Source: an optimization exercise on an open RTL-to-GDS flow (aim: small area). Production flows keep margins and buffers that such runs may drop. RTL that was checked went through simulation tests only; none was proved equivalent to the original. Some runs may be left out. An edit can pass the tests and still lose a function that they never use. Only the layout flow was run in runs 3 to 5; the RTL was not checked for function there.

Fig. 1: run 1, supply network
The bar under the picture is 100 µm long. Pins as bars on the die edge. Tap cells in gray.
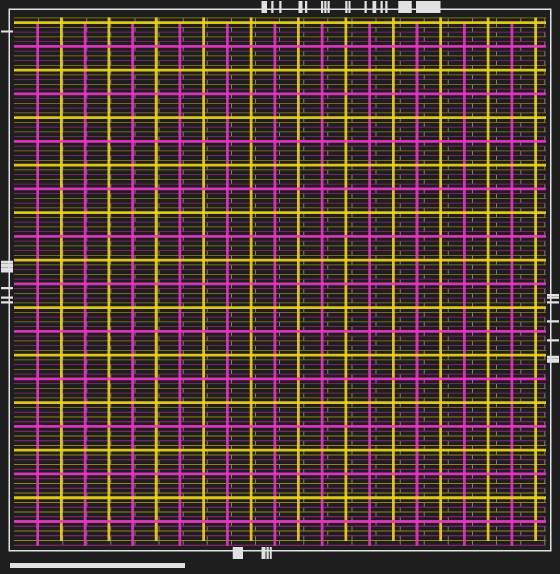
Fig. 2: run 1, placement by cell class
Fill, decap, tap and diode cells in gray.
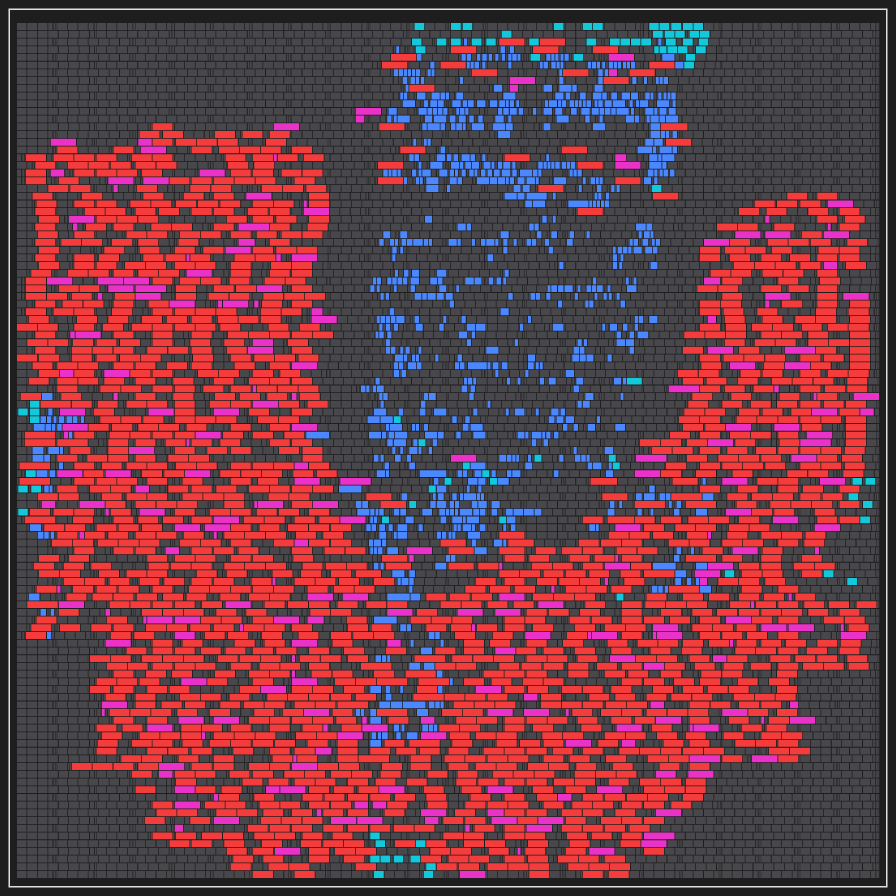
Fig. 3: run 1, clock wires, drivers and flops
The bar under the picture is 100 µm long.
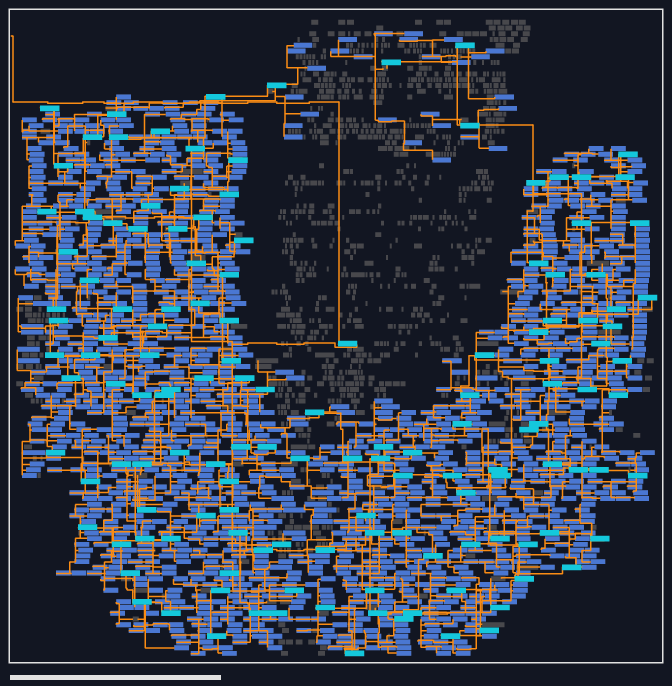
Fig. 4: run 1, routed metal, one color a layer
The bar under the picture is 100 µm long.
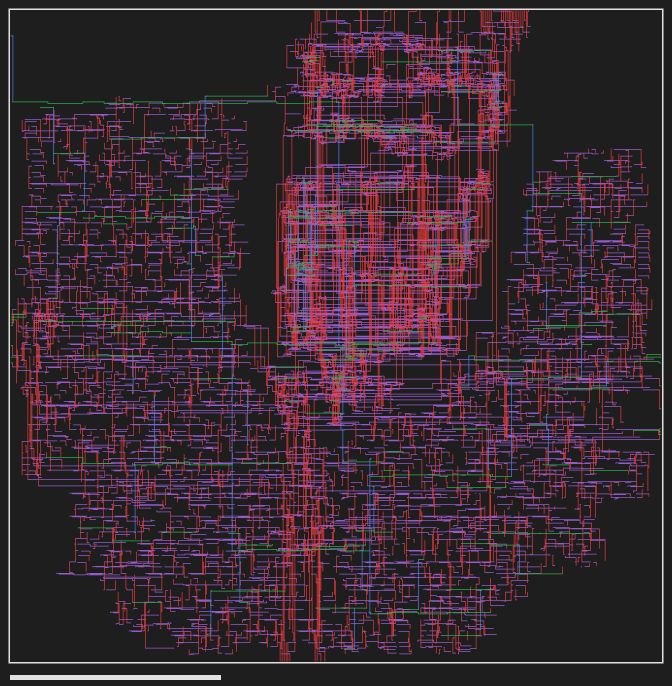
`design.v`:
```
module fir_pipeline #(
    parameter DATA_WIDTH  = 24,
    parameter TAP_NUM     = 64,
    parameter COEFF_WIDTH = 26
)(
    input  logic                          clk,
    input  logic                          rst_n,
    input  logic                          in_valid,
    input  logic signed [DATA_WIDTH-1:0]  in_data,
    output logic                          out_valid,
    output logic signed [DATA_WIDTH+15:0] out_data
);
    localparam int NR = TAP_NUM - 2;    
    localparam int AW = 27;             
    function automatic logic signed [COEFF_WIDTH-1:0] coeff(input integer k);
        case (k)
            0: coeff = 26'sd0;
            1: coeff = 26'sd137;
            2: coeff = -26'sd531;
            3: coeff = 26'sd51;
            4: coeff = 26'sd2256;
            5: coeff = -26'sd4368;
            6: coeff = 26'sd1756;
            7: coeff = 26'sd6984;
            8: coeff = -26'sd14653;
            9: coeff = 26'sd9000;
            10: coeff = 26'sd13355;
            11: coeff = -26'sd35455;
            12: coeff = 26'sd28671;
            13: coeff = 26'sd17439;
            14: coeff = -26'sd70614;
            15: coeff = 26'sd71227;
            16: coeff = 26'sd10121;
            17: coeff = -26'sd121666;
            18: coeff = 26'sd150813;
            19: coeff = -26'sd25292;
            20: coeff = -26'sd185871;
            21: coeff = 26'sd286953;
            22: coeff = -26'sd117772;
            23: coeff = -26'sd255456;
            24: coeff = 26'sd515868;
            25: coeff = -26'sd327817;
            26: coeff = -26'sd318777;
            27: coeff = 26'sd953354;
            28: coeff = -26'sd866001;
            29: coeff = -26'sd363288;
            30: coeff = 26'sd2439282;
            31: coeff = -26'sd4406275;
            32: coeff = 26'sd21990352;
            33: coeff = -26'sd4406275;
            34: coeff = 26'sd2439282;
            35: coeff = -26'sd363288;
            36: coeff = -26'sd866001;
            37: coeff = 26'sd953354;
            38: coeff = -26'sd318777;
            39: coeff = -26'sd327817;
            40: coeff = 26'sd515868;
            41: coeff = -26'sd255456;
            42: coeff = -26'sd117772;
            43: coeff = 26'sd286953;
            44: coeff = -26'sd185871;
            45: coeff = -26'sd25292;
            46: coeff = 26'sd150813;
            47: coeff = -26'sd121666;
            48: coeff = 26'sd10121;
            49: coeff = 26'sd71227;
            50: coeff = -26'sd70614;
            51: coeff = 26'sd17439;
            52: coeff = 26'sd28671;
            53: coeff = -26'sd35455;
            54: coeff = 26'sd13355;
            55: coeff = 26'sd9000;
            56: coeff = -26'sd14653;
            57: coeff = 26'sd6984;
            58: coeff = 26'sd1756;
            59: coeff = -26'sd4368;
            60: coeff = 26'sd2256;
            61: coeff = 26'sd51;
            62: coeff = -26'sd531;
            63: coeff = 26'sd137;
            default: coeff = '0;
        endcase
    endfunction
    function automatic logic signed [COEFF_WIDTH-1:0] step_coeff(input logic [5:0] v);
        integer k;
        if (v == 6'd0)       k = 63;
        else if (v == 6'd62) k = 1;
        else                 k = v + 1;
        step_coeff = coeff(k);
    endfunction
    logic [DATA_WIDTH-1:0] ring [0:NR-1];    
    logic [DATA_WIDTH-1:0] buf_q;            
    logic [5:0]  v;       
    logic [4:0]  j;       
    logic        busy;
    logic        pend;
    logic        clr;
    logic        ov;
    logic signed [AW-1:0] acc;
    always_ff @(posedge clk) begin
        ring[0] <= busy ? buf_q : (clr ? '0 : ring[NR-1]);
        for (int i = 1; i < NR; i++) ring[i] <= ring[i-1];
        if (busy)          buf_q <= ring[NR-1];
        else if (in_valid) buf_q <= in_data;
    end
    wire last_pass = (j == 5'd23);
    wire bit_in    = last_pass ? ~ring[NR-1][DATA_WIDTH-1] : ring[NR-1][j];
    wire signed [AW-1:0] coef = AW'(step_coeff(v));
    wire signed [AW-1:0] term = bit_in ? coef : AW'(0);
    wire signed [AW-1:0] half = {acc[AW-1], acc[AW-1:1]};
    wire signed [AW-1:0] base = (v == 6'd0) ? ((j == 5'd0) ? AW'(0) : half) : acc;
    wire cin = last_pass && (v == 6'd0 || v == 6'd1);
    always_ff @(posedge clk or negedge rst_n) begin
        if (!rst_n) begin
            v    <= '0;
            j    <= '0;
            busy <= 1'b0;
            pend <= 1'b0;
            clr  <= 1'b1;
            ov   <= 1'b0;
            acc  <= AW'(1) <<< 24;    
        end else begin
            ov <= in_valid;
            if (in_valid) pend <= 1'b1;
            if (!busy) begin
                v <= (v == 6'd61) ? 6'd0 : v + 6'd1;
                if (v == 6'd61) begin
                    clr <= 1'b0;
                    if (pend && !clr) begin
                        busy <= 1'b1;
                        pend <= 1'b0;
                    end
                end
            end else if (j == 5'd24) begin
                busy <= 1'b0;
                j    <= '0;
                v    <= 6'd2;
            end else begin
                v   <= (v == 6'd62) ? 6'd0 : v + 6'd1;
                acc <= base + term + AW'(cin);
                if (v == 6'd62) j <= j + 5'd1;
            end
        end
    end
    wire signed [AW-2:0] res = acc[AW-1:1] - (AW-1)'(1 << 23);
    assign out_valid = ov;
    assign out_data  = {{(DATA_WIDTH+16-(AW-1)){res[AW-2]}}, res};
endmodule
```
`run.sh`:
```
#!/bin/bash
# synth_recipe.tcl (not shown) runs the flow's synth.tcl, then flattens the netlist and writes it again
# the make line also repeats each setting of config.mk as NAME=value (left out here)
make -C /OpenROAD-flow-scripts/flow DESIGN_CONFIG=/design/flow/config.mk WORK_HOME=/design/flow/orfs CLKGATE_MAP_FILE= SYNTH_SCRIPT=/design/flow/synth_recipe.tcl finish
```
`config.mk`:
```
export PLATFORM = sky130hd
export DESIGN_NAME = fir_pipeline
export DESIGN_NICKNAME = fir_pipeline
export VERILOG_FILES = /design/flow/design.v
export SDC_FILE = /design/flow/constraint.sdc
export NUM_CORES = 8
export LEC_CHECK = 0
export CAP_MARGIN = 20
export CORE_MARGIN = 2
export CORE_UTILIZATION = 40
export SLEW_MARGIN = 20
```
`constraint.sdc`:
```
create_clock -name core_clock -period 10.0 [get_ports {clk}]
set_input_delay 2.0000 -clock core_clock [delete_from_list [all_inputs] [get_ports {clk}]]
set_output_delay 2.0000 -clock core_clock [all_outputs]
set_load 0.01 [all_outputs]
```
==> flow_metrics.env, run 1 <==
export IMPL_synth_top_cell_area_share_pct=80.0
export IMPL_synthFlopType="dfxtp_1"
export IMPL_hold_path_depth=0
export IMPL_synth_top_area_cell="dfxtp_1"
export IMPL_outcome="complete, no violations"
export IMPL_fillers=7927
export IMPL_cts_setup_buffers=0
export IMPL_cap_violations=0
export IMPL_yosys_top_cells_area="dfxtp_1 (80%), dfrtp_1 (2.7%), edfxtp_1 (1.9%)"
export IMPL_place_inst=3708
export IMPL_drc_errors=0
export IMPL_fin_setup_tns_ns=0
export IMPL_start_kind="flop"
export IMPL_finalMaxSlewViolations=0
export IMPL_path_cells="inv_1 -> ha_1 -> nand3_2 -> o21ai_0 -> nand2_1 -> ha_1 -> nand2_1 -> nand2_1 -> a21oi_1 -> o311a_1 -> nor3_1 -> a311oi_1 -> ha_1 -> o21ai_0 -> nor4_1 -> nor2_1 -> o211ai_1 -> a211oi_1 -> nor2_1 -> a311oi_1 -> o32a_1"
export IMPL_start_util_pct=40.5
export IMPL_antenna_found_initial=1
export IMPL_synth_mux_area_share_pct=1.24
export IMPL_drt_iter0_drc=1144
export IMPL_finalNetCount=2681
export IMPL_overflow=0
export IMPL_grt_use_met3_pct=3.43
export IMPL_layout_cells_non_filler=3962
export IMPL_io_buffers=67
export IMPL_synth_seq_cells=1554
export IMPL_crit_arrival_ns=7.25
export IMPL_grt_pass1_wl_mm=98.9
export IMPL_grt_busiest_layer="met2"
export IMPL_synth_fa_ha_area_share_pct=1.55
export IMPL_yosys_top_cells_count="dfxtp_1 (1488), nand2_1 (175), o21ai_0 (119)"
export IMPL_cts_max_level=4
export IMPL_ioPinCount=68
export IMPL_setup_violations=0
export IMPL_gp_congestion=0.838
export IMPL_firstDrtPassIters=5
export IMPL_drive_above_1_share_pct=10.7
export IMPL_cts_tree="built"
export IMPL_max_stage_delay_ns=0.69
export IMPL_yosysWarnings=2
export IMPL_async_flop_share_pct=2.70
export IMPL_tightest_slew_ns=1.14
export IMPL_grt_pass1_vias=17594
export IMPL_area_growth_pct=17.4
-- Fig. 1 (at the start) --
legend:
  VDD:
    color: yellow
  VSS:
    color: magenta
tap cells: 1243
met1 rails: 112
die width: 309 µm
Die Ht: 309 µm
CORE AREA: 91900 µm²

-- Fig. 2 (at the start) --
legend:
  other buffers and delay cells:
    color: cyan
    cells: 83
    share_of_their_area: 1.9%
  flops:
    color: red
    cells: 1554
    share_of_their_area: 75%
  combinational and other logic:
    color: blue
    cells: 829
    share_of_their_area: 12%
  clock drivers and dummy loads:
    color: magenta
    cells: 251
    share_of_their_area: 11%
Rows: 111
Seq area share: 72.2%
Design Area, Final: 43700 µm²
final core utilization: 47.6%

-- Fig. 3 (at the start) --
legend:
  clock drivers:
    color: cyan
    count: 141
  flip-flops:
    color: blue
    count: 1554
  clock wires:
    color: orange
    length: 14700 µm
flops lie: all over the die
routed clock nets: 142
Clock Skew: 0.0334 ns
later-pin clock latency in the skew report: 0.75 ns

-- Fig. 4 (at the start) --
legend:
  metal 1:
    color: purple
    wire_length: 30.7 mm
  metal 3:
    color: green
    wire_length: 3130 µm
  metal 4:
    color: blue
    wire_length: 1970 µm
  metal 2:
    color: red
    wire_length: 26.6 mm
final wirelength: 62.5 mm
Avg WL per Cell: 15.8 µm
gr usage total: 13.4%
DR vias: 17328

[run 1: state kept, by name, summed over array words and instances, names as in the netlist]
signal,cells
acc,27
buf_q,24
busy,1
clr,1
j,5
ov,1
pend,1
ring,1488
v,6
[run 1: final timing paths]
kind / startpoint / end / slack [ns]
setup / recovery: v[0] / acc[25] / 3.37
hold / removal: ring[7][1] / ring[8][1] / 0.31
setup reg to reg: v[0] / acc[25] / 3.37
hold reg to reg: ring[7][1] / ring[8][1] / 0.31
max in group asynchronous: rst_n / busy / 8.11
min in group asynchronous: rst_n / acc[23] / 1.33
[run 1: cell families after synthesis]
| logic type | count (synthesis) |
|---|---|
| buf+inv | 127 |
| mux | 35 |
| fa+ha+maj | 45 |
| simple gates | 390 |
| compound gates | 321 |
| flops | 1554 |
| xor+xnor | 22 |
[run 1: layout by cell type, fill, tap and decap left out, types with 30 or more instances in the layout]
cell type,synthesis,routed
nand2b_1,30,30
clkbuf_1,61,32
clkdlybuf4s50_1,0,66
nand2_1,175,175
dfrtp_1,40,39
nand3_1,51,51
ha_1,43,43
a21oi_1,71,70
o21ai_0,119,119
nor2_1,68,67
clkbuf_16,0,143
dfxtp_1,1488,1488
[run 1: worst max-delay path: cells and delay by family, from the launching register on]
kind	cells	cell delay, ns
AO/OA/AOI/OAI	9	3.00
adder cells (fa/ha/maj)	3	1.29
buffers and inverters	1	0.21
flip-flops	1	0.52
AND/OR/NAND/NOR	8	1.50
[run 1: layout make-up]
class	count	area share, %
antenna	2	0.0114
clock buffer	197	9.15
inverter	16	0.137
clock inverter	54	1.54
multi-input combinational	813	11.6
sequential	1554	72.2
tap	1243	3.56
timing repair buffer	83	1.81
[run 1: layer usage]
| metal | wire, µm | vias up |
|---|---|---|
| met2 | 26600 | 428 |
| met3 | 3130 | 149 |
| met1 | 30700 | 8299 |
| met4 | 1970 | 0 |
| met5 | 0 | - |
| li1 | - | 8452 |
==> run 1 -> run 2 <==
--- a/config.mk
+++ b/config.mk
@@ -8,4 +8,7 @@
 export CAP_MARGIN = 20
 export CORE_MARGIN = 2
 export CORE_UTILIZATION = 40
+export CTS_BUF_LIST = sky130_fd_sc_hd__clkbuf_8
+export CTS_CLUSTER_DIAMETER = 50
+export CTS_CLUSTER_SIZE = 20
 export SLEW_MARGIN = 20
Fig. 5: run 2, placement by cell class
Fill, decap, tap and diode cells in gray.
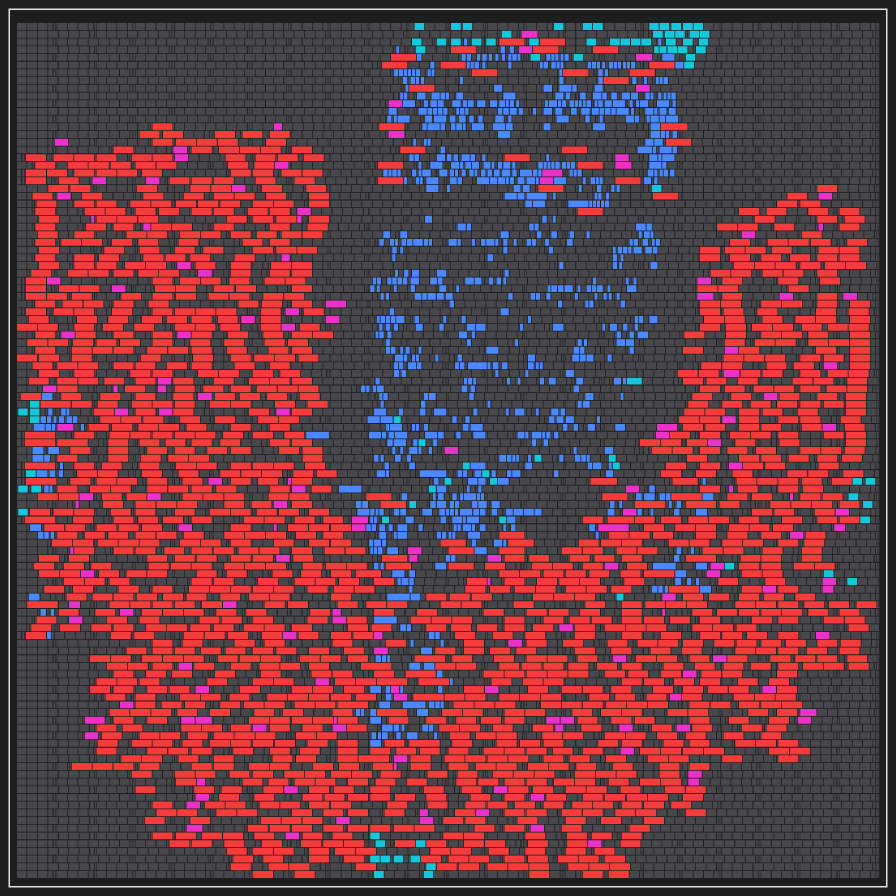
legend:
  combinational and other logic:
    color: blue
    cells: 829
    share_of_their_area: 13%
  flops:
    color: red
    cells: 1554
    share_of_their_area: 80%
  other buffers and delay cells:
    color: cyan
    cells: 83
    share_of_their_area: 2.0%
  clock drivers and dummy loads:
    color: magenta
    cells: 153
    share_of_their_area: 5.0%
Design Area, Final: 41000 µm²
final core utilization: 44.6%
Seq area share: 76.9%

Fig. 6: run 2, routed metal, one color a layer
The bar under the picture is 100 µm long.
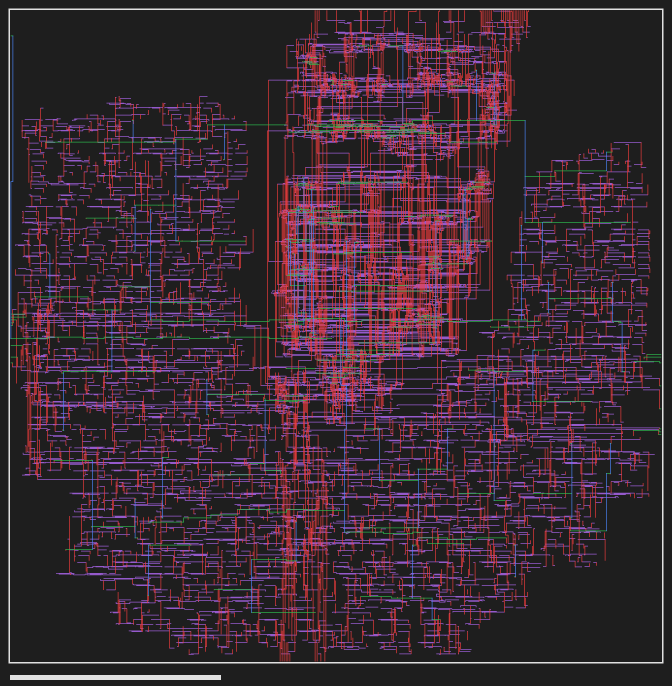
legend:
  metal 3:
    color: green
    wire_length: 2700 µm
  metal 4:
    color: blue
    wire_length: 1830 µm
  metal 2:
    color: red
    wire_length: 25.6 mm
  metal 1:
    color: purple
    wire_length: 30.6 mm
Avg WL per Cell: 15.7 µm
gr usage total: 12.9%
final wirelength: 60.8 mm
DR vias: 16937

Fig. 7: run 2, clock wires, drivers and flops
The bar under the picture is 100 µm long.
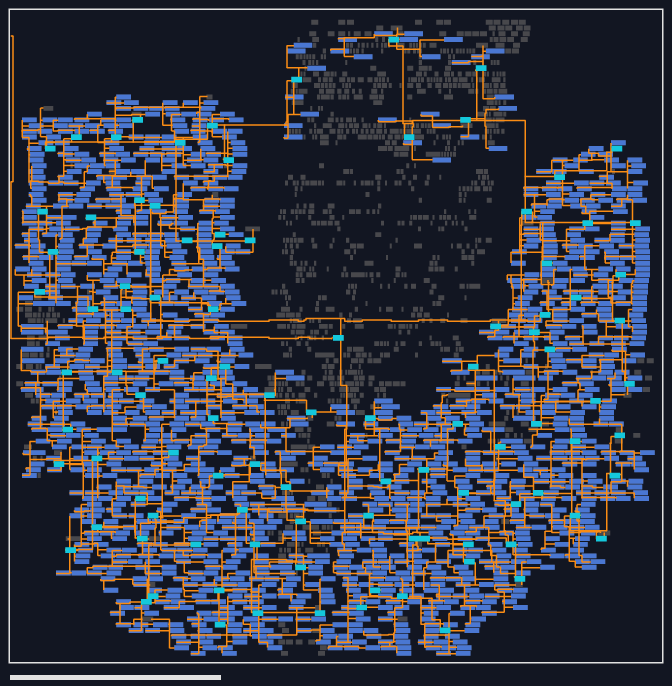

==> run 2 against run 1 <==
Worst hold slack worse by 0.0062 ns. Synthesized cell count unchanged. Sequential share of layout area up 4.8 points. First-iteration DRC count down 0.26%. Non-clock buffer count unchanged. Clock skew up 0.0042 ns. Global-route usage down 0.52 points. Still clean on timing, DRC and antenna. Flip-flop and latch count unchanged. Utilization down 2.9 points. Final cell count down 2.4%. Highest routed layer unchanged.
==> flow_metrics.env, run 2 <==
export IMPL_die_height_um=309
export IMPL_synth_fa_ha_area_share_pct=1.55
export IMPL_fin_setup_tns_ns=0
export IMPL_cts_sinks=1554
export IMPL_synth_most_common_cell="dfxtp_1"
export IMPL_synth_mux_area_share_pct=1.24
export IMPL_drive_above_1_share_pct=8.36
export IMPL_syn_area_per_cell_um2=14.9
export IMPL_cts_root_buffer="clkbuf_8"
export IMPL_synthFlopType="dfxtp_1"
export IMPL_gp_congestion=0.838
export IMPL_grt_setup_unrepaired="false"
export IMPL_crit_arrival_ns=7.30
export IMPL_seq_area_frac_synth_pct=84.8
export IMPL_synth_simple_gate_area_share_pct=4.82
export IMPL_cts_buffers=102
export IMPL_grt_pass1_wl_mm=95.9
export IMPL_cts_resized=0
export IMPL_start_util_pct=40.5
export IMPL_worstPathRequired_ns=10.65
export IMPL_via_per_inst=4.38
export IMPL_core_area_um2=91900
export IMPL_layout_common_cells="dfxtp_1 (1488), nand2_1 (175), o21ai_0 (119)"
export IMPL_insertion_delay_ns=0.78
export IMPL_largest_reg_flops=1488
export IMPL_period_share_pct=66.5
export IMPL_clk_path_buf_depth=3
export IMPL_crit_end="acc[25]"
export IMPL_fp_dieW_um=309
export IMPL_area_growth_pct=10.2
export IMPL_endpoint_kind="flop"
export IMPL_rr_worst_depth=21
export IMPL_setup_violations=0
export IMPL_clock_skew_ns=0.0376
export IMPL_yosys_top_cells_area="dfxtp_1 (80%), dfrtp_1 (2.7%), edfxtp_1 (1.9%)"
export IMPL_cts_clk_slew_worst_paths_ns=0.11
export IMPL_ys_types=81
export IMPL_grt_pass1_vias=16858
export IMPL_yosysWarnings=2
export IMPL_antenna_found_initial=3
export IMPL_outcome="complete, no violations"
export IMPL_yosys_top_cells_count="dfxtp_1 (1488), nand2_1 (175), o21ai_0 (119)"
export IMPL_cts_tree="built"
export IMPL_overflow=0
export IMPL_cts_hold_buf=0
export IMPL_netlist_area_um2=37200
export IMPL_synth_xor_area_share_pct=0.517
export IMPL_final_min_clock_period_ns=6.65
export IMPL_hp_start="ring[8][6]"
export IMPL_critPathLaunch="v[0]"
export IMPL_io_buffers=67
export IMPL_synth_nets=2566
export IMPL_syn_inst=2494
export IMPL_finalMaxSlewViolations=0
export IMPL_async_flop_share_pct=2.70
export IMPL_hold_path_class="reg -> reg"
export IMPL_placementRows=111
export IMPL_synth_seq_cells=1554
export IMPL_start_kind="flop"
export IMPL_reg2reg_from="v[0]"
export IMPL_top_regs="ring x1488, acc x27, buf_q x24"
export IMPL_ioPinCount=68
export IMPL_hold_viol=0
export IMPL_firstDrtPassIters=5
export IMPL_mostFrequentLayoutCell="dfxtp_1"
export IMPL_cts_max_level=3
export IMPL_die_area_um2=95600
export IMPL_cts_setup_buffers=0
export IMPL_min_to="ring[9][6]"
export IMPL_reg2reg_to="acc[25]"
export IMPL_synth_top_area_cell="dfxtp_1"
export IMPL_route_antenna_remaining_nets=0
export IMPL_criticalPathCategory="reg -> reg"
export IMPL_slew_headroom_pct=26.6
export IMPL_synth_compound_area_share_pct=5.40
export IMPL_drc_errors=0
export IMPL_hold_path_depth=0
export IMPL_drt_iter0_drc=1141
export IMPL_finalNetCount=2642
export IMPL_tightest_slew_ns=1.10
export IMPL_max_freq_ghz=0.150
export IMPL_r2r_setup_slack_ns=3.35
export IMPL_top_register="ring"
export IMPL_synth_top_cell_area_share_pct=80.0
export IMPL_cap_violations=0
export IMPL_hpwl_mm=36.6
export IMPL_grt_max_degree=66
[run 2: critical path, stage by stage, from the launching register on]
cell,delay (ns)
dfrtp_1,0.53
inv_1,0.21
ha_1,0.29
nand3_2,0.16
o21ai_0,0.48
nand2_1,0.33
ha_1,0.69
nand2_1,0.24
nand2_1,0.08
a21oi_1,0.40
o311a_1,0.31
nor3_1,0.06
a311oi_1,0.53
ha_1,0.31
o21ai_0,0.16
nor4_1,0.32
nor2_1,0.12
o211ai_1,0.45
a211oi_1,0.20
nor2_1,0.18
a311oi_1,0.12
o32a_1,0.34
[run 2: through the flow]
step | setup WS, ns | util, % | cells | area, µm²
floorplan | 4.89 | - | 2494 | 37200
global placement | 3.39 | 42.5 | 3708 | 39000
detailed placement | 3.46 | 42.5 | 3708 | 39000
CTS | 3.41 | 44.6 | 3861 | 41000
global route | 2.84 | 44.6 | 3864 | 41000
finish | 3.35 | 44.6 | 3866 | 41000
[run 2: kinds of logic (layout without fill, tap and decap cells)]
logic type / count (synthesis) / count (layout)
adders and majority gates: 45 / 45
muxes: 35 / 35
other: 0 / 4
DFF: 1554 / 1554
buffers and inverters: 127 / 252
xor gates and xnor gates: 22 / 22
AOI/OAI and AO/OA: 321 / 321
and+or+nand+nor: 390 / 390
[run 2: cell type report]
| class | count | area [µm²] |
|---|---|---|
| Clock buffer | 107 | 1470 |
| Clock inverter | 46 | 498 |
| Inverter | 16 | 60.1 |
| Fill cell | 8222 | 50900 |
| Antenna cell | 4 | 10.0 |
| Multi-Input combinational cell | 813 | 5080 |
| Timing Repair Buffer | 83 | 793 |
| Tap cell | 1243 | 1560 |
| Sequential cell | 1554 | 31600 |
[run 2: layer usage]
metal	up-vias	GRT usage [%]	share of wire [%]
met1	8126	18.5	50
li1	8311	-	-
met2	361	18.8	42
met3	139	2.86	4.4
met4	0	5.05	3.0
met5	-	0	0
==> run 2 -> run 3 <==
--- a/design.v
+++ b/design.v
@@ -81,35 +81,44 @@
             default: coeff = '0;
         endcase
     endfunction
-    function automatic logic signed [COEFF_WIDTH-1:0] step_coeff(input logic [5:0] v);
-        integer k;
-        if (v == 6'd0)       k = 63;
-        else if (v == 6'd62) k = 1;
-        else                 k = v + 1;
-        step_coeff = coeff(k);
+    function automatic logic signed [COEFF_WIDTH-1:0] fold_coeff(input logic [4:0] i);
+        fold_coeff = coeff(i + 1);
+    endfunction
+    function automatic logic [AW-1:0] add3(input logic [AW-1:0] a, input logic [AW-1:0] b,
+                                           input logic ci);
+        logic c;
+        c = ci;
+        for (int i = 0; i < AW; i++) begin
+            add3[i] = a[i] ^ b[i] ^ c;
+            c = (a[i] & b[i]) | (c & (a[i] ^ b[i]));
+        end
     endfunction
     logic [DATA_WIDTH-1:0] ring [0:NR-1];    
     logic [DATA_WIDTH-1:0] buf_q;            
-    logic [5:0]  v;       
+    logic [5:0]  v;
     logic [4:0]  j;       
     logic        busy;
     logic        pend;
     logic        clr;
     logic        ov;
-    logic signed [AW-1:0] acc;
+    logic [AW-1:0] acc;
+    wire [DATA_WIDTH-1:0] head = ring[NR-1];
+    wire [DATA_WIDTH-1:0] head_rot = {head[0], head[DATA_WIDTH-1:1]};
     always_ff @(posedge clk) begin
-        ring[0] <= busy ? buf_q : (clr ? '0 : ring[NR-1]);
+        ring[0] <= busy ? buf_q : (clr ? '0 : head);
         for (int i = 1; i < NR; i++) ring[i] <= ring[i-1];
-        if (busy)          buf_q <= ring[NR-1];
+        if (busy)          buf_q <= head_rot;
         else if (in_valid) buf_q <= in_data;
     end
     wire last_pass = (j == 5'd23);
-    wire bit_in    = last_pass ? ~ring[NR-1][DATA_WIDTH-1] : ring[NR-1][j];
-    wire signed [AW-1:0] coef = AW'(step_coeff(v));
-    wire signed [AW-1:0] term = bit_in ? coef : AW'(0);
-    wire signed [AW-1:0] half = {acc[AW-1], acc[AW-1:1]};
-    wire signed [AW-1:0] base = (v == 6'd0) ? ((j == 5'd0) ? AW'(0) : half) : acc;
-    wire cin = last_pass && (v == 6'd0 || v == 6'd1);
+    wire bit_in    = head[0] ^ last_pass;
+    wire [4:0] fi  = v[4:0] ^ {5{v[5]}};
+    wire [AW-1:0] coef = AW'(fold_coeff(fi));
+    wire [AW-1:0] term = coef & {AW{bit_in}};
+    wire first = (v == 6'd0);
+    wire shift = first & (j != 5'd0);
+    wire [AW-1:0] base = ({acc[AW-1], acc[AW-1:1]} & {AW{shift}}) | (acc & {AW{~first}});
+    wire cin = last_pass & (v[5:1] == 5'd0);
     always_ff @(posedge clk or negedge rst_n) begin
         if (!rst_n) begin
             v    <= '0;
@@ -118,13 +127,13 @@
             pend <= 1'b0;
             clr  <= 1'b1;
             ov   <= 1'b0;
-            acc  <= AW'(1) <<< 24;    
+            acc  <= AW'(1) << 24;    
         end else begin
             ov <= in_valid;
             if (in_valid) pend <= 1'b1;
             if (!busy) begin
-                v <= (v == 6'd61) ? 6'd0 : v + 6'd1;
-                if (v == 6'd61) begin
+                v <= (v == 6'd62) ? 6'd0 : (v == 6'd31) ? 6'd33 : v + 6'd1;
+                if (v == 6'd62) begin
                     clr <= 1'b0;
                     if (pend && !clr) begin
                         busy <= 1'b1;
@@ -136,13 +145,13 @@
                 j    <= '0;
                 v    <= 6'd2;
             end else begin
-                v   <= (v == 6'd62) ? 6'd0 : v + 6'd1;
-                acc <= base + term + AW'(cin);
-                if (v == 6'd62) j <= j + 5'd1;
+                v   <= (v == 6'd31) ? 6'd33 : v + 6'd1;
+                acc <= add3(base, term, cin);
+                if (v == 6'd63) j <= j + 5'd1;
             end
         end
     end
-    wire signed [AW-2:0] res = acc[AW-1:1] - (AW-1)'(1 << 23);
+    wire [AW-2:0] res = acc[AW-1:1] - (AW-1)'(1 << 23);
     assign out_valid = ov;
     assign out_data  = {{(DATA_WIDTH+16-(AW-1)){res[AW-2]}}, res};
 endmodule
--- a/config.mk
+++ b/config.mk
@@ -5,6 +5,7 @@
 export SDC_FILE = /design/flow/constraint.sdc
 export NUM_CORES = 8
 export LEC_CHECK = 0
+export ABC_AREA = 1
 export CAP_MARGIN = 20
 export CORE_MARGIN = 2
 export CORE_UTILIZATION = 40
Fig. 8: run 3, supply network
The bar under the picture is 100 µm long. Pins as bars on the die edge. Tap cells in gray.
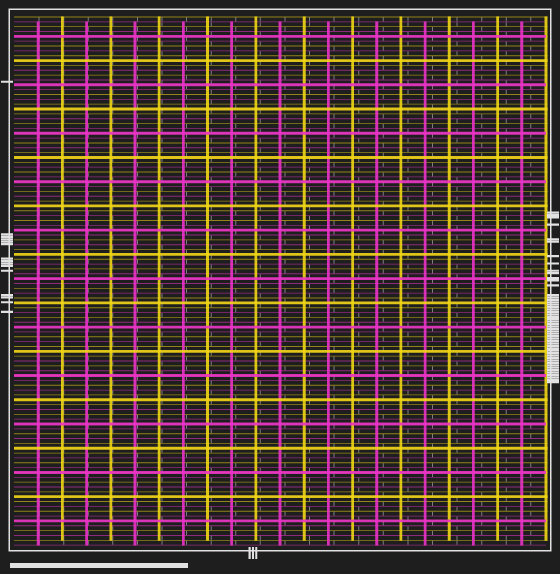
legend:
  VSS:
    color: magenta
  VDD:
    color: yellow
signal pins: 68
met5 straps: 21
rows: 109
met1 rails: 110
CORE AREA: 88500 µm²
Die Ht: 303 µm
die width: 303 µm

Fig. 9: run 3, routed metal, one color a layer
The bar under the picture is 100 µm long.
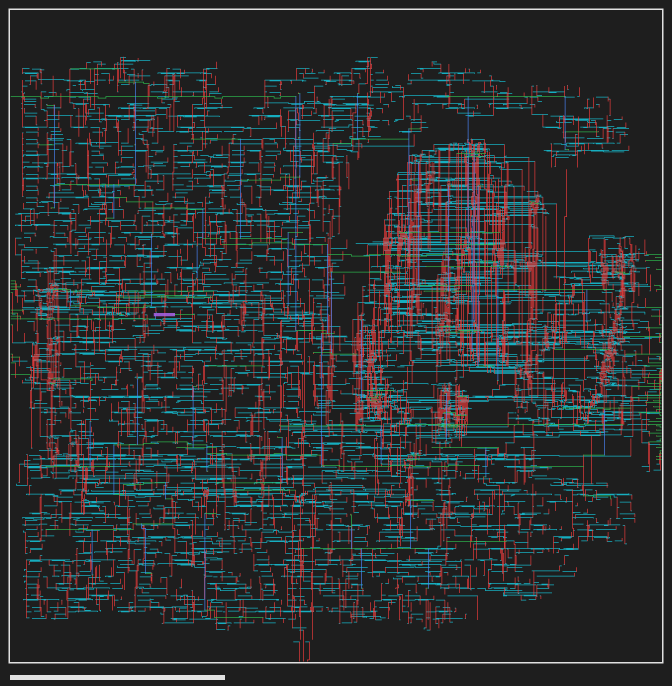
legend:
  metal 5:
    color: purple
    wire_length: 8.30 µm
  metal 3:
    color: green
    wire_length: 2430 µm
  metal 1:
    color: cyan
    wire_length: 27.4 mm
  metal 4:
    color: blue
    wire_length: 1540 µm
  metal 2:
    color: red
    wire_length: 20.5 mm
Avg WL per Cell: 13.8 µm
final wirelength: 51.9 mm
DR vias: 15151

Fig. 10: run 3, clock wires, drivers and flops
The bar under the picture is 100 µm long.
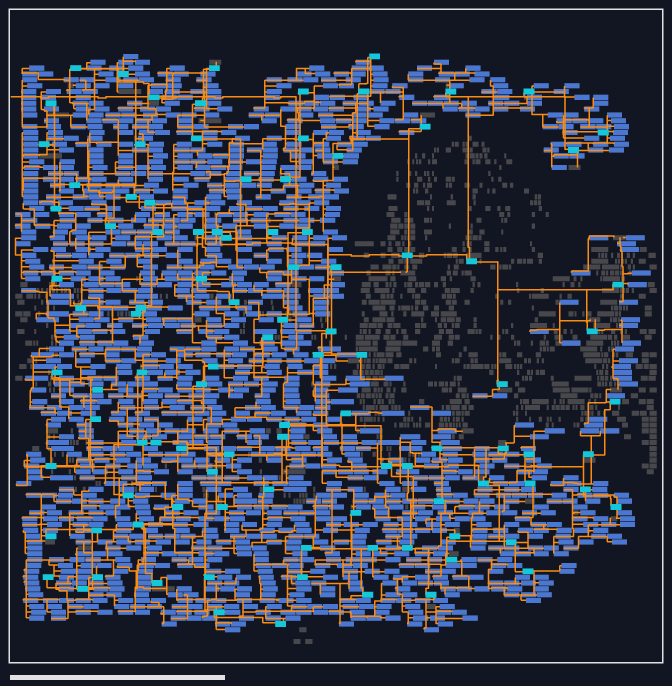
legend:
  clock drivers:
    color: cyan
    count: 102
  flip-flops:
    color: blue
    count: 1554
  clock wires:
    color: orange
    length: 13600 µm
routed clock nets: 103
later-pin clock latency in the skew report: 0.74 ns
Clock Skew: 0.0245 ns

==> run 3 against run 2 <==
Now fails the layout checks on negative setup slack. Final cell count shrank 2.9%. Non-clock buffer count grew 119. Utilization grew 1.6 points. Clock skew shrank 0.013 ns. Global-route usage shrank 1.3 points. Flip-flop and latch count is the same. Count of clock-buffer cells in the layout grew 1. Critical path type unchanged. Highest routed layer is now met5.
==> flow_metrics.env, run 3 <==
export IMPL_synthFlopType="dfxtp_1"
export IMPL_top_register="ring"
export IMPL_clk_path_buf_depth=3
export IMPL_setup_violations=5
export IMPL_ys_types=45
export IMPL_syn_inst=2295
export IMPL_netlist_area_um2=35800
export IMPL_hold_path_class="reg -> reg"
export IMPL_slew_headroom_pct=43.7
export IMPL_hp_start="ring[3][18]"
export IMPL_max_stage_delay_ns=0.51
export IMPL_layout_common_cells="dfxtp_1 (1488), nand2_1 (241), buf_4 (133)"
export IMPL_async_flop_share_pct=2.70
export IMPL_hold_viol=0
export IMPL_cap_violations=0
export IMPL_reg2reg_from="v[5]"
export IMPL_io_buffers=67
export IMPL_placed_area_um2=38500
export IMPL_synth_nets=2369
export IMPL_mostFrequentLayoutCell="dfxtp_1"
export IMPL_worst_path_dominant_cell_family="adder cells"
export IMPL_yosys_top_cells_count="dfxtp_1 (1488), nand2_1 (248), inv_1 (89)"
export IMPL_cts_sinks=1554
export IMPL_endpoint_kind="flop"
export IMPL_synth_top_area_cell="dfxtp_1"
export IMPL_seq_area_frac_synth_pct=88.2
export IMPL_cts_root_buffer="clkbuf_8"
export IMPL_fin_area_um2=40900
export IMPL_timing_final_ws_setup_ns=-1.28
export IMPL_worst_path_buf_inv=5
export IMPL_outcome="finished with violations"
export IMPL_yosysWarnings=2
export IMPL_firstDrtPassIters=5
export IMPL_yosys_top_cells_area="dfxtp_1 (83%), dfrtp_1 (2.8%), nand2_1 (2.6%)"
export IMPL_track_usage_pct=11.6
export IMPL_min_to="ring[4][18]"
export IMPL_check_faults="negative setup slack"
export IMPL_die_area_um2=91900
export IMPL_overflow=0
export IMPL_rr_worst_depth=44
export IMPL_synth_seq_cells=1554
export IMPL_cts_buffers=102
export IMPL_synth_most_common_cell="dfxtp_1"
export IMPL_criticalPathCategory="reg -> reg"
export IMPL_drc_errors=0
export IMPL_route_antenna_remaining_nets=0
export IMPL_cpMaxStageDelayCell="dfrtp_2"
export IMPL_ioPinCount=68
export IMPL_hold_path_depth=0
export IMPL_cts_hold_buf=0
export IMPL_drt_iter0_drc=753
export IMPL_grt_max_degree=55
export IMPL_top_regs="ring x1488, acc x27, buf_q x24"
export IMPL_via_per_inst=4.03
export IMPL_grt_pass1_wl_mm=84.2
export IMPL_crit_arrival_ns=11.89
export IMPL_syn_area_per_cell_um2=15.6
export IMPL_period_share_pct=113
run 3: kinds of logic after synthesis:
logic type      synth area share (%)
buf+inv                         2.41
fa+ha+maj                       2.19
flops                           88.2
xor+xnor                      0.0734
simple gates                    4.96
compound gates                  2.17
run 3: how the worst max path moves through the flow:
stage / startpoint / end / slack [ns] / depth (start not counted)
2_1_floorplan: v[5] / acc[26] / -0.97 / 47
3_3_place_gp: v[5] / acc[26] / -1.43 / 43
3_5_place_dp: v[5] / acc[26] / -1.40 / 42
4_1_cts: v[5] / acc[26] / -1.29 / 44
5_1_grt: v[5] / acc[26] / -1.63 / 44
6_report: v[5] / acc[26] / -1.28 / 44
run 3: metal layers:
layer / global-route usage, % / vias to the layer above / routed length [µm]
li1: - / 7597 / -
met1: 17.4 / 7180 / 27400
met2: 16.1 / 264 / 20500
met3: 2.76 / 108 / 2430
met4: 4.29 / 2 / 1540
met5: 0 / - / 8
run 3: repair_timing:
| item | in CTS | in global routing |
|---|---|---|
| setup buffers | 13 | 3 |
| hold endpoints to repair | 0 | 0 |
| resized for setup | 18 | 12 |
| setup endpoints to repair | 5 | 5 |
| pin swaps | 10 | 5 |
| cloned | 1 | 0 |
run 3: layout make-up:
| cell class | instances | area [µm²] |
|---|---|---|
| repair buffers | 202 | 1700 |
| inverters | 97 | 389 |
| flip-flops and latches | 1554 | 31600 |
| multi-input cells | 571 | 3650 |
| well taps | 1165 | 1460 |
| clock inverters | 56 | 647 |
| fillers | 7604 | 47600 |
| clock buffers | 108 | 1490 |
| diodes | 2 | 5.00 |
run 3: per-stage QoR:
step                      setup TNS [ns]  utilization (%)  setup WS, ns  instances
after floorplan                    -2.08                -        -0.966       2295
after global placement             -3.68             43.5         -1.43       3572
after detailed placement           -3.89             43.5         -1.40       3572
after CTS                          -3.29             46.1         -1.29       3750
after global routing               -4.65             46.2         -1.63       3755
final                              -3.31             46.2         -1.28       3755
==> run 3 -> run 4 <==
--- a/design.v
+++ b/design.v
@@ -12,6 +12,8 @@
 );
     localparam int NR = TAP_NUM - 2;    
     localparam int AW = 27;             
+    localparam int LW = 13;             
+    localparam int HW = AW - LW;        
     function automatic logic signed [COEFF_WIDTH-1:0] coeff(input integer k);
         case (k)
             0: coeff = 26'sd0;
@@ -84,12 +86,22 @@
     function automatic logic signed [COEFF_WIDTH-1:0] fold_coeff(input logic [4:0] i);
         fold_coeff = coeff(i + 1);
     endfunction
-    function automatic logic [AW-1:0] add3(input logic [AW-1:0] a, input logic [AW-1:0] b,
-                                           input logic ci);
+    function automatic logic [LW:0] add_lo(input logic [LW-1:0] a, input logic [LW-1:0] b,
+                                          input logic ci);
         logic c;
         c = ci;
-        for (int i = 0; i < AW; i++) begin
-            add3[i] = a[i] ^ b[i] ^ c;
+        for (int i = 0; i < LW; i++) begin
+            add_lo[i] = a[i] ^ b[i] ^ c;
+            c = (a[i] & b[i]) | (c & (a[i] ^ b[i]));
+        end
+        add_lo[LW] = c;
+    endfunction
+    function automatic logic [HW-1:0] add_hi(input logic [HW-1:0] a, input logic [HW-1:0] b,
+                                            input logic ci);
+        logic c;
+        c = ci;
+        for (int i = 0; i < HW; i++) begin
+            add_hi[i] = a[i] ^ b[i] ^ c;
             c = (a[i] & b[i]) | (c & (a[i] ^ b[i]));
         end
     endfunction
@@ -102,23 +114,32 @@
     logic        clr;
     logic        ov;
     logic [AW-1:0] acc;
+    logic        cs;
     wire [DATA_WIDTH-1:0] head = ring[NR-1];
     wire [DATA_WIDTH-1:0] head_rot = {head[0], head[DATA_WIDTH-1:1]};
     always_ff @(posedge clk) begin
         ring[0] <= busy ? buf_q : (clr ? '0 : head);
         for (int i = 1; i < NR; i++) ring[i] <= ring[i-1];
-        if (busy)          buf_q <= head_rot;
-        else if (in_valid) buf_q <= in_data;
+        buf_q <= (head_rot & {DATA_WIDTH{busy}}) | (in_data & {DATA_WIDTH{~busy & in_valid}})
+               | (buf_q & {DATA_WIDTH{~busy & ~in_valid}});
     end
     wire last_pass = (j == 5'd23);
-    wire bit_in    = head[0] ^ last_pass;
+    wire tail      = (j == 5'd24);
+    wire bit_in    = (head[0] ^ last_pass) & ~tail;
     wire [4:0] fi  = v[4:0] ^ {5{v[5]}};
     wire [AW-1:0] coef = AW'(fold_coeff(fi));
     wire [AW-1:0] term = coef & {AW{bit_in}};
-    wire first = (v == 6'd0);
+    wire first = (v == 6'd0) & ~tail;
     wire shift = first & (j != 5'd0);
-    wire [AW-1:0] base = ({acc[AW-1], acc[AW-1:1]} & {AW{shift}}) | (acc & {AW{~first}});
+    wire keep  = ~first;
+    wire [LW-1:0] lo = acc[LW-1:0];
+    wire [HW-1:0] hi = acc[AW-1:LW];
+    wire [LW-1:0] lo_base = ({hi[0] ^ cs, lo[LW-1:1]} & {LW{shift}}) | (lo & {LW{keep}});
+    wire [HW-1:0] hi_base = ({hi[HW-1], hi[HW-1:1]} & {HW{shift}}) | (hi & {HW{keep}});
+    wire hc  = cs & (keep | (shift & hi[0]));
     wire cin = last_pass & (v[5:1] == 5'd0);
+    wire [LW:0]   lo_sum = add_lo(lo_base, term[LW-1:0], cin);
+    wire [HW-1:0] hi_sum = add_hi(hi_base, term[AW-1:LW], hc);
     always_ff @(posedge clk or negedge rst_n) begin
         if (!rst_n) begin
             v    <= '0;
@@ -128,6 +149,7 @@
             clr  <= 1'b1;
             ov   <= 1'b0;
             acc  <= AW'(1) << 24;    
+            cs   <= 1'b0;
         end else begin
             ov <= in_valid;
             if (in_valid) pend <= 1'b1;
@@ -140,14 +162,17 @@
                         pend <= 1'b0;
                     end
                 end
-            end else if (j == 5'd24) begin
-                busy <= 1'b0;
-                j    <= '0;
-                v    <= 6'd2;
             end else begin
-                v   <= (v == 6'd31) ? 6'd33 : v + 6'd1;
-                acc <= add3(base, term, cin);
-                if (v == 6'd63) j <= j + 5'd1;
+                acc <= {hi_sum, lo_sum[LW-1:0]};
+                cs  <= lo_sum[LW];
+                if (tail) begin
+                    busy <= 1'b0;
+                    j    <= '0;
+                    v    <= 6'd2;
+                end else begin
+                    v <= (v == 6'd31) ? 6'd33 : v + 6'd1;
+                    if (v == 6'd63) j <= j + 5'd1;
+                end
             end
         end
     end
Fig. 11: run 4, placement by cell class
Fill, decap, tap and diode cells in gray.
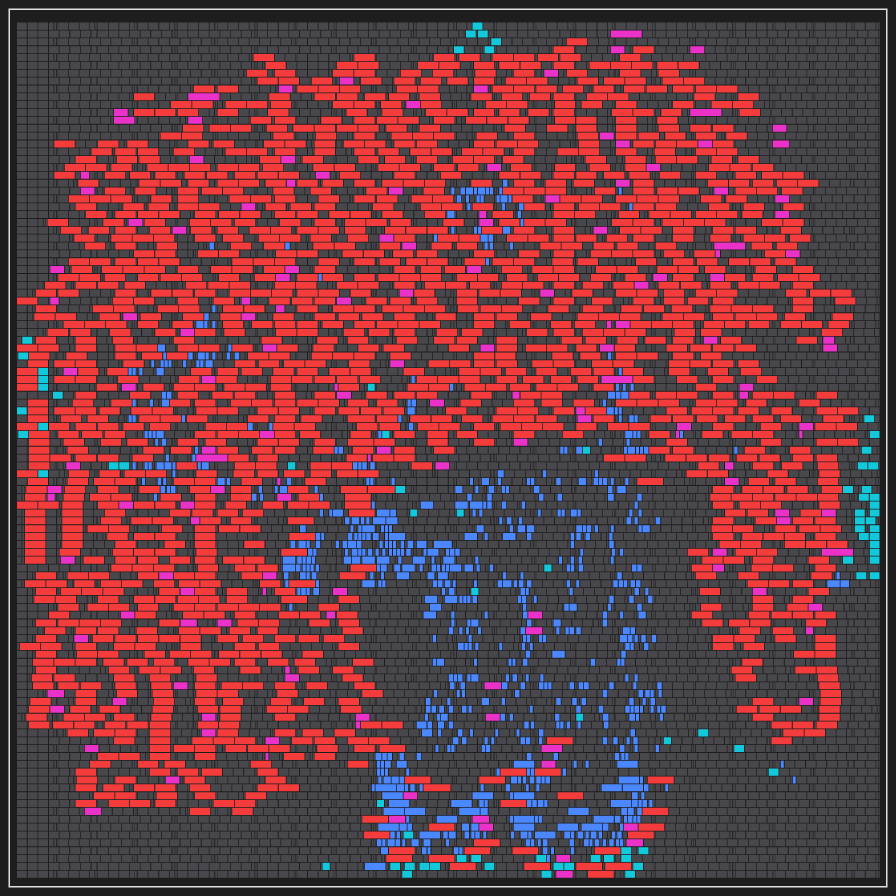
legend:
  clock drivers and dummy loads:
    color: magenta
    cells: 152
    share_of_their_area: 5.4%
  combinational and other logic:
    color: blue
    cells: 724
    share_of_their_area: 10%
  flops:
    color: red
    cells: 1555
    share_of_their_area: 82%
  other buffers and delay cells:
    color: cyan
    cells: 78
    share_of_their_area: 2.0%
Rows: 109
CORE AREA: 88600 µm²
Seq area share: 79.1%
Design Area, Final: 39600 µm²
final core utilization: 44.7%

Fig. 12: run 4, routing congestion
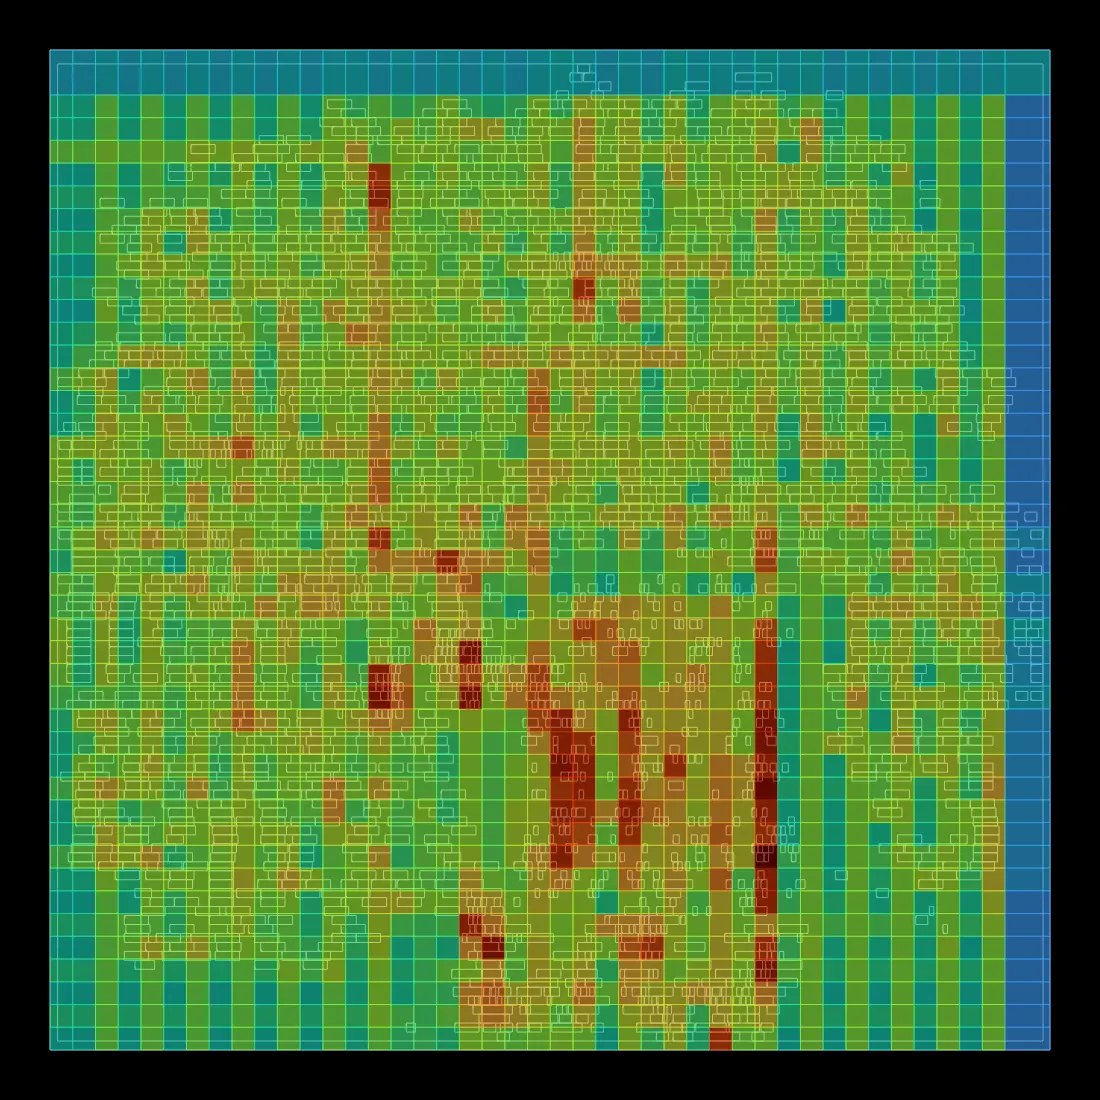
Avg WL per Cell: 14.8 µm
GRT busiest layer: met1
Global Route met3 Usage: 3.09%
met1 Use GR: 18.0%

Fig. 13: run 4, clock wires, drivers and flops
The bar under the picture is 100 µm long.
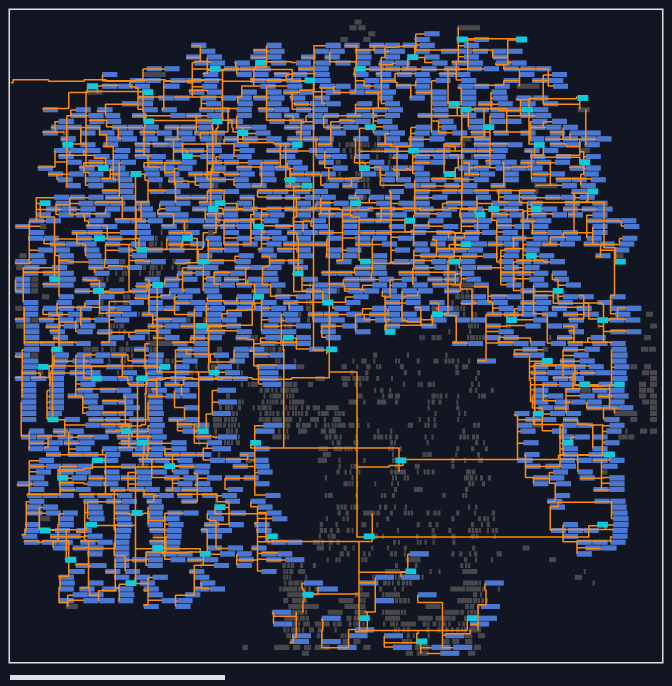
Clock Skew: 0.0377 ns
later-pin clock latency in the skew report: 0.76 ns

==> run 4 against run 3 <==
Now clean on timing, DRC and antenna. Flip-flop and latch count grew 1. Clock skew grew 0.013 ns. Non-clock buffer count shrank 124. Global-route usage grew 0.69 points. Register-to-register slack gained 2.2 ns. Sequential share of layout area grew 1.9 points. Largest cell class unchanged.
==> flow_metrics.env, run 4 <==
export IMPL_max_freq_ghz=0.110
export IMPL_die_height_um=303
export IMPL_slew_headroom_pct=44.9
export IMPL_seq_area_frac_synth_pct=87.4
export IMPL_timing_final_ws_setup_ns=0.890
export IMPL_grt_max_degree=67
export IMPL_die_area_um2=92100
export IMPL_finalNetCount=2531
export IMPL_synth_top_area_cell="dfxtp_1"
export IMPL_grt_pass1_vias=15746
export IMPL_cts_buffers=100
export IMPL_clk_path_buf_depth=3
export IMPL_cts_root_buffer="clkbuf_8"
export IMPL_drt_iter0_drc=709
export IMPL_yosysWarnings=2
export IMPL_top_register="ring"
export IMPL_cpMostUsedCell="fa_1"
export IMPL_synth_most_common_cell="dfxtp_1"
export IMPL_async_flop_share_pct=2.77
export IMPL_pre_cts_slack_ns=0.882
export IMPL_layout_common_cells="dfxtp_1 (1512), nand2_1 (244), clkbuf_8 (106)"
export IMPL_vias=15267
export IMPL_yosys_top_cells_area="dfxtp_1 (84%), dfrtp_1 (2.9%), nand2_1 (2.6%)"
export IMPL_io_buffers=67
export IMPL_crit_fanout=13
export IMPL_cts_setup_buffers=0
export IMPL_synth_seq_cells=1555
export IMPL_period_share_pct=91.1
export IMPL_netlist_area_um2=35900
export IMPL_setup_violations=0
export IMPL_track_usage_pct=12.3
export IMPL_hpwl_mm=33.1
export IMPL_overflow=0
export IMPL_cts_sinks=1555
export IMPL_firstDrtPassIters=5
export IMPL_cts_tree="built"
export IMPL_criticalPathCategory="reg -> reg"
export IMPL_worstPathRequired_ns=10.60
export IMPL_yosys_top_cells_count="dfxtp_1 (1512), nand2_1 (244), o21ai_0 (84)"
export IMPL_ys_types=46
export IMPL_cts_hold_buf=0
export IMPL_fp_dieW_um=303
export IMPL_start_kind="flop"
export IMPL_max_stage_delay_ns=0.60
export IMPL_crit_arrival_ns=9.71
export IMPL_cts_resized=0
export IMPL_gp_congestion=0.784
export IMPL_hold_viol=0
export IMPL_synthFlopType="dfxtp_1"
export IMPL_fillers=7781
export IMPL_start_util_pct=40.5
export IMPL_ioPinCount=68
export IMPL_mostFrequentLayoutCell="dfxtp_1"
export IMPL_hold_path_class="reg -> reg"
export IMPL_top_regs="ring x1488, acc x27, buf_q x24"
export IMPL_syn_area_per_cell_um2=15.2
export IMPL_cap_violations=0
export IMPL_finalMaxSlewViolations=0
export IMPL_antenna_found_initial=2
export IMPL_tightest_slew_ns=0.824
export IMPL_area_growth_pct=10.5
export IMPL_drive_above_1_share_pct=7.73
export IMPL_via_per_inst=4.15
export IMPL_final_min_clock_period_ns=9.11
export IMPL_outcome="complete, no violations"
export IMPL_synth_edf_count=0
export IMPL_synth_nets=2432
export IMPL_synth_top_cell_area_share_pct=84.4
export IMPL_endpoint_kind="flop"
export IMPL_cts_clk_slew_worst_paths_ns=0.10
export IMPL_wl_mm=54.6
export IMPL_cpMaxStageDelayCell="dfrtp_1"
export IMPL_largest_reg_flops=1488
export IMPL_route_antenna_remaining_nets=0
export IMPL_cts_max_level=3
export IMPL_fin_setup_tns_ns=0
export IMPL_syn_inst=2360
export IMPL_grt_setup_unrepaired="false"
export IMPL_grt_pass1_wl_mm=87.8
export IMPL_drc_errors=0
## run 4: worst paths after layout
check	startpoint	end	slack [ns]	depth (start not counted)
hold / removal	ring[40][23]	ring[41][23]	0.30	0
min in group asynchronous	rst_n	j[1]	1.26	1
hold reg to reg	ring[40][23]	ring[41][23]	0.30	0
max in group asynchronous	rst_n	busy	8.30	1
setup reg to reg	v[5]	acc[12]	0.89	31
setup / recovery	v[5]	acc[12]	0.89	31
## run 4: final cells by class
| cell class | instances | area (µm²) | area share [%] |
|---|---|---|---|
| clock buffer | 106 | 1460 | 3.68 |
| tap | 1165 | 1460 | 3.68 |
| multi-input combinational | 632 | 3660 | 9.23 |
| antenna | 4 | 10.0 | 0.0253 |
| inverter | 92 | 348 | 0.878 |
| timing repair buffer | 78 | 751 | 1.89 |
| sequential | 1555 | 31300 | 79.1 |
| clock inverter | 46 | 599 | 1.51 |
## run 4: routing by layer
metal,vias up,routed length [µm],track usage [%]
met5,-,0,0
li1,7598,-,-
met3,109,2630,3.09
met1,7316,28400,18.0
met2,244,21700,17.1
met4,0,1770,5.12
## run 4: worst max-delay path, delay by kind of cell, from the launching register on
kind                     cells  cell delay (ns)
flip-flops                   1             0.60
AND/OR/NAND/NOR             10             1.34
buffers and inverters        5             0.83
adder cells (fa/ha/maj)     14             6.01
AO/OA/AOI/OAI                2             0.16
## run 4: per-stage QoR
| step | instances | hold slack [ns] | cell area, µm² |
|---|---|---|---|
| after floorplan | 2360 | 0.310 | 35900 |
| after global placement | 3522 | 0.310 | 37600 |
| after detailed placement | 3522 | 0.312 | 37600 |
| after CTS | 3674 | 0.299 | 39600 |
| after global routing | 3676 | 0.303 | 39600 |
| final | 3678 | 0.301 | 39600 |
## run 4: cells by family (layout without fill, tap and decap cells)
logic type	after synthesis	count (layout)	synth area share, %
AOI/OAI and AO/OA	203	203	3.32
xor gates and xnor gates	3	3	0.0942
adders and majority gates	45	45	2.11
buffers and inverters	173	322	2.42
DFF	1555	1555	87.4
other	0	4	0
and+or+nand+nor	381	381	4.64
==> run 4 -> run 5 <==
==> flow/run.sh (new file) <==
#!/bin/bash
# Standard ORFS layout (standard.sh) with two changes:
#  - clock tree synthesis without dummy loads, clkbuf_8 leaf clusters
#  - port buffers use buf_1
set -euo pipefail
export CTS_ARGS="-sink_clustering_enable -repair_clock_nets -dont_use_dummy_load -buf_list sky130_fd_sc_hd__clkbuf_8 -sink_clustering_size 20 -sink_clustering_max_diameter 50"
export BUFFER_PORTS_ARGS="-buffer_cell sky130_fd_sc_hd__buf_1"
bash standard.sh > standard.log 2>&1
==> standard.sh (new file) <==
#!/bin/bash
# synth_recipe.tcl (not shown) runs the flow's synth.tcl, then flattens the netlist and writes it again
# the make line also repeats each setting of config.mk as NAME=value (left out here)
make -C /OpenROAD-flow-scripts/flow DESIGN_CONFIG=/design/flow/config.mk WORK_HOME=/design/flow/orfs CLKGATE_MAP_FILE= SYNTH_SCRIPT=/design/flow/synth_recipe.tcl "${@:-finish}"
removed: run.sh
Fig. 14: run 5, placement by cell class
Fill, decap, tap and diode cells in gray.
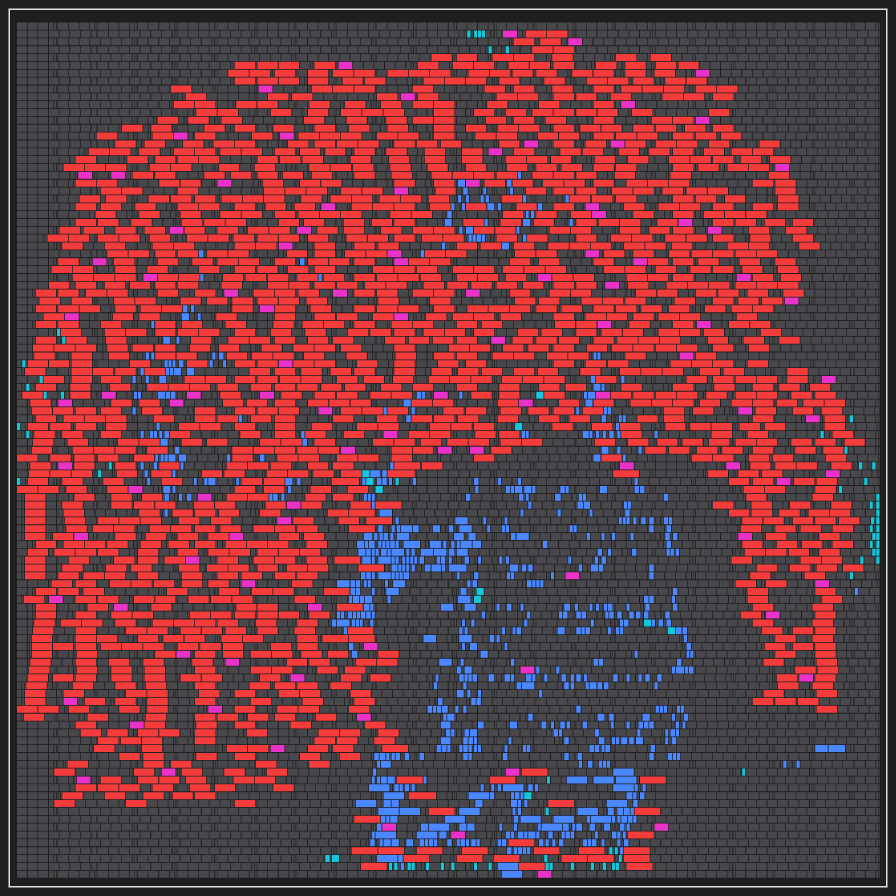
Seq area share: 81.3%
Design Area, Final: 38600 µm²
final core utilization: 43.5%

Fig. 15: run 5, supply network
The bar under the picture is 100 µm long. Pins as bars on the die edge. Tap cells in gray.
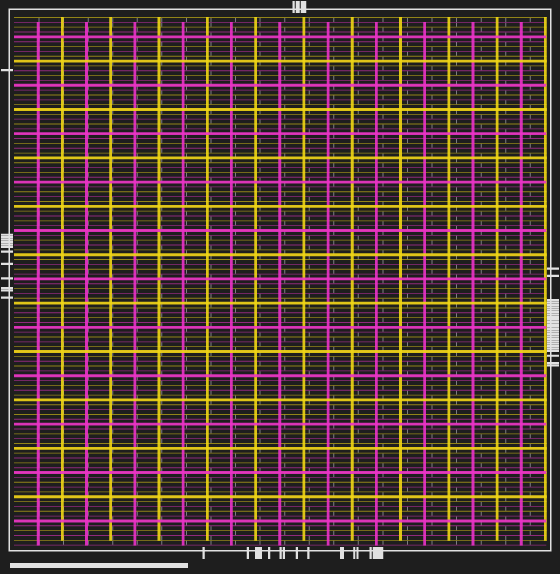
legend:
  VDD:
    color: yellow
  VSS:
    color: magenta
tap cells: 1165
met4 straps: 22
met1 rails: 110
die width: 303 µm
Die Ht: 303 µm

Fig. 16: run 5, routed metal, one color a layer
The bar under the picture is 100 µm long.
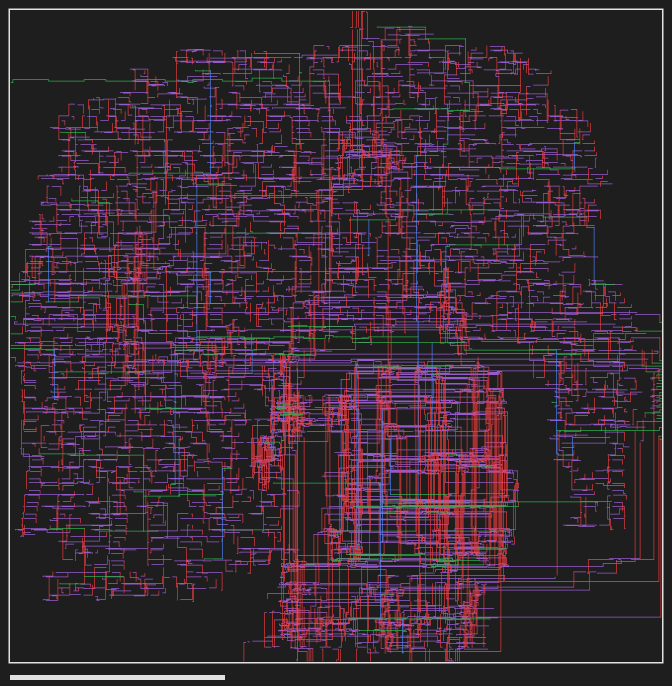
DR vias: 15086
Avg WL per Cell: 14.9 µm
gr usage total: 12.0%
final wirelength: 54.1 mm

==> run 5 against run 4 <==
Design area fell by 2.7%. Worst setup slack got worse by 0.14 ns. Non-clock buffer count did not move. Worst hold slack got worse by 0.070 ns. Flip-flop and latch count did not move. First-iteration DRC count rose by 3.0%. Via count fell by 1.2%. Global-route usage fell by 0.30 points. Utilization fell by 1.2 points. Count of clock-buffer cells in the layout fell by 4. Critical endpoint unchanged.
==> flow_metrics.env, run 5 <==
export IMPL_outcome="complete, no violations"
export IMPL_grt_max_degree=67
export IMPL_async_flop_share_pct=2.77
export IMPL_netlist_area_um2=35900
export IMPL_fin_setup_tns_ns=0
export IMPL_grt_pass1_wl_mm=84.9
export IMPL_mostFrequentLayoutCell="dfxtp_1"
export IMPL_crit_fanout=19
export IMPL_synth_seq_cells=1555
export IMPL_yosys_top_cells_count="dfxtp_1 (1512), nand2_1 (244), o21ai_0 (84)"
export IMPL_top_regs="ring x1488, acc x27, buf_q x24"
export IMPL_grt_setup_unrepaired="false"
export IMPL_gp_congestion=0.786
export IMPL_cts_resized=0
export IMPL_cpMaxStageDelayCell="dfrtp_1"
export IMPL_period_share_pct=92.5
export IMPL_cts_tree="built"
export IMPL_syn_inst=2360
export IMPL_area_growth_pct=7.54
export IMPL_syn_area_per_cell_um2=15.2
export IMPL_cpMostUsedCell="fa_1"
export IMPL_synth_nets=2432
export IMPL_crit_arrival_ns=9.76
export IMPL_final_min_clock_period_ns=9.25
export IMPL_tightest_slew_ns=0.897
export IMPL_ys_types=46
export IMPL_max_freq_ghz=0.108
export IMPL_drt_iter0_drc=730
export IMPL_max_stage_delay_ns=0.59
export IMPL_ioPinCount=68
export IMPL_slew_headroom_pct=40.1
export IMPL_synth_top_cell_area_share_pct=84.4
export IMPL_finalMaxSlewViolations=0
export IMPL_cts_hold_buf=0
export IMPL_insertion_delay_ns=0.73
export IMPL_setup_violations=0
export IMPL_yosys_top_cells_area="dfxtp_1 (84%), dfrtp_1 (2.9%), nand2_1 (2.6%)"
export IMPL_drive_above_1_share_pct=6.18
export IMPL_top_register="ring"
export IMPL_io_buffers=67
export IMPL_route_antenna_remaining_nets=0
export IMPL_clock_skew_ns=0.107
export IMPL_synth_most_common_cell="dfxtp_1"
export IMPL_hold_worst_slack_ns=0.231
export IMPL_synth_edf_count=0
export IMPL_worstPathRequired_ns=10.51
export IMPL_cts_sinks=1555
export IMPL_cts_clk_slew_worst_paths_ns=0.11
export IMPL_endpoint_kind="flop"
export IMPL_drc_errors=0
export IMPL_clk_path_buf_depth=3
export IMPL_grt_pass1_vias=14963
export IMPL_criticalPathCategory="reg -> reg"
export IMPL_hold_path_class="reg -> reg"
export IMPL_cts_max_level=3
export IMPL_hpwl_mm=33.0
export IMPL_antenna_found_initial=2
export IMPL_firstDrtPassIters=5
export IMPL_placementRows=109
export IMPL_start_kind="flop"
export IMPL_start_util_pct=40.5
export IMPL_finalNetCount=2533
export IMPL_via_per_inst=4.16
export IMPL_r2r_setup_slack_ns=0.75
export IMPL_cts_setup_buffers=0
export IMPL_cts_root_buffer="clkbuf_8"
export IMPL_largest_reg_flops=1488
export IMPL_yosysWarnings=2
export IMPL_synthFlopType="dfxtp_1"
export IMPL_cap_violations=0
export IMPL_synth_top_area_cell="dfxtp_1"
export IMPL_hold_viol=0
export IMPL_overflow=0
export IMPL_cts_buffers=102
export IMPL_core_area_um2=88600
export IMPL_layout_common_cells="dfxtp_1 (1512), nand2_1 (244), clkbuf_8 (102)"
export IMPL_die_area_um2=92100
export IMPL_seq_area_frac_synth_pct=87.4
-- run 5: area by class of cell --
class                      count  area (µm²)
fill                        7946       50100
sequential                  1555       31300
multi-input combinational    632        3670
tap                         1165        1460
clock buffer                 102        1400
inverter                      92         348
timing repair buffer          78         335
antenna                        2        5.00
-- run 5: critical path: cells and delay by family (launching register included) --
kind / cells / cell delay [ns]
fa+ha+maj: 14 / 6.08
buf+inv: 6 / 1.01
flops: 1 / 0.59
simple gates: 10 / 1.24
compound gates: 2 / 0.16
-- run 5: through the flow --
step	cells	utilization, %	cell area [µm²]	worst slack [ns]
after detailed placement	3522	41.9	37100	0.783
after CTS	3624	43.5	38600	0.753
after floorplan	2360	-	35900	1.88
final	3626	43.5	38600	0.751
after global routing	3626	43.5	38600	0.226
after global placement	3522	41.9	37100	0.969
-- run 5: worst paths after layout --
check | from | endpoint | depth (start not counted)
max | v[5] | acc[12] | 32
min | ring[12][0] | ring[13][0] | 0
max reg2reg | v[5] | acc[12] | 32
min reg2reg | ring[12][0] | ring[13][0] | 0
max in group asynchronous | rst_n | ov | 2
min in group asynchronous | rst_n | acc[26] | 2
-- run 5: cell families (layout without fill, tap and decap cells) --
kind of cell / count (synthesis) / after routing / share of synthesized area [%]
xor+xnor: 3 / 3 / 0.0942
simple gates: 381 / 381 / 4.64
compound gates: 203 / 203 / 3.32
buf+inv: 173 / 272 / 2.42
fa+ha+maj: 45 / 45 / 2.11
other cells: 0 / 2 / 0
flops: 1555 / 1555 / 87.4
-- run 5: per-layer routing --
metal  global-route usage (%)  part of all wire [%]
met1                     18.0                    52
met4                     5.02                   3.2
met2                     16.5                    40
met5                        0                     0
met3                     2.73                   4.9
==> run 5 -> run 6 <==
--- a/design.v
+++ b/design.v
@@ -123,23 +123,28 @@
         buf_q <= (head_rot & {DATA_WIDTH{busy}}) | (in_data & {DATA_WIDTH{~busy & in_valid}})
                | (buf_q & {DATA_WIDTH{~busy & ~in_valid}});
     end
+    localparam logic [AW-1:0] FIX = AW'(2) - (AW'(1) << 24);
     wire last_pass = (j == 5'd23);
     wire tail      = (j == 5'd24);
-    wire bit_in    = (head[0] ^ last_pass) & ~tail;
+    wire act       = busy & ~tail;
+    wire bit_in    = (head[0] ^ last_pass) & act;
     wire [4:0] fi  = v[4:0] ^ {5{v[5]}};
     wire [AW-1:0] coef = AW'(fold_coeff(fi));
-    wire [AW-1:0] term = coef & {AW{bit_in}};
-    wire first = (v == 6'd0) & ~tail;
+    wire [AW-1:0] term = (coef & {AW{bit_in}}) | (FIX & {AW{tail}});
+    wire first = (v == 6'd0) & act;
     wire shift = first & (j != 5'd0);
-    wire keep  = ~first;
+    wire keep  = ~first & ~clr;
     wire [LW-1:0] lo = acc[LW-1:0];
     wire [HW-1:0] hi = acc[AW-1:LW];
     wire [LW-1:0] lo_base = ({hi[0] ^ cs, lo[LW-1:1]} & {LW{shift}}) | (lo & {LW{keep}});
     wire [HW-1:0] hi_base = ({hi[HW-1], hi[HW-1:1]} & {HW{shift}}) | (hi & {HW{keep}});
     wire hc  = cs & (keep | (shift & hi[0]));
-    wire cin = last_pass & (v[5:1] == 5'd0);
-    wire [LW:0]   lo_sum = add_lo(lo_base, term[LW-1:0], cin);
+    wire [LW:0]   lo_sum = add_lo(lo_base, term[LW-1:0], 1'b0);
     wire [HW-1:0] hi_sum = add_hi(hi_base, term[AW-1:LW], hc);
+    always_ff @(posedge clk) begin
+        acc <= {hi_sum, lo_sum[LW-1:0]};
+        cs  <= lo_sum[LW];
+    end
     always_ff @(posedge clk or negedge rst_n) begin
         if (!rst_n) begin
             v    <= '0;
@@ -148,8 +153,6 @@
             pend <= 1'b0;
             clr  <= 1'b1;
             ov   <= 1'b0;
-            acc  <= AW'(1) << 24;    
-            cs   <= 1'b0;
         end else begin
             ov <= in_valid;
             if (in_valid) pend <= 1'b1;
@@ -162,21 +165,16 @@
                         pend <= 1'b0;
                     end
                 end
+            end else if (tail) begin
+                busy <= 1'b0;
+                j    <= '0;
+                v    <= 6'd2;
             end else begin
-                acc <= {hi_sum, lo_sum[LW-1:0]};
-                cs  <= lo_sum[LW];
-                if (tail) begin
-                    busy <= 1'b0;
-                    j    <= '0;
-                    v    <= 6'd2;
-                end else begin
-                    v <= (v == 6'd31) ? 6'd33 : v + 6'd1;
-                    if (v == 6'd63) j <= j + 5'd1;
-                end
+                v <= (v == 6'd31) ? 6'd33 : v + 6'd1;
+                if (v == 6'd63) j <= j + 5'd1;
             end
         end
     end
-    wire [AW-2:0] res = acc[AW-1:1] - (AW-1)'(1 << 23);
     assign out_valid = ov;
-    assign out_data  = {{(DATA_WIDTH+16-(AW-1)){res[AW-2]}}, res};
+    assign out_data  = {{(DATA_WIDTH+16-(AW-1)){acc[AW-1]}}, acc[AW-1:1]};
 endmodule
==> flow/run.sh (replaced) <==
#!/bin/bash
# Standard ORFS layout (standard.sh) with these changes:
#  - synthesis maps with our own ABC script (flow/abc_area.script, used as
#    ORFS's area script; ABC_AREA is set in config.mk)
#  - clock tree synthesis without dummy loads, with our buffer and clustering
#  - port buffers use buf_1
set -euo pipefail
rm -rf scripts_local
cp -r "$FLOW_HOME/scripts" scripts_local
cp flow/abc_area.script scripts_local/abc_area.script
export SCRIPTS_DIR="$PWD/scripts_local"
export CTS_ARGS="-sink_clustering_enable -repair_clock_nets -dont_use_dummy_load -buf_list sky130_fd_sc_hd__clkbuf_16 -sink_clustering_size 35 -sink_clustering_max_diameter 60"
export BUFFER_PORTS_ARGS="-buffer_cell sky130_fd_sc_hd__buf_1"
bash standard.sh > standard.log 2>&1
==> flow/abc_area.script (new file) <==
strash
&get -n
&deepsyn -J 300 -S 1
&put
&get -n
&dch
&nf -R 1000
&put
topo
stime -c
--- a/config.mk
+++ b/config.mk
@@ -9,7 +9,4 @@
 export CAP_MARGIN = 20
 export CORE_MARGIN = 2
 export CORE_UTILIZATION = 40
-export CTS_BUF_LIST = sky130_fd_sc_hd__clkbuf_8
-export CTS_CLUSTER_DIAMETER = 50
-export CTS_CLUSTER_SIZE = 20
 export SLEW_MARGIN = 20
Fig. 17: run 6, routed metal, one color a layer
The bar under the picture is 100 µm long.
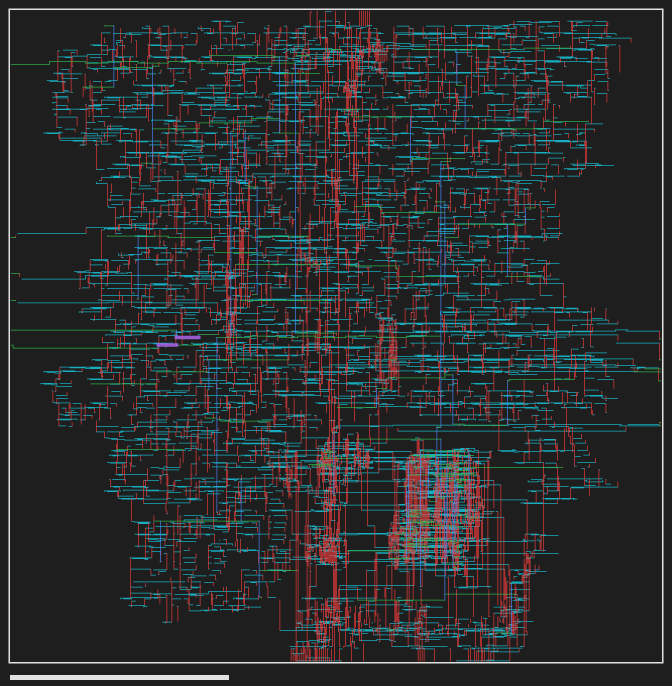
Avg WL per Cell: 13.7 µm
DR vias: 13197
gr usage total: 10.1%
final wirelength: 44.6 mm

Fig. 18: run 6, supply network
The bar under the picture is 100 µm long. Pins as bars on the die edge. Tap cells in gray.
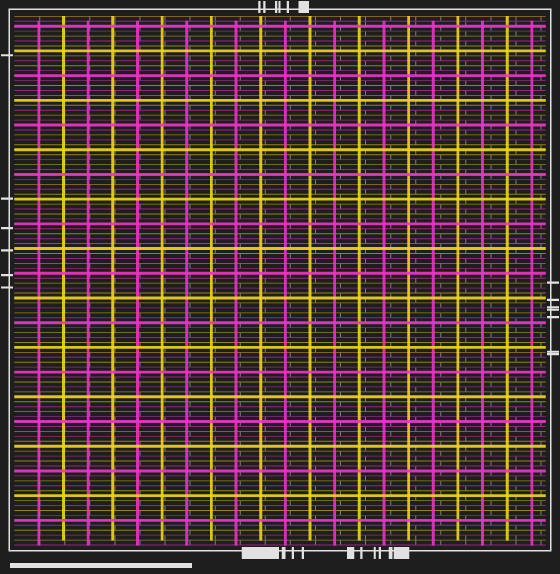
legend:
  VDD:
    color: yellow
  VSS:
    color: magenta
rows: 107
met1 rails: 108
Die Ht: 297 µm
CORE AREA: 85100 µm²
die width: 297 µm

Fig. 19: run 6, clock wires, drivers and flops
The bar under the picture is 100 µm long.
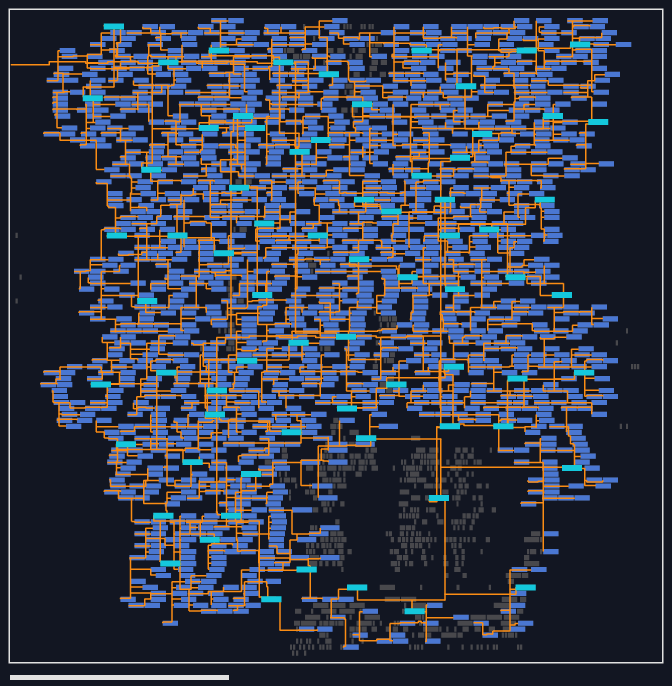
legend:
  clock wires:
    color: orange
    length: 13100 µm
  clock drivers:
    color: cyan
    count: 71
  flip-flops:
    color: blue
    count: 1555
routed clock nets: 72
flops lie: all over the die
Clock Skew: 0.0928 ns
later-pin clock latency in the skew report: 0.65 ns

==> run 6 against run 5 <==
Still clean on timing, DRC and antenna. Synthesized area fell by 4.1%. Final cell count decreased by 10%. Sequential share of layout area grew 1.7 points. Clock skew fell by 0.014 ns. Global-route usage is 1.8 points lower. Non-clock buffer count shrank 5. Count of clock-buffer cells in the layout fell by 31. Design area is 2.5% lower. Register-to-register slack is essentially flat. Flip-flop and latch count stayed put. Utilization is 0.67 points higher. Largest cell class unchanged.
==> flow_metrics.env, run 6 <==
export IMPL_cts_setup_buffers=0
export IMPL_cts_sinks=1555
export IMPL_synth_top_area_cell="dfxtp_1"
export IMPL_top_register="ring"
export IMPL_cpMostUsedCell="fa_1"
export IMPL_final_min_clock_period_ns=9.26
export IMPL_antenna_found_initial=2
export IMPL_tightest_slew_ns=0.867
export IMPL_start_kind="flop"
export IMPL_synth_nets=2087
export IMPL_firstDrtPassIters=5
export IMPL_crit_fanout=12
export IMPL_synth_top_cell_area_share_pct=89.6
export IMPL_cts_root_buffer="clkbuf_16"
export IMPL_finalNetCount=2193
export IMPL_n_antenna_cell=0
export IMPL_layout_common_cells="dfxtp_1 (1540), clkbuf_16 (71), buf_1 (67)"
export IMPL_synth_seq_cells=1555
export IMPL_yosysWarnings=2
export IMPL_grt_max_degree=56
export IMPL_synth_edf_count=0
export IMPL_yosys_top_cells_count="dfxtp_1 (1540), nand2_1 (55), nor2_1 (55)"
export IMPL_worstPathRequired_ns=10.43
export IMPL_crit_arrival_ns=9.69
export IMPL_synthFlopType="dfxtp_1"
export IMPL_criticalPathCategory="reg -> reg"
export IMPL_clk_path_buf_depth=3
export IMPL_route_antenna_remaining_nets=0
export IMPL_hold_viol=0
export IMPL_max_stage_delay_ns=0.60
export IMPL_netlist_area_um2=34400
export IMPL_drive_above_1_share_pct=3.97
export IMPL_syn_area_per_cell_um2=17.1
export IMPL_drc_errors=0
export IMPL_fin_setup_tns_ns=0
export IMPL_cts_clk_slew_worst_paths_ns=0.11
export IMPL_endpoint_kind="flop"
export IMPL_hold_worst_slack_ns=0.249
export IMPL_yosys_top_cells_area="dfxtp_1 (90%), fa_1 (1.5%), dfrtp_1 (1.0%)"
export IMPL_cpMaxStageDelayCell="xor2_1"
export IMPL_fin_util_pct=44.2
export IMPL_drt_iter0_drc=1004
export IMPL_grt_setup_unrepaired="false"
export IMPL_cts_max_level=3
export IMPL_grt_pass1_vias=13463
export IMPL_area_growth_pct=9.36
export IMPL_placementRows=107
export IMPL_cts_resized=0
export IMPL_ioPinCount=68
export IMPL_layout_cells_non_filler=3261
export IMPL_max_freq_ghz=0.108
export IMPL_slew_headroom_pct=40.7
export IMPL_cts_tree="built"
export IMPL_largest_reg_flops=1488
export IMPL_finalMaxSlewViolations=0
export IMPL_hold_path_class="reg -> reg"
export IMPL_start_util_pct=40.4
export IMPL_async_flop_share_pct=0.965
export IMPL_place_inst=3190
export IMPL_cts_buffers=71
export IMPL_cap_violations=0
export IMPL_outcome="complete, no violations"
export IMPL_cts_hold_buf=0
export IMPL_gp_congestion=0.802
export IMPL_hpwl_mm=25.4
export IMPL_mostFrequentLayoutCell="dfxtp_1"
export IMPL_via_per_inst=4.05
export IMPL_seq_area_frac_synth_pct=90.7
export IMPL_synth_most_common_cell="dfxtp_1"
export IMPL_overflow=0
export IMPL_syn_inst=2013
export IMPL_ys_types=40
export IMPL_io_buffers=67
export IMPL_grt_pass1_wl_mm=72.8
export IMPL_period_share_pct=92.6
export IMPL_die_area_um2=88400
export IMPL_top_regs="ring x1488, acc x27, buf_q x24"
export IMPL_setup_violations=0
[run 6: layer usage]
layer	GRT usage, %	share of wire, %
met1	15.0	52
met4	4.38	3.0
met2	14.2	40
met5	0	0.040
met3	2.29	4.8
[run 6: worst paths after layout]
kind	start	to	slack (ns)	depth (start not counted)
max reg2reg	v[0]	acc[12]	0.74	28
min reg2reg	ring[9][2]	ring[10][2]	0.25	0
max in group asynchronous	rst_n	busy	7.89	1
min	ring[9][2]	ring[10][2]	0.25	0
max	v[0]	acc[12]	0.74	28
min in group asynchronous	rst_n	v[4]	1.45	1
[run 6: through the flow]
step / worst slack [ns] / cell area [µm²]
2_1_floorplan: 1.97 / 34400
3_3_place_gp: 0.990 / 35800
3_5_place_dp: 0.895 / 35800
4_1_cts: 0.765 / 37600
5_1_grt: 0.0592 / 37600
6_report: 0.740 / 37600
[run 6: cells by family after synthesis]
logic type / after synthesis / synth area share, %
AO/OA/AOI/OAI: 158 / 3.34
AND/OR/NAND/NOR: 155 / 1.97
XOR/XNOR: 14 / 0.356
adder cells (fa/ha/maj): 47 / 2.26
flip-flops: 1555 / 90.7
buffers and inverters: 84 / 1.35
[run 6: area by class of cell]
| cell class | instances | area, µm² |
|---|---|---|
| fillers | 7410 | 47500 |
| clock buffers | 71 | 1780 |
| inverters | 44 | 165 |
| flip-flops and latches | 1555 | 31200 |
| multi-input cells | 374 | 2740 |
| well taps | 1144 | 1430 |
| repair buffers | 73 | 297 |
[run 6: critical path, delay by kind of cell (launching register included)]
| family | cells | cell delay (ns) |
|---|---|---|
| fa+ha+maj | 12 | 4.96 |
| xor+xnor | 1 | 0.60 |
| simple gates | 8 | 1.88 |
| flops | 1 | 0.46 |
| buf+inv | 5 | 0.78 |
| compound gates | 2 | 0.38 |
==> run 6 -> run 7 <==
--- a/flow/run.sh
+++ b/flow/run.sh
@@ -9,6 +9,6 @@
 cp -r "$FLOW_HOME/scripts" scripts_local
 cp flow/abc_area.script scripts_local/abc_area.script
 export SCRIPTS_DIR="$PWD/scripts_local"
-export CTS_ARGS="-sink_clustering_enable -repair_clock_nets -dont_use_dummy_load -buf_list sky130_fd_sc_hd__clkbuf_16 -sink_clustering_size 35 -sink_clustering_max_diameter 60"
+export CTS_ARGS="-sink_clustering_enable -repair_clock_nets -dont_use_dummy_load -buf_list sky130_fd_sc_hd__clkbuf_8 -sink_clustering_size 20 -sink_clustering_max_diameter 50"
 export BUFFER_PORTS_ARGS="-buffer_cell sky130_fd_sc_hd__buf_1"
 bash standard.sh > standard.log 2>&1
--- a/config.mk
+++ b/config.mk
@@ -8,5 +8,5 @@
 export ABC_AREA = 1
 export CAP_MARGIN = 20
 export CORE_MARGIN = 2
-export CORE_UTILIZATION = 40
+export CORE_UTILIZATION = 60
 export SLEW_MARGIN = 20
Fig. 20: run 7, placement by cell class
Fill, decap, tap and diode cells in gray.
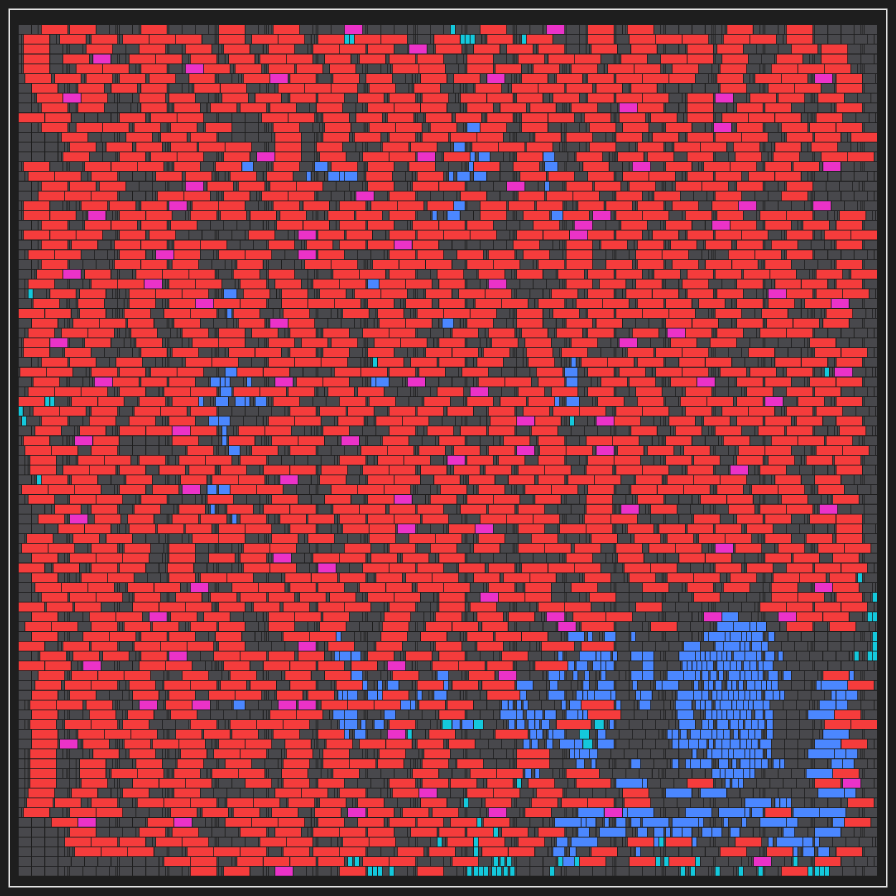
legend:
  flops:
    color: red
    cells: 1555
    share_of_their_area: 87%
  clock drivers:
    color: magenta
    cells: 96
    share_of_their_area: 3.7%
  combinational and other logic:
    color: blue
    cells: 418
    share_of_their_area: 8.1%
  other buffers and delay cells:
    color: cyan
    cells: 72
    share_of_their_area: 0.81%
CORE AREA: 56500 µm²
Seq area share: 85.1%

Fig. 21: run 7, routed metal, one color a layer
The bar under the picture is 50 µm long.
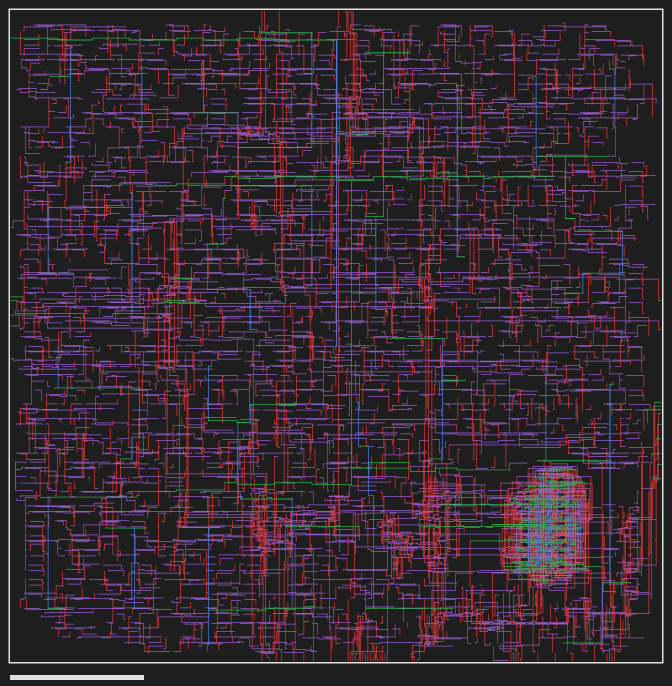
gr usage total: 14.4%
Avg WL per Cell: 14.2 µm
final wirelength: 41.2 mm

Fig. 22: run 7, routing congestion
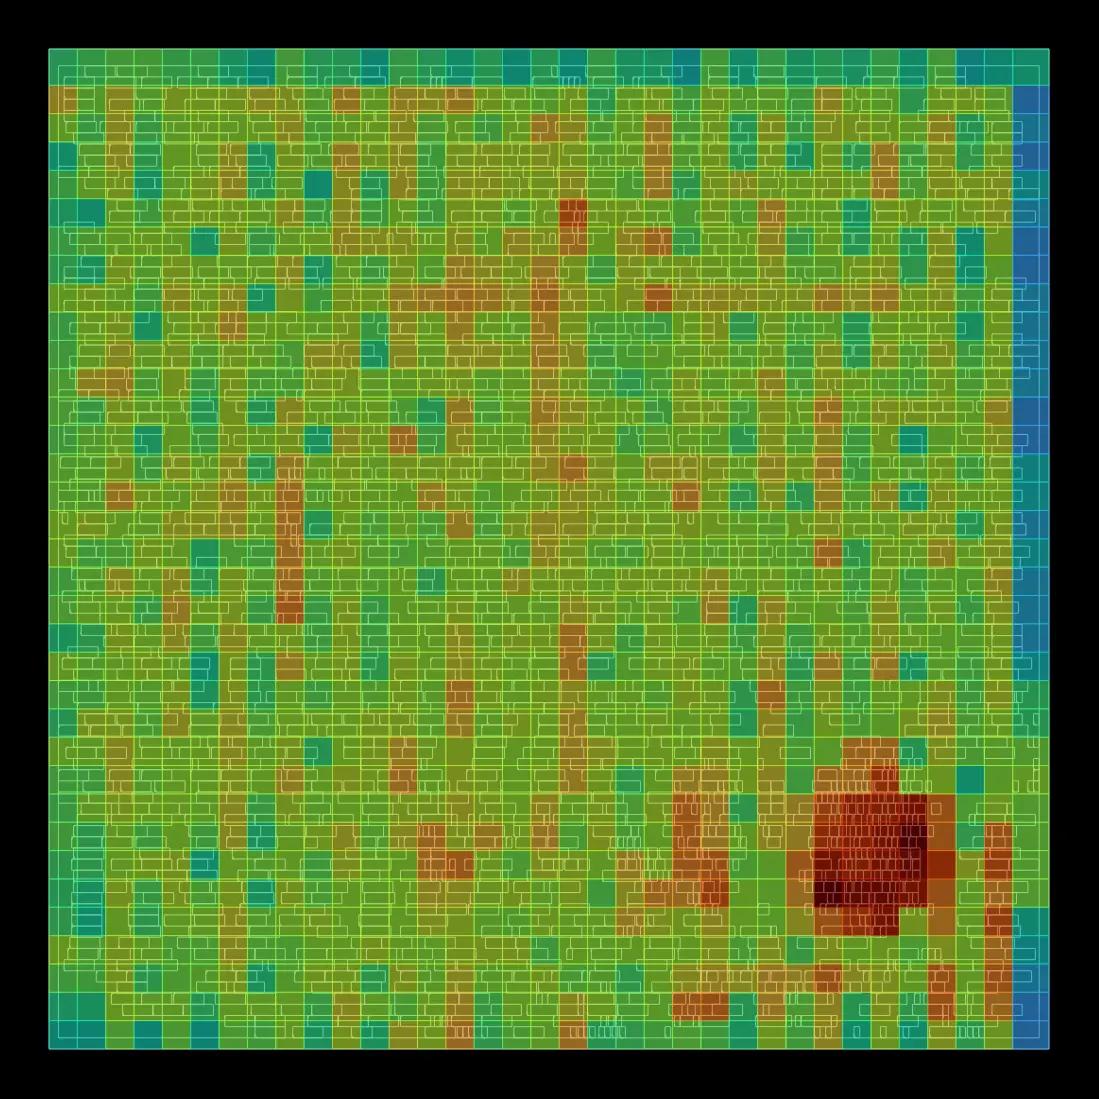
met2 usage: 19.5%
Global Route met3 Usage: 3.72%

==> run 7 against run 6 <==
Die area decreased by 33%. Synthesized area is the same. Utilization up 21 points. Via count rose by 0.71%. Critical endpoint unchanged. Non-clock buffer count is 1 lower. Register-to-register slack better by 0.06 ns. Count of clock-buffer cells in the layout up 25. Worst hold slack better by 0.014 ns. Final cell count decreased by 11%.
==> flow_metrics.env, run 7 <==
export IMPL_outcome="complete, no violations"
export IMPL_crit_arrival_ns=9.66
export IMPL_synth_seq_cells=1555
export IMPL_synth_top_cell_area_share_pct=89.6
export IMPL_slew_headroom_pct=38.3
export IMPL_cts_clk_slew_worst_paths_ns=0.10
export IMPL_grt_max_degree=56
export IMPL_grt_pass1_vias=13297
export IMPL_gp_congestion=1.05
export IMPL_top_register="ring"
export IMPL_crit_fanout=12
export IMPL_drt_iter0_drc=1242
export IMPL_die_height_um=243
export IMPL_fp_dieW_um=243
export IMPL_yosys_top_cells_count="dfxtp_1 (1540), nand2_1 (55), nor2_1 (55)"
export IMPL_yosys_top_cells_area="dfxtp_1 (90%), fa_1 (1.5%), dfrtp_1 (1.0%)"
export IMPL_route_layer_met1_wl_mm=21.3
export IMPL_pre_cts_slack_ns=0.981
export IMPL_cts_hold_buf=0
export IMPL_cpMostUsedCell="fa_1"
export IMPL_cpMaxStageDelayCell="xor2_1"
export IMPL_cts_buffers=96
export IMPL_start_kind="flop"
export IMPL_drive_above_1_share_pct=5.04
export IMPL_drc_errors=0
export IMPL_clk_path_buf_depth=3
export IMPL_max_stage_delay_ns=0.58
export IMPL_final_min_clock_period_ns=9.20
export IMPL_route_met2_wl_mm=16.0
export IMPL_grt_pass1_wl_mm=68.6
export IMPL_cts_tree="built"
export IMPL_cap_violations=0
export IMPL_synth_most_common_cell="dfxtp_1"
export IMPL_hold_viol=0
export IMPL_layout_common_cells="dfxtp_1 (1540), clkbuf_8 (96), buf_1 (67)"
export IMPL_synthFlopType="dfxtp_1"
export IMPL_cts_resized=0
export IMPL_top_regs="ring x1488, acc x27, buf_q x24"
export IMPL_highest_layer="met4"
export IMPL_synth_edf_count=0
export IMPL_async_flop_share_pct=0.965
export IMPL_criticalPathCategory="reg -> reg"
export IMPL_syn_area_per_cell_um2=17.1
export IMPL_largest_reg_flops=1488
export IMPL_cts_max_level=3
export IMPL_synth_nets=2087
export IMPL_seq_area_frac_synth_pct=90.7
export IMPL_area_growth_pct=6.62
export IMPL_vias=13291
export IMPL_netlist_area_um2=34400
export IMPL_grt_busiest_layer="met1"
export IMPL_ioPinCount=68
export IMPL_max_freq_ghz=0.109
export IMPL_cts_sinks=1555
export IMPL_rr_worst_depth=28
export IMPL_overflow=0
export IMPL_io_buffers=67
export IMPL_hold_path_class="reg -> reg"
export IMPL_cts_setup_buffers=0
export IMPL_placementRows=87
export IMPL_ys_types=40
export IMPL_antenna_found_initial=1
export IMPL_worstPathRequired_ns=10.47
export IMPL_clock_skew_ns=0.0812
export IMPL_grt_setup_unrepaired="false"
export IMPL_yosysWarnings=2
export IMPL_tightest_slew_ns=0.923
export IMPL_use_met1_pct=21.6
export IMPL_endpoint_kind="flop"
export IMPL_die_area_um2=59300
export IMPL_start_util_pct=60.9
-- run 7: critical path: cells and delay by family, from the launching register on --
family / cells / cell delay [ns]
AO/OA/AOI/OAI: 2 / 0.35
XOR/XNOR: 1 / 0.58
adder cells (fa/ha/maj): 12 / 4.98
buffers and inverters: 5 / 0.74
flip-flops: 1 / 0.43
AND/OR/NAND/NOR: 8 / 1.91
-- run 7: final timing paths --
check | startpoint | to | slack, ns
max in group asynchronous | rst_n | busy | 8.04
hold reg to reg | ring[30][4] | ring[31][4] | 0.26
setup reg to reg | v[0] | acc[12] | 0.80
setup / recovery | v[0] | acc[12] | 0.80
min in group asynchronous | rst_n | v[4] | 1.40
hold / removal | ring[30][4] | ring[31][4] | 0.26
-- run 7: per-stage QoR --
stage | util [%] | std cells | area (µm²) | hold WS (ns)
6_report | 64.9 | 2898 | 36700 | 0.263
5_1_grt | 64.9 | 2898 | 36700 | 0.272
4_1_cts | 64.9 | 2897 | 36700 | 0.267
3_5_place_dp | 62.6 | 2801 | 35400 | 0.312
3_3_place_gp | 62.6 | 2801 | 35400 | 0.310
2_1_floorplan | - | 2013 | 34400 | 0.310
-- run 7: kinds of logic (layout without fill, tap and decap cells) --
| kind of cell | Yosys count | in the layout | synth area share, % |
|---|---|---|---|
| compound gates | 158 | 158 | 3.34 |
| fa+ha+maj | 47 | 47 | 2.26 |
| xor+xnor | 14 | 14 | 0.356 |
| simple gates | 155 | 155 | 1.97 |
| other cells | 0 | 1 | 0 |
| flops | 1555 | 1555 | 90.7 |
| buf+inv | 84 | 212 | 1.35 |
-- run 7: layout make-up --
| class | count | area (µm²) |
|---|---|---|
| Antenna cell | 1 | 2.50 |
| Clock buffer | 96 | 1320 |
| Fill cell | 4008 | 19800 |
| Inverter | 44 | 165 |
| Multi-Input combinational cell | 374 | 2740 |
| Sequential cell | 1555 | 31200 |
| Tap cell | 756 | 946 |
| Timing Repair Buffer | 72 | 289 |
==> run 7 -> run 8 <==
--- a/config.mk
+++ b/config.mk
@@ -8,5 +8,5 @@
 export ABC_AREA = 1
 export CAP_MARGIN = 20
 export CORE_MARGIN = 2
-export CORE_UTILIZATION = 60
+export CORE_UTILIZATION = 40
 export SLEW_MARGIN = 20
Fig. 23: run 8, placement by cell class
Fill, decap, tap and diode cells in gray.
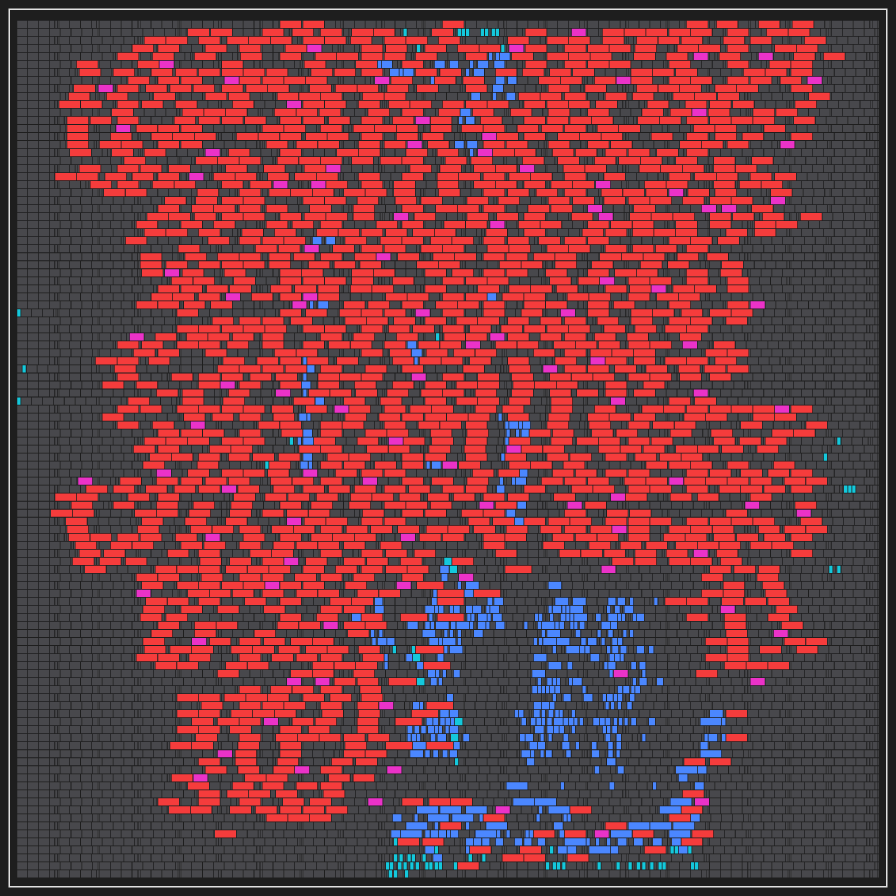
final core utilization: 43.7%
CORE AREA: 85100 µm²
Design Area, Final: 37200 µm²
Rows: 107

Fig. 24: run 8, routing congestion
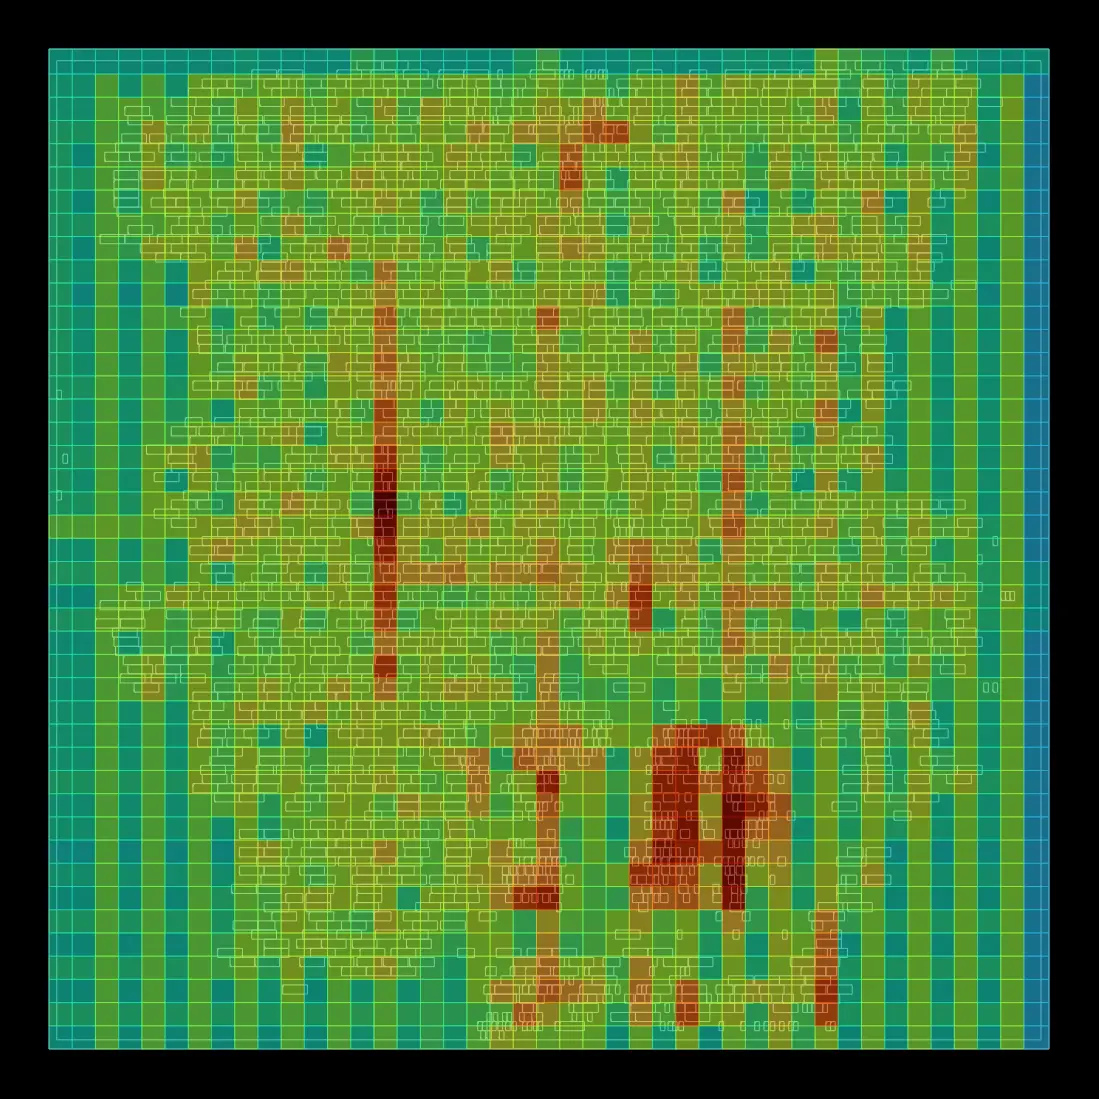
Avg WL per Cell: 13.6 µm
met2 usage: 14.2%
gr usage total: 10.2%
met1 Use GR: 14.9%
Global Route met3 Usage: 2.53%

Fig. 25: run 8, clock wires, drivers and flops
The bar under the picture is 100 µm long.
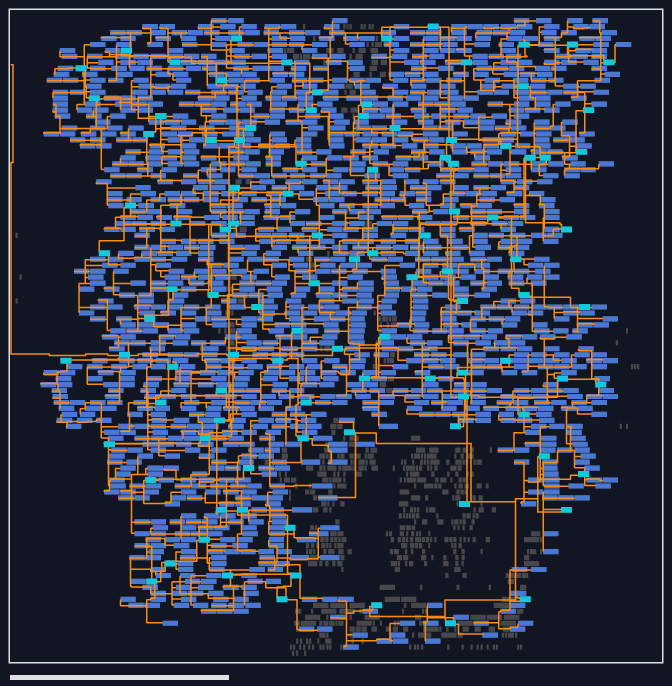
legend:
  clock wires:
    color: orange
    length: 13500 µm
  clock drivers:
    color: cyan
    count: 102
  flip-flops:
    color: blue
    count: 1555
routed clock nets: 103
Clock Skew: 0.0838 ns
later-pin clock latency in the skew report: 0.70 ns

==> run 8 against run 7 <==
Sequential share of layout area shrank 1.3 points. Critical path depth unchanged. Flip-flop and latch count unchanged. Register-to-register slack worse by 0.07 ns. First-iteration DRC count shrank 18%. Maximum frequency shrank 0.78%. Worst hold slack better by 0.0088 ns. Global-route usage decreased by 4.1 points. Worst setup slack worse by 0.072 ns.
==> flow_metrics.env, run 8 <==
export IMPL_seq_area_frac_synth_pct=90.7
export IMPL_yosys_top_cells_count="dfxtp_1 (1540), nand2_1 (55), nor2_1 (55)"
export IMPL_layout_common_cells="dfxtp_1 (1540), clkbuf_8 (102), buf_1 (67)"
export IMPL_async_flop_share_pct=0.965
export IMPL_crit_arrival_ns=9.77
export IMPL_ioPinCount=68
export IMPL_cts_resized=0
export IMPL_top_regs="ring x1488, acc x27, buf_q x24"
export IMPL_cpMaxStageDelayCell="xor2_1"
export IMPL_drc_errors=0
export IMPL_fin_setup_tns_ns=0
export IMPL_area_growth_pct=8.28
export IMPL_worst_path_dominant_cell_family="adder cells"
export IMPL_die_area_um2=88400
export IMPL_grt_pass1_vias=13726
export IMPL_clk_path_buf_depth=3
export IMPL_via_per_inst=4.04
export IMPL_max_stage_delay_ns=0.60
export IMPL_slew_headroom_pct=40.7
export IMPL_gp_congestion=0.802
export IMPL_worst_path_buf_inv=5
export IMPL_syn_area_per_cell_um2=17.1
export IMPL_grt_setup_unrepaired="false"
export IMPL_io_buffers=67
export IMPL_hpwl_mm=25.4
export IMPL_hold_path_class="reg -> reg"
export IMPL_tightest_slew_ns=0.867
export IMPL_ys_types=40
export IMPL_cap_violations=0
export IMPL_outcome="complete, no violations"
export IMPL_drt_iter0_drc=1014
export IMPL_synthFlopType="dfxtp_1"
export IMPL_syn_inst=2013
export IMPL_netlist_area_um2=34400
export IMPL_max_freq_ghz=0.108
export IMPL_crit_end="acc[12]"
export IMPL_pre_cts_slack_ns=0.895
export IMPL_crit_fanout=12
export IMPL_cts_max_level=3
export IMPL_vias=13305
export IMPL_critPathLaunch="v[0]"
export IMPL_cts_clk_slew_worst_paths_ns=0.10
export IMPL_grt_max_degree=56
export IMPL_yosysWarnings=2
export IMPL_criticalPathCategory="reg -> reg"
export IMPL_reg2reg_to="acc[12]"
export IMPL_cts_tree="built"
export IMPL_worstPathRequired_ns=10.50
export IMPL_top_register="ring"
export IMPL_hold_worst_slack_ns=0.272
export IMPL_finalMaxSlewViolations=0
export IMPL_cts_sinks=1555
export IMPL_overflow=0
export IMPL_start_util_pct=40.4
==> run 8: cell counts after synthesis <==
Identical to the previous run, type by type.
==> run 8: layout make-up <==
class,instances,area [µm²]
Antenna cell,1,2.50
Clock buffer,102,1400
Fill cell,7457,47900
Inverter,44,165
Multi-Input combinational cell,374,2740
Sequential cell,1555,31200
Tap cell,1144,1430
Timing Repair Buffer,73,297
==> run 8: logic make-up after synthesis <==
group	synth area share [%]
buffers and inverters	1.35
xor gates and xnor gates	0.356
and+or+nand+nor	1.97
DFF	90.7
adders and majority gates	2.26
AOI/OAI and AO/OA	3.34
==> run 8: how the worst min path moves through the flow <==
stage | start | to | slack (ns) | cells past startpoint
2_1_floorplan | ring[9][0] | ring[10][0] | 0.31 | 0
3_3_place_gp | ring[58][12] | ring[59][12] | 0.31 | 0
3_5_place_dp | ring[16][10] | ring[17][10] | 0.31 | 0
4_1_cts | ring[12][18] | ring[13][18] | 0.26 | 0
5_1_grt | ring[35][4] | ring[36][4] | 0.26 | 0
6_report | ring[35][4] | ring[36][4] | 0.27 | 0
==> run 8: routing by layer <==
layer,track usage (%),routed length (µm)
met1,14.9,23200
met2,14.2,18000
met3,2.53,2190
met4,4.81,1380
met5,0,18
==> run 8: per-stage QoR <==
stage                     utilization, %  instance area, µm²  std cells
after CTS                           43.7               37200       3292
after detailed placement            42.1               35800       3190
after global routing                43.7               37200       3293
after floorplan                        -               34400       2013
final                               43.7               37200       3293
after global placement              42.1               35800       3190
==> run 8 -> run 9 <==
--- a/flow/run.sh
+++ b/flow/run.sh
@@ -9,6 +9,6 @@
 cp -r "$FLOW_HOME/scripts" scripts_local
 cp flow/abc_area.script scripts_local/abc_area.script
 export SCRIPTS_DIR="$PWD/scripts_local"
-export CTS_ARGS="-sink_clustering_enable -repair_clock_nets -dont_use_dummy_load -buf_list sky130_fd_sc_hd__clkbuf_8 -sink_clustering_size 20 -sink_clustering_max_diameter 50"
+export CTS_ARGS="-sink_clustering_enable -repair_clock_nets -dont_use_dummy_load -buf_list sky130_fd_sc_hd__clkbuf_8 -sink_clustering_size 26 -sink_clustering_max_diameter 35"
 export BUFFER_PORTS_ARGS="-buffer_cell sky130_fd_sc_hd__buf_1"
 bash standard.sh > standard.log 2>&1
--- a/config.mk
+++ b/config.mk
@@ -8,5 +8,5 @@
 export ABC_AREA = 1
 export CAP_MARGIN = 20
 export CORE_MARGIN = 2
-export CORE_UTILIZATION = 40
+export CORE_UTILIZATION = 60
 export SLEW_MARGIN = 20
Fig. 26: run 9, placement by cell class
Fill, decap, tap and diode cells in gray.
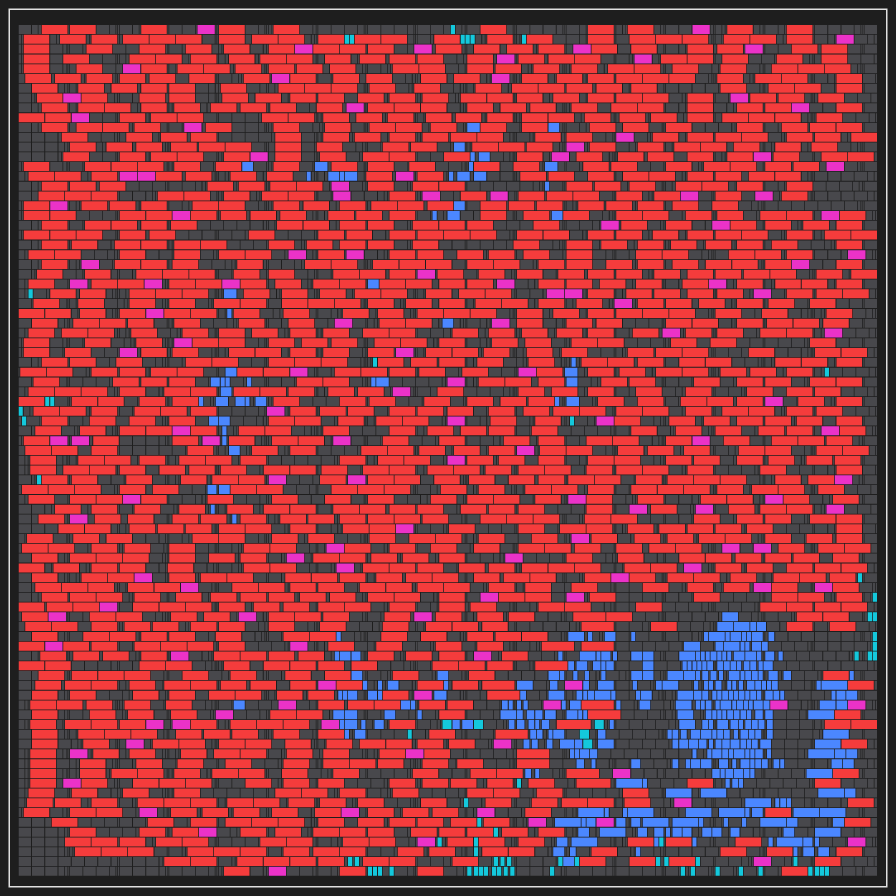
legend:
  flops:
    color: red
    cells: 1555
    share_of_their_area: 86%
  combinational and other logic:
    color: blue
    cells: 418
    share_of_their_area: 8.0%
  other buffers and delay cells:
    color: cyan
    cells: 72
    share_of_their_area: 0.80%
  clock drivers:
    color: magenta
    cells: 140
    share_of_their_area: 5.3%
Design Area, Final: 37300 µm²
final core utilization: 66.0%

Fig. 27: run 9, clock wires, drivers and flops
The bar under the picture is 50 µm long.
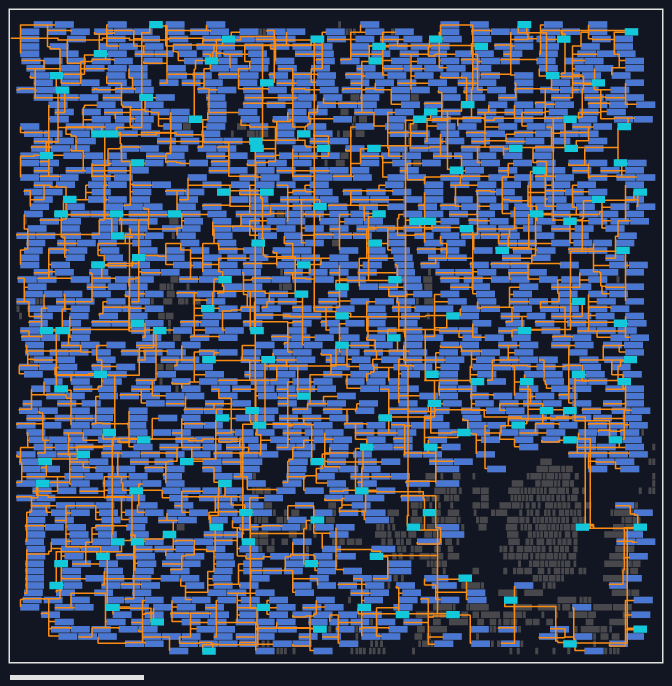
legend:
  clock drivers:
    color: cyan
    count: 140
  flip-flops:
    color: blue
    count: 1555
  clock wires:
    color: orange
    length: 13100 µm
flops lie: all over the die
later-pin clock latency in the skew report: 0.76 ns
Clock Skew: 0.0675 ns

Fig. 28: run 9, routed metal, one color a layer
The bar under the picture is 50 µm long.
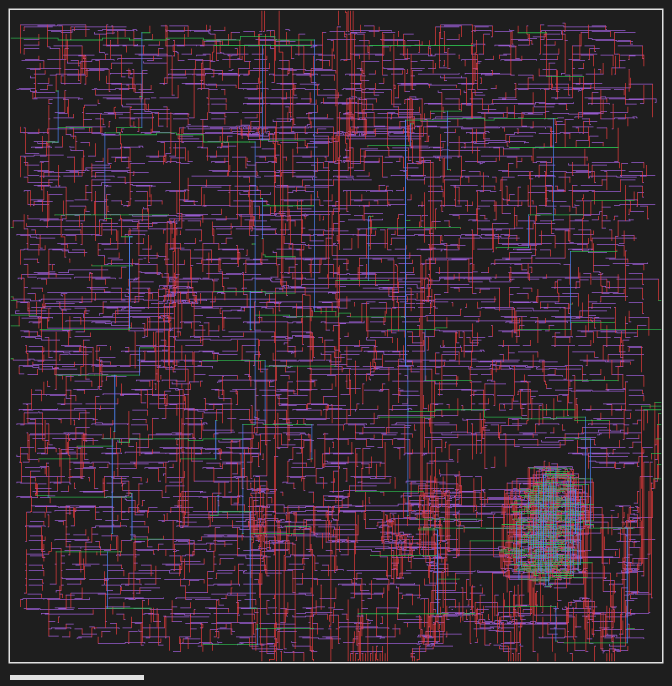
legend:
  metal 4:
    color: blue
    wire_length: 1630 µm
  metal 1:
    color: purple
    wire_length: 21.1 mm
  metal 3:
    color: green
    wire_length: 2580 µm
  metal 2:
    color: red
    wire_length: 16400 µm
gr usage total: 14.8%
Avg WL per Cell: 14.2 µm

==> run 9 against run 8 <==
Still clean. Non-clock buffer count is 1 lower. Synthesized cell count did not move. Worst hold slack worse by 0.011 ns. Worst setup slack improved by 0.18 ns. Maximum frequency grew 1.9%. First-iteration DRC count rose by 13%. Critical path type unchanged. Highest routed layer is now met4.
==> flow_metrics.env, run 9 <==
export IMPL_syn_area_per_cell_um2=17.1
export IMPL_hold_path_class="reg -> reg"
export IMPL_antenna_found_initial=0
export IMPL_cts_setup_buffers=0
export IMPL_hpwl_mm=22.1
export IMPL_cts_max_level=4
export IMPL_setup_violations=0
export IMPL_ys_types=40
export IMPL_finalNetCount=2261
export IMPL_seq_area_frac_synth_pct=90.7
export IMPL_final_min_clock_period_ns=9.09
export IMPL_yosys_top_cells_area="dfxtp_1 (90%), fa_1 (1.5%), dfrtp_1 (1.0%)"
export IMPL_firstDrtPassIters=22
export IMPL_criticalPathCategory="reg -> reg"
export IMPL_synth_most_common_cell="dfxtp_1"
export IMPL_clk_path_buf_depth=3
export IMPL_start_util_pct=60.9
export IMPL_vias=13550
export IMPL_synth_nets=2087
export IMPL_area_growth_pct=8.38
export IMPL_async_flop_share_pct=0.965
export IMPL_pre_cts_slack_ns=0.981
export IMPL_outcome="complete, no violations"
export IMPL_die_height_um=243
export IMPL_fin_setup_tns_ns=0
export IMPL_cts_clk_slew_worst_paths_ns=0.09
export IMPL_yosysWarnings=2
export IMPL_tightest_slew_ns=0.896
export IMPL_core_area_um2=56500
export IMPL_overflow=0
export IMPL_timing_final_ws_setup_ns=0.909
export IMPL_layout_common_cells="dfxtp_1 (1540), clkbuf_8 (140), buf_1 (67)"
export IMPL_ioPinCount=68
export IMPL_cts_tree="built"
export IMPL_hp_start="ring[25][6]"
export IMPL_max_freq_ghz=0.110
export IMPL_grt_pass1_wl_mm=69.8
export IMPL_r2r_setup_slack_ns=0.91
export IMPL_cts_resized=0
export IMPL_crit_arrival_ns=9.66
export IMPL_crit_fanout=12
export IMPL_rr_worst_depth=28
export IMPL_mostFrequentLayoutCell="dfxtp_1"
export IMPL_cts_buffers=140
export IMPL_drt_iter0_drc=1150
export IMPL_top_register="ring"
export IMPL_drive_above_1_share_pct=6.96
export IMPL_reg2reg_to="acc[12]"
export IMPL_drc_errors=0
export IMPL_grt_max_degree=56
export IMPL_synth_top_area_cell="dfxtp_1"
export IMPL_cpMaxStageDelayCell="xor2_1"
export IMPL_start_kind="flop"
export IMPL_placementRows=87
export IMPL_die_area_um2=59300
export IMPL_fillers=3941
export IMPL_largest_reg_flops=1488
export IMPL_io_buffers=67
export IMPL_max_stage_delay_ns=0.57
export IMPL_finalMaxSlewViolations=0
export IMPL_hold_viol=0
export IMPL_worstPathRequired_ns=10.57
export IMPL_via_per_inst=4.61
export IMPL_top_regs="ring x1488, acc x27, buf_q x24"
export IMPL_multi_input_area_um2=2740
export IMPL_synth_top_cell_area_share_pct=89.6
export IMPL_grt_setup_unrepaired="false"
export IMPL_crit_end="acc[12]"
export IMPL_cts_hold_buf=0
export IMPL_fp_dieW_um=243
export IMPL_critPathLaunch="v[0]"
export IMPL_n_antenna_cell=0
export IMPL_grt_pass1_vias=13676
export IMPL_synth_edf_count=0
export IMPL_netlist_area_um2=34400
export IMPL_wl_mm=41.7
export IMPL_gp_congestion=1.05
export IMPL_seqCellArea_um2=31200
export IMPL_cpMostUsedCell="fa_1"
export IMPL_syn_inst=2013
export IMPL_endpoint_kind="flop"
export IMPL_slew_headroom_pct=40.1
export IMPL_synthFlopType="dfxtp_1"
export IMPL_reg2reg_from="v[0]"
export IMPL_cts_root_buffer="clkbuf_8"
export IMPL_cts_sinks=1555
export IMPL_yosys_top_cells_count="dfxtp_1 (1540), nand2_1 (55), nor2_1 (55)"
export IMPL_synth_seq_cells=1555
export IMPL_route_antenna_remaining_nets=0
export IMPL_cap_violations=0
export IMPL_period_share_pct=90.9
run 9: cell counts after synthesis:
No cell type changed its count.
run 9: kinds of logic (layout without fill, tap and decap cells):
logic type / Yosys count / in the layout / synth area share [%]
AO/OA/AOI/OAI: 158 / 158 / 3.34
flip-flops: 1555 / 1555 / 90.7
XOR/XNOR: 14 / 14 / 0.356
adder cells (fa/ha/maj): 47 / 47 / 2.26
buffers and inverters: 84 / 256 / 1.35
AND/OR/NAND/NOR: 155 / 155 / 1.97
run 9: area by class of cell:
cell class | count | area share, %
Tap cell | 756 | 2.54
Inverter | 44 | 0.443
Clock buffer | 140 | 5.17
Sequential cell | 1555 | 83.7
Timing Repair Buffer | 72 | 0.775
Multi-Input combinational cell | 374 | 7.36
run 9: how the worst min path moves through the flow:
| stage | to | cells after the start |
|---|---|---|
| floorplan | ring[10][0] | 0 |
| global placement | ring[24][12] | 0 |
| detailed placement | ring[11][18] | 0 |
| CTS | ring[26][6] | 0 |
| global route | ring[52][6] | 0 |
| finish | ring[26][6] | 0 |
run 9: critical path: cells and delay by family (launching register included):
| kind | cells | cell delay (ns) |
|---|---|---|
| xor gates and xnor gates | 1 | 0.57 |
| DFF | 1 | 0.41 |
| AOI/OAI and AO/OA | 2 | 0.35 |
| buffers and inverters | 5 | 0.74 |
| and+or+nand+nor | 8 | 1.87 |
| adders and majority gates | 12 | 4.99 |
run 9: through the flow:
| step | hold slack, ns | instances | area [µm²] | utilization [%] |
|---|---|---|---|---|
| final | 0.261 | 2941 | 37300 | 66.0 |
| after global routing | 0.263 | 2941 | 37300 | 66.0 |
| after CTS | 0.253 | 2941 | 37300 | 66.0 |
| after detailed placement | 0.312 | 2801 | 35400 | 62.6 |
| after global placement | 0.310 | 2801 | 35400 | 62.6 |
| after floorplan | 0.310 | 2013 | 34400 | - |
run 9: layer usage:
layer | GRT usage, % | vias to the layer above | wire length, µm
li1 | - | 6688 | -
met1 | 21.5 | 6298 | 21100
met2 | 19.7 | 398 | 16400
met3 | 4.49 | 166 | 2580
met4 | 8.50 | 0 | 1630
met5 | 0 | - | 0

-- what the ideal ports hide --
Ports are ideal in the flow. The routed layouts listed here were re-timed in OpenROAD.
Step 1 (the two cells are an assumption about what drives the block):
set clk [get_ports {clk}]
set_driving_cell -lib_cell sky130_fd_sc_hd__clkbuf_16 $clk
set_driving_cell -lib_cell sky130_fd_sc_hd__buf_2 [delete_from_list [all_inputs] $clk]
Step 2 moves the port delays by t, midway between the first and last clock arrival at a register: inputs arrive t later, outputs are due t later. That takes back most of the time a late clock gives input paths.
a / b / c = ideal / step 1 / step 2; a / b = the first two.
run | t (ns) | setup slack, ns | worst slew at a driven data input, ns
run 1 | 0.795 | 3.368 / 3.368 / 3.368 | 0.07
run 2 | 0.814 | 3.354 / 3.354 / 3.354 | 0.07
run 3 | 0.782 | -1.279 / -1.279 / -1.279 | 0.08
run 4 | 0.800 | 0.890 / 0.890 / 0.890 | 0.11
run 5 | 0.731 | 0.751 / 0.751 / 0.751 | 0.12
run 6 | 0.660 | 0.740 / 0.740 / 0.740 | 0.08
run 7 | 0.700 | 0.804 / 0.804 / 0.804 | 0.10
run 8 | 0.735 | 0.732 / 0.732 / 0.732 | 0.08
run 9 | 0.777 | 0.909 / 0.909 / 0.909 | 0.10
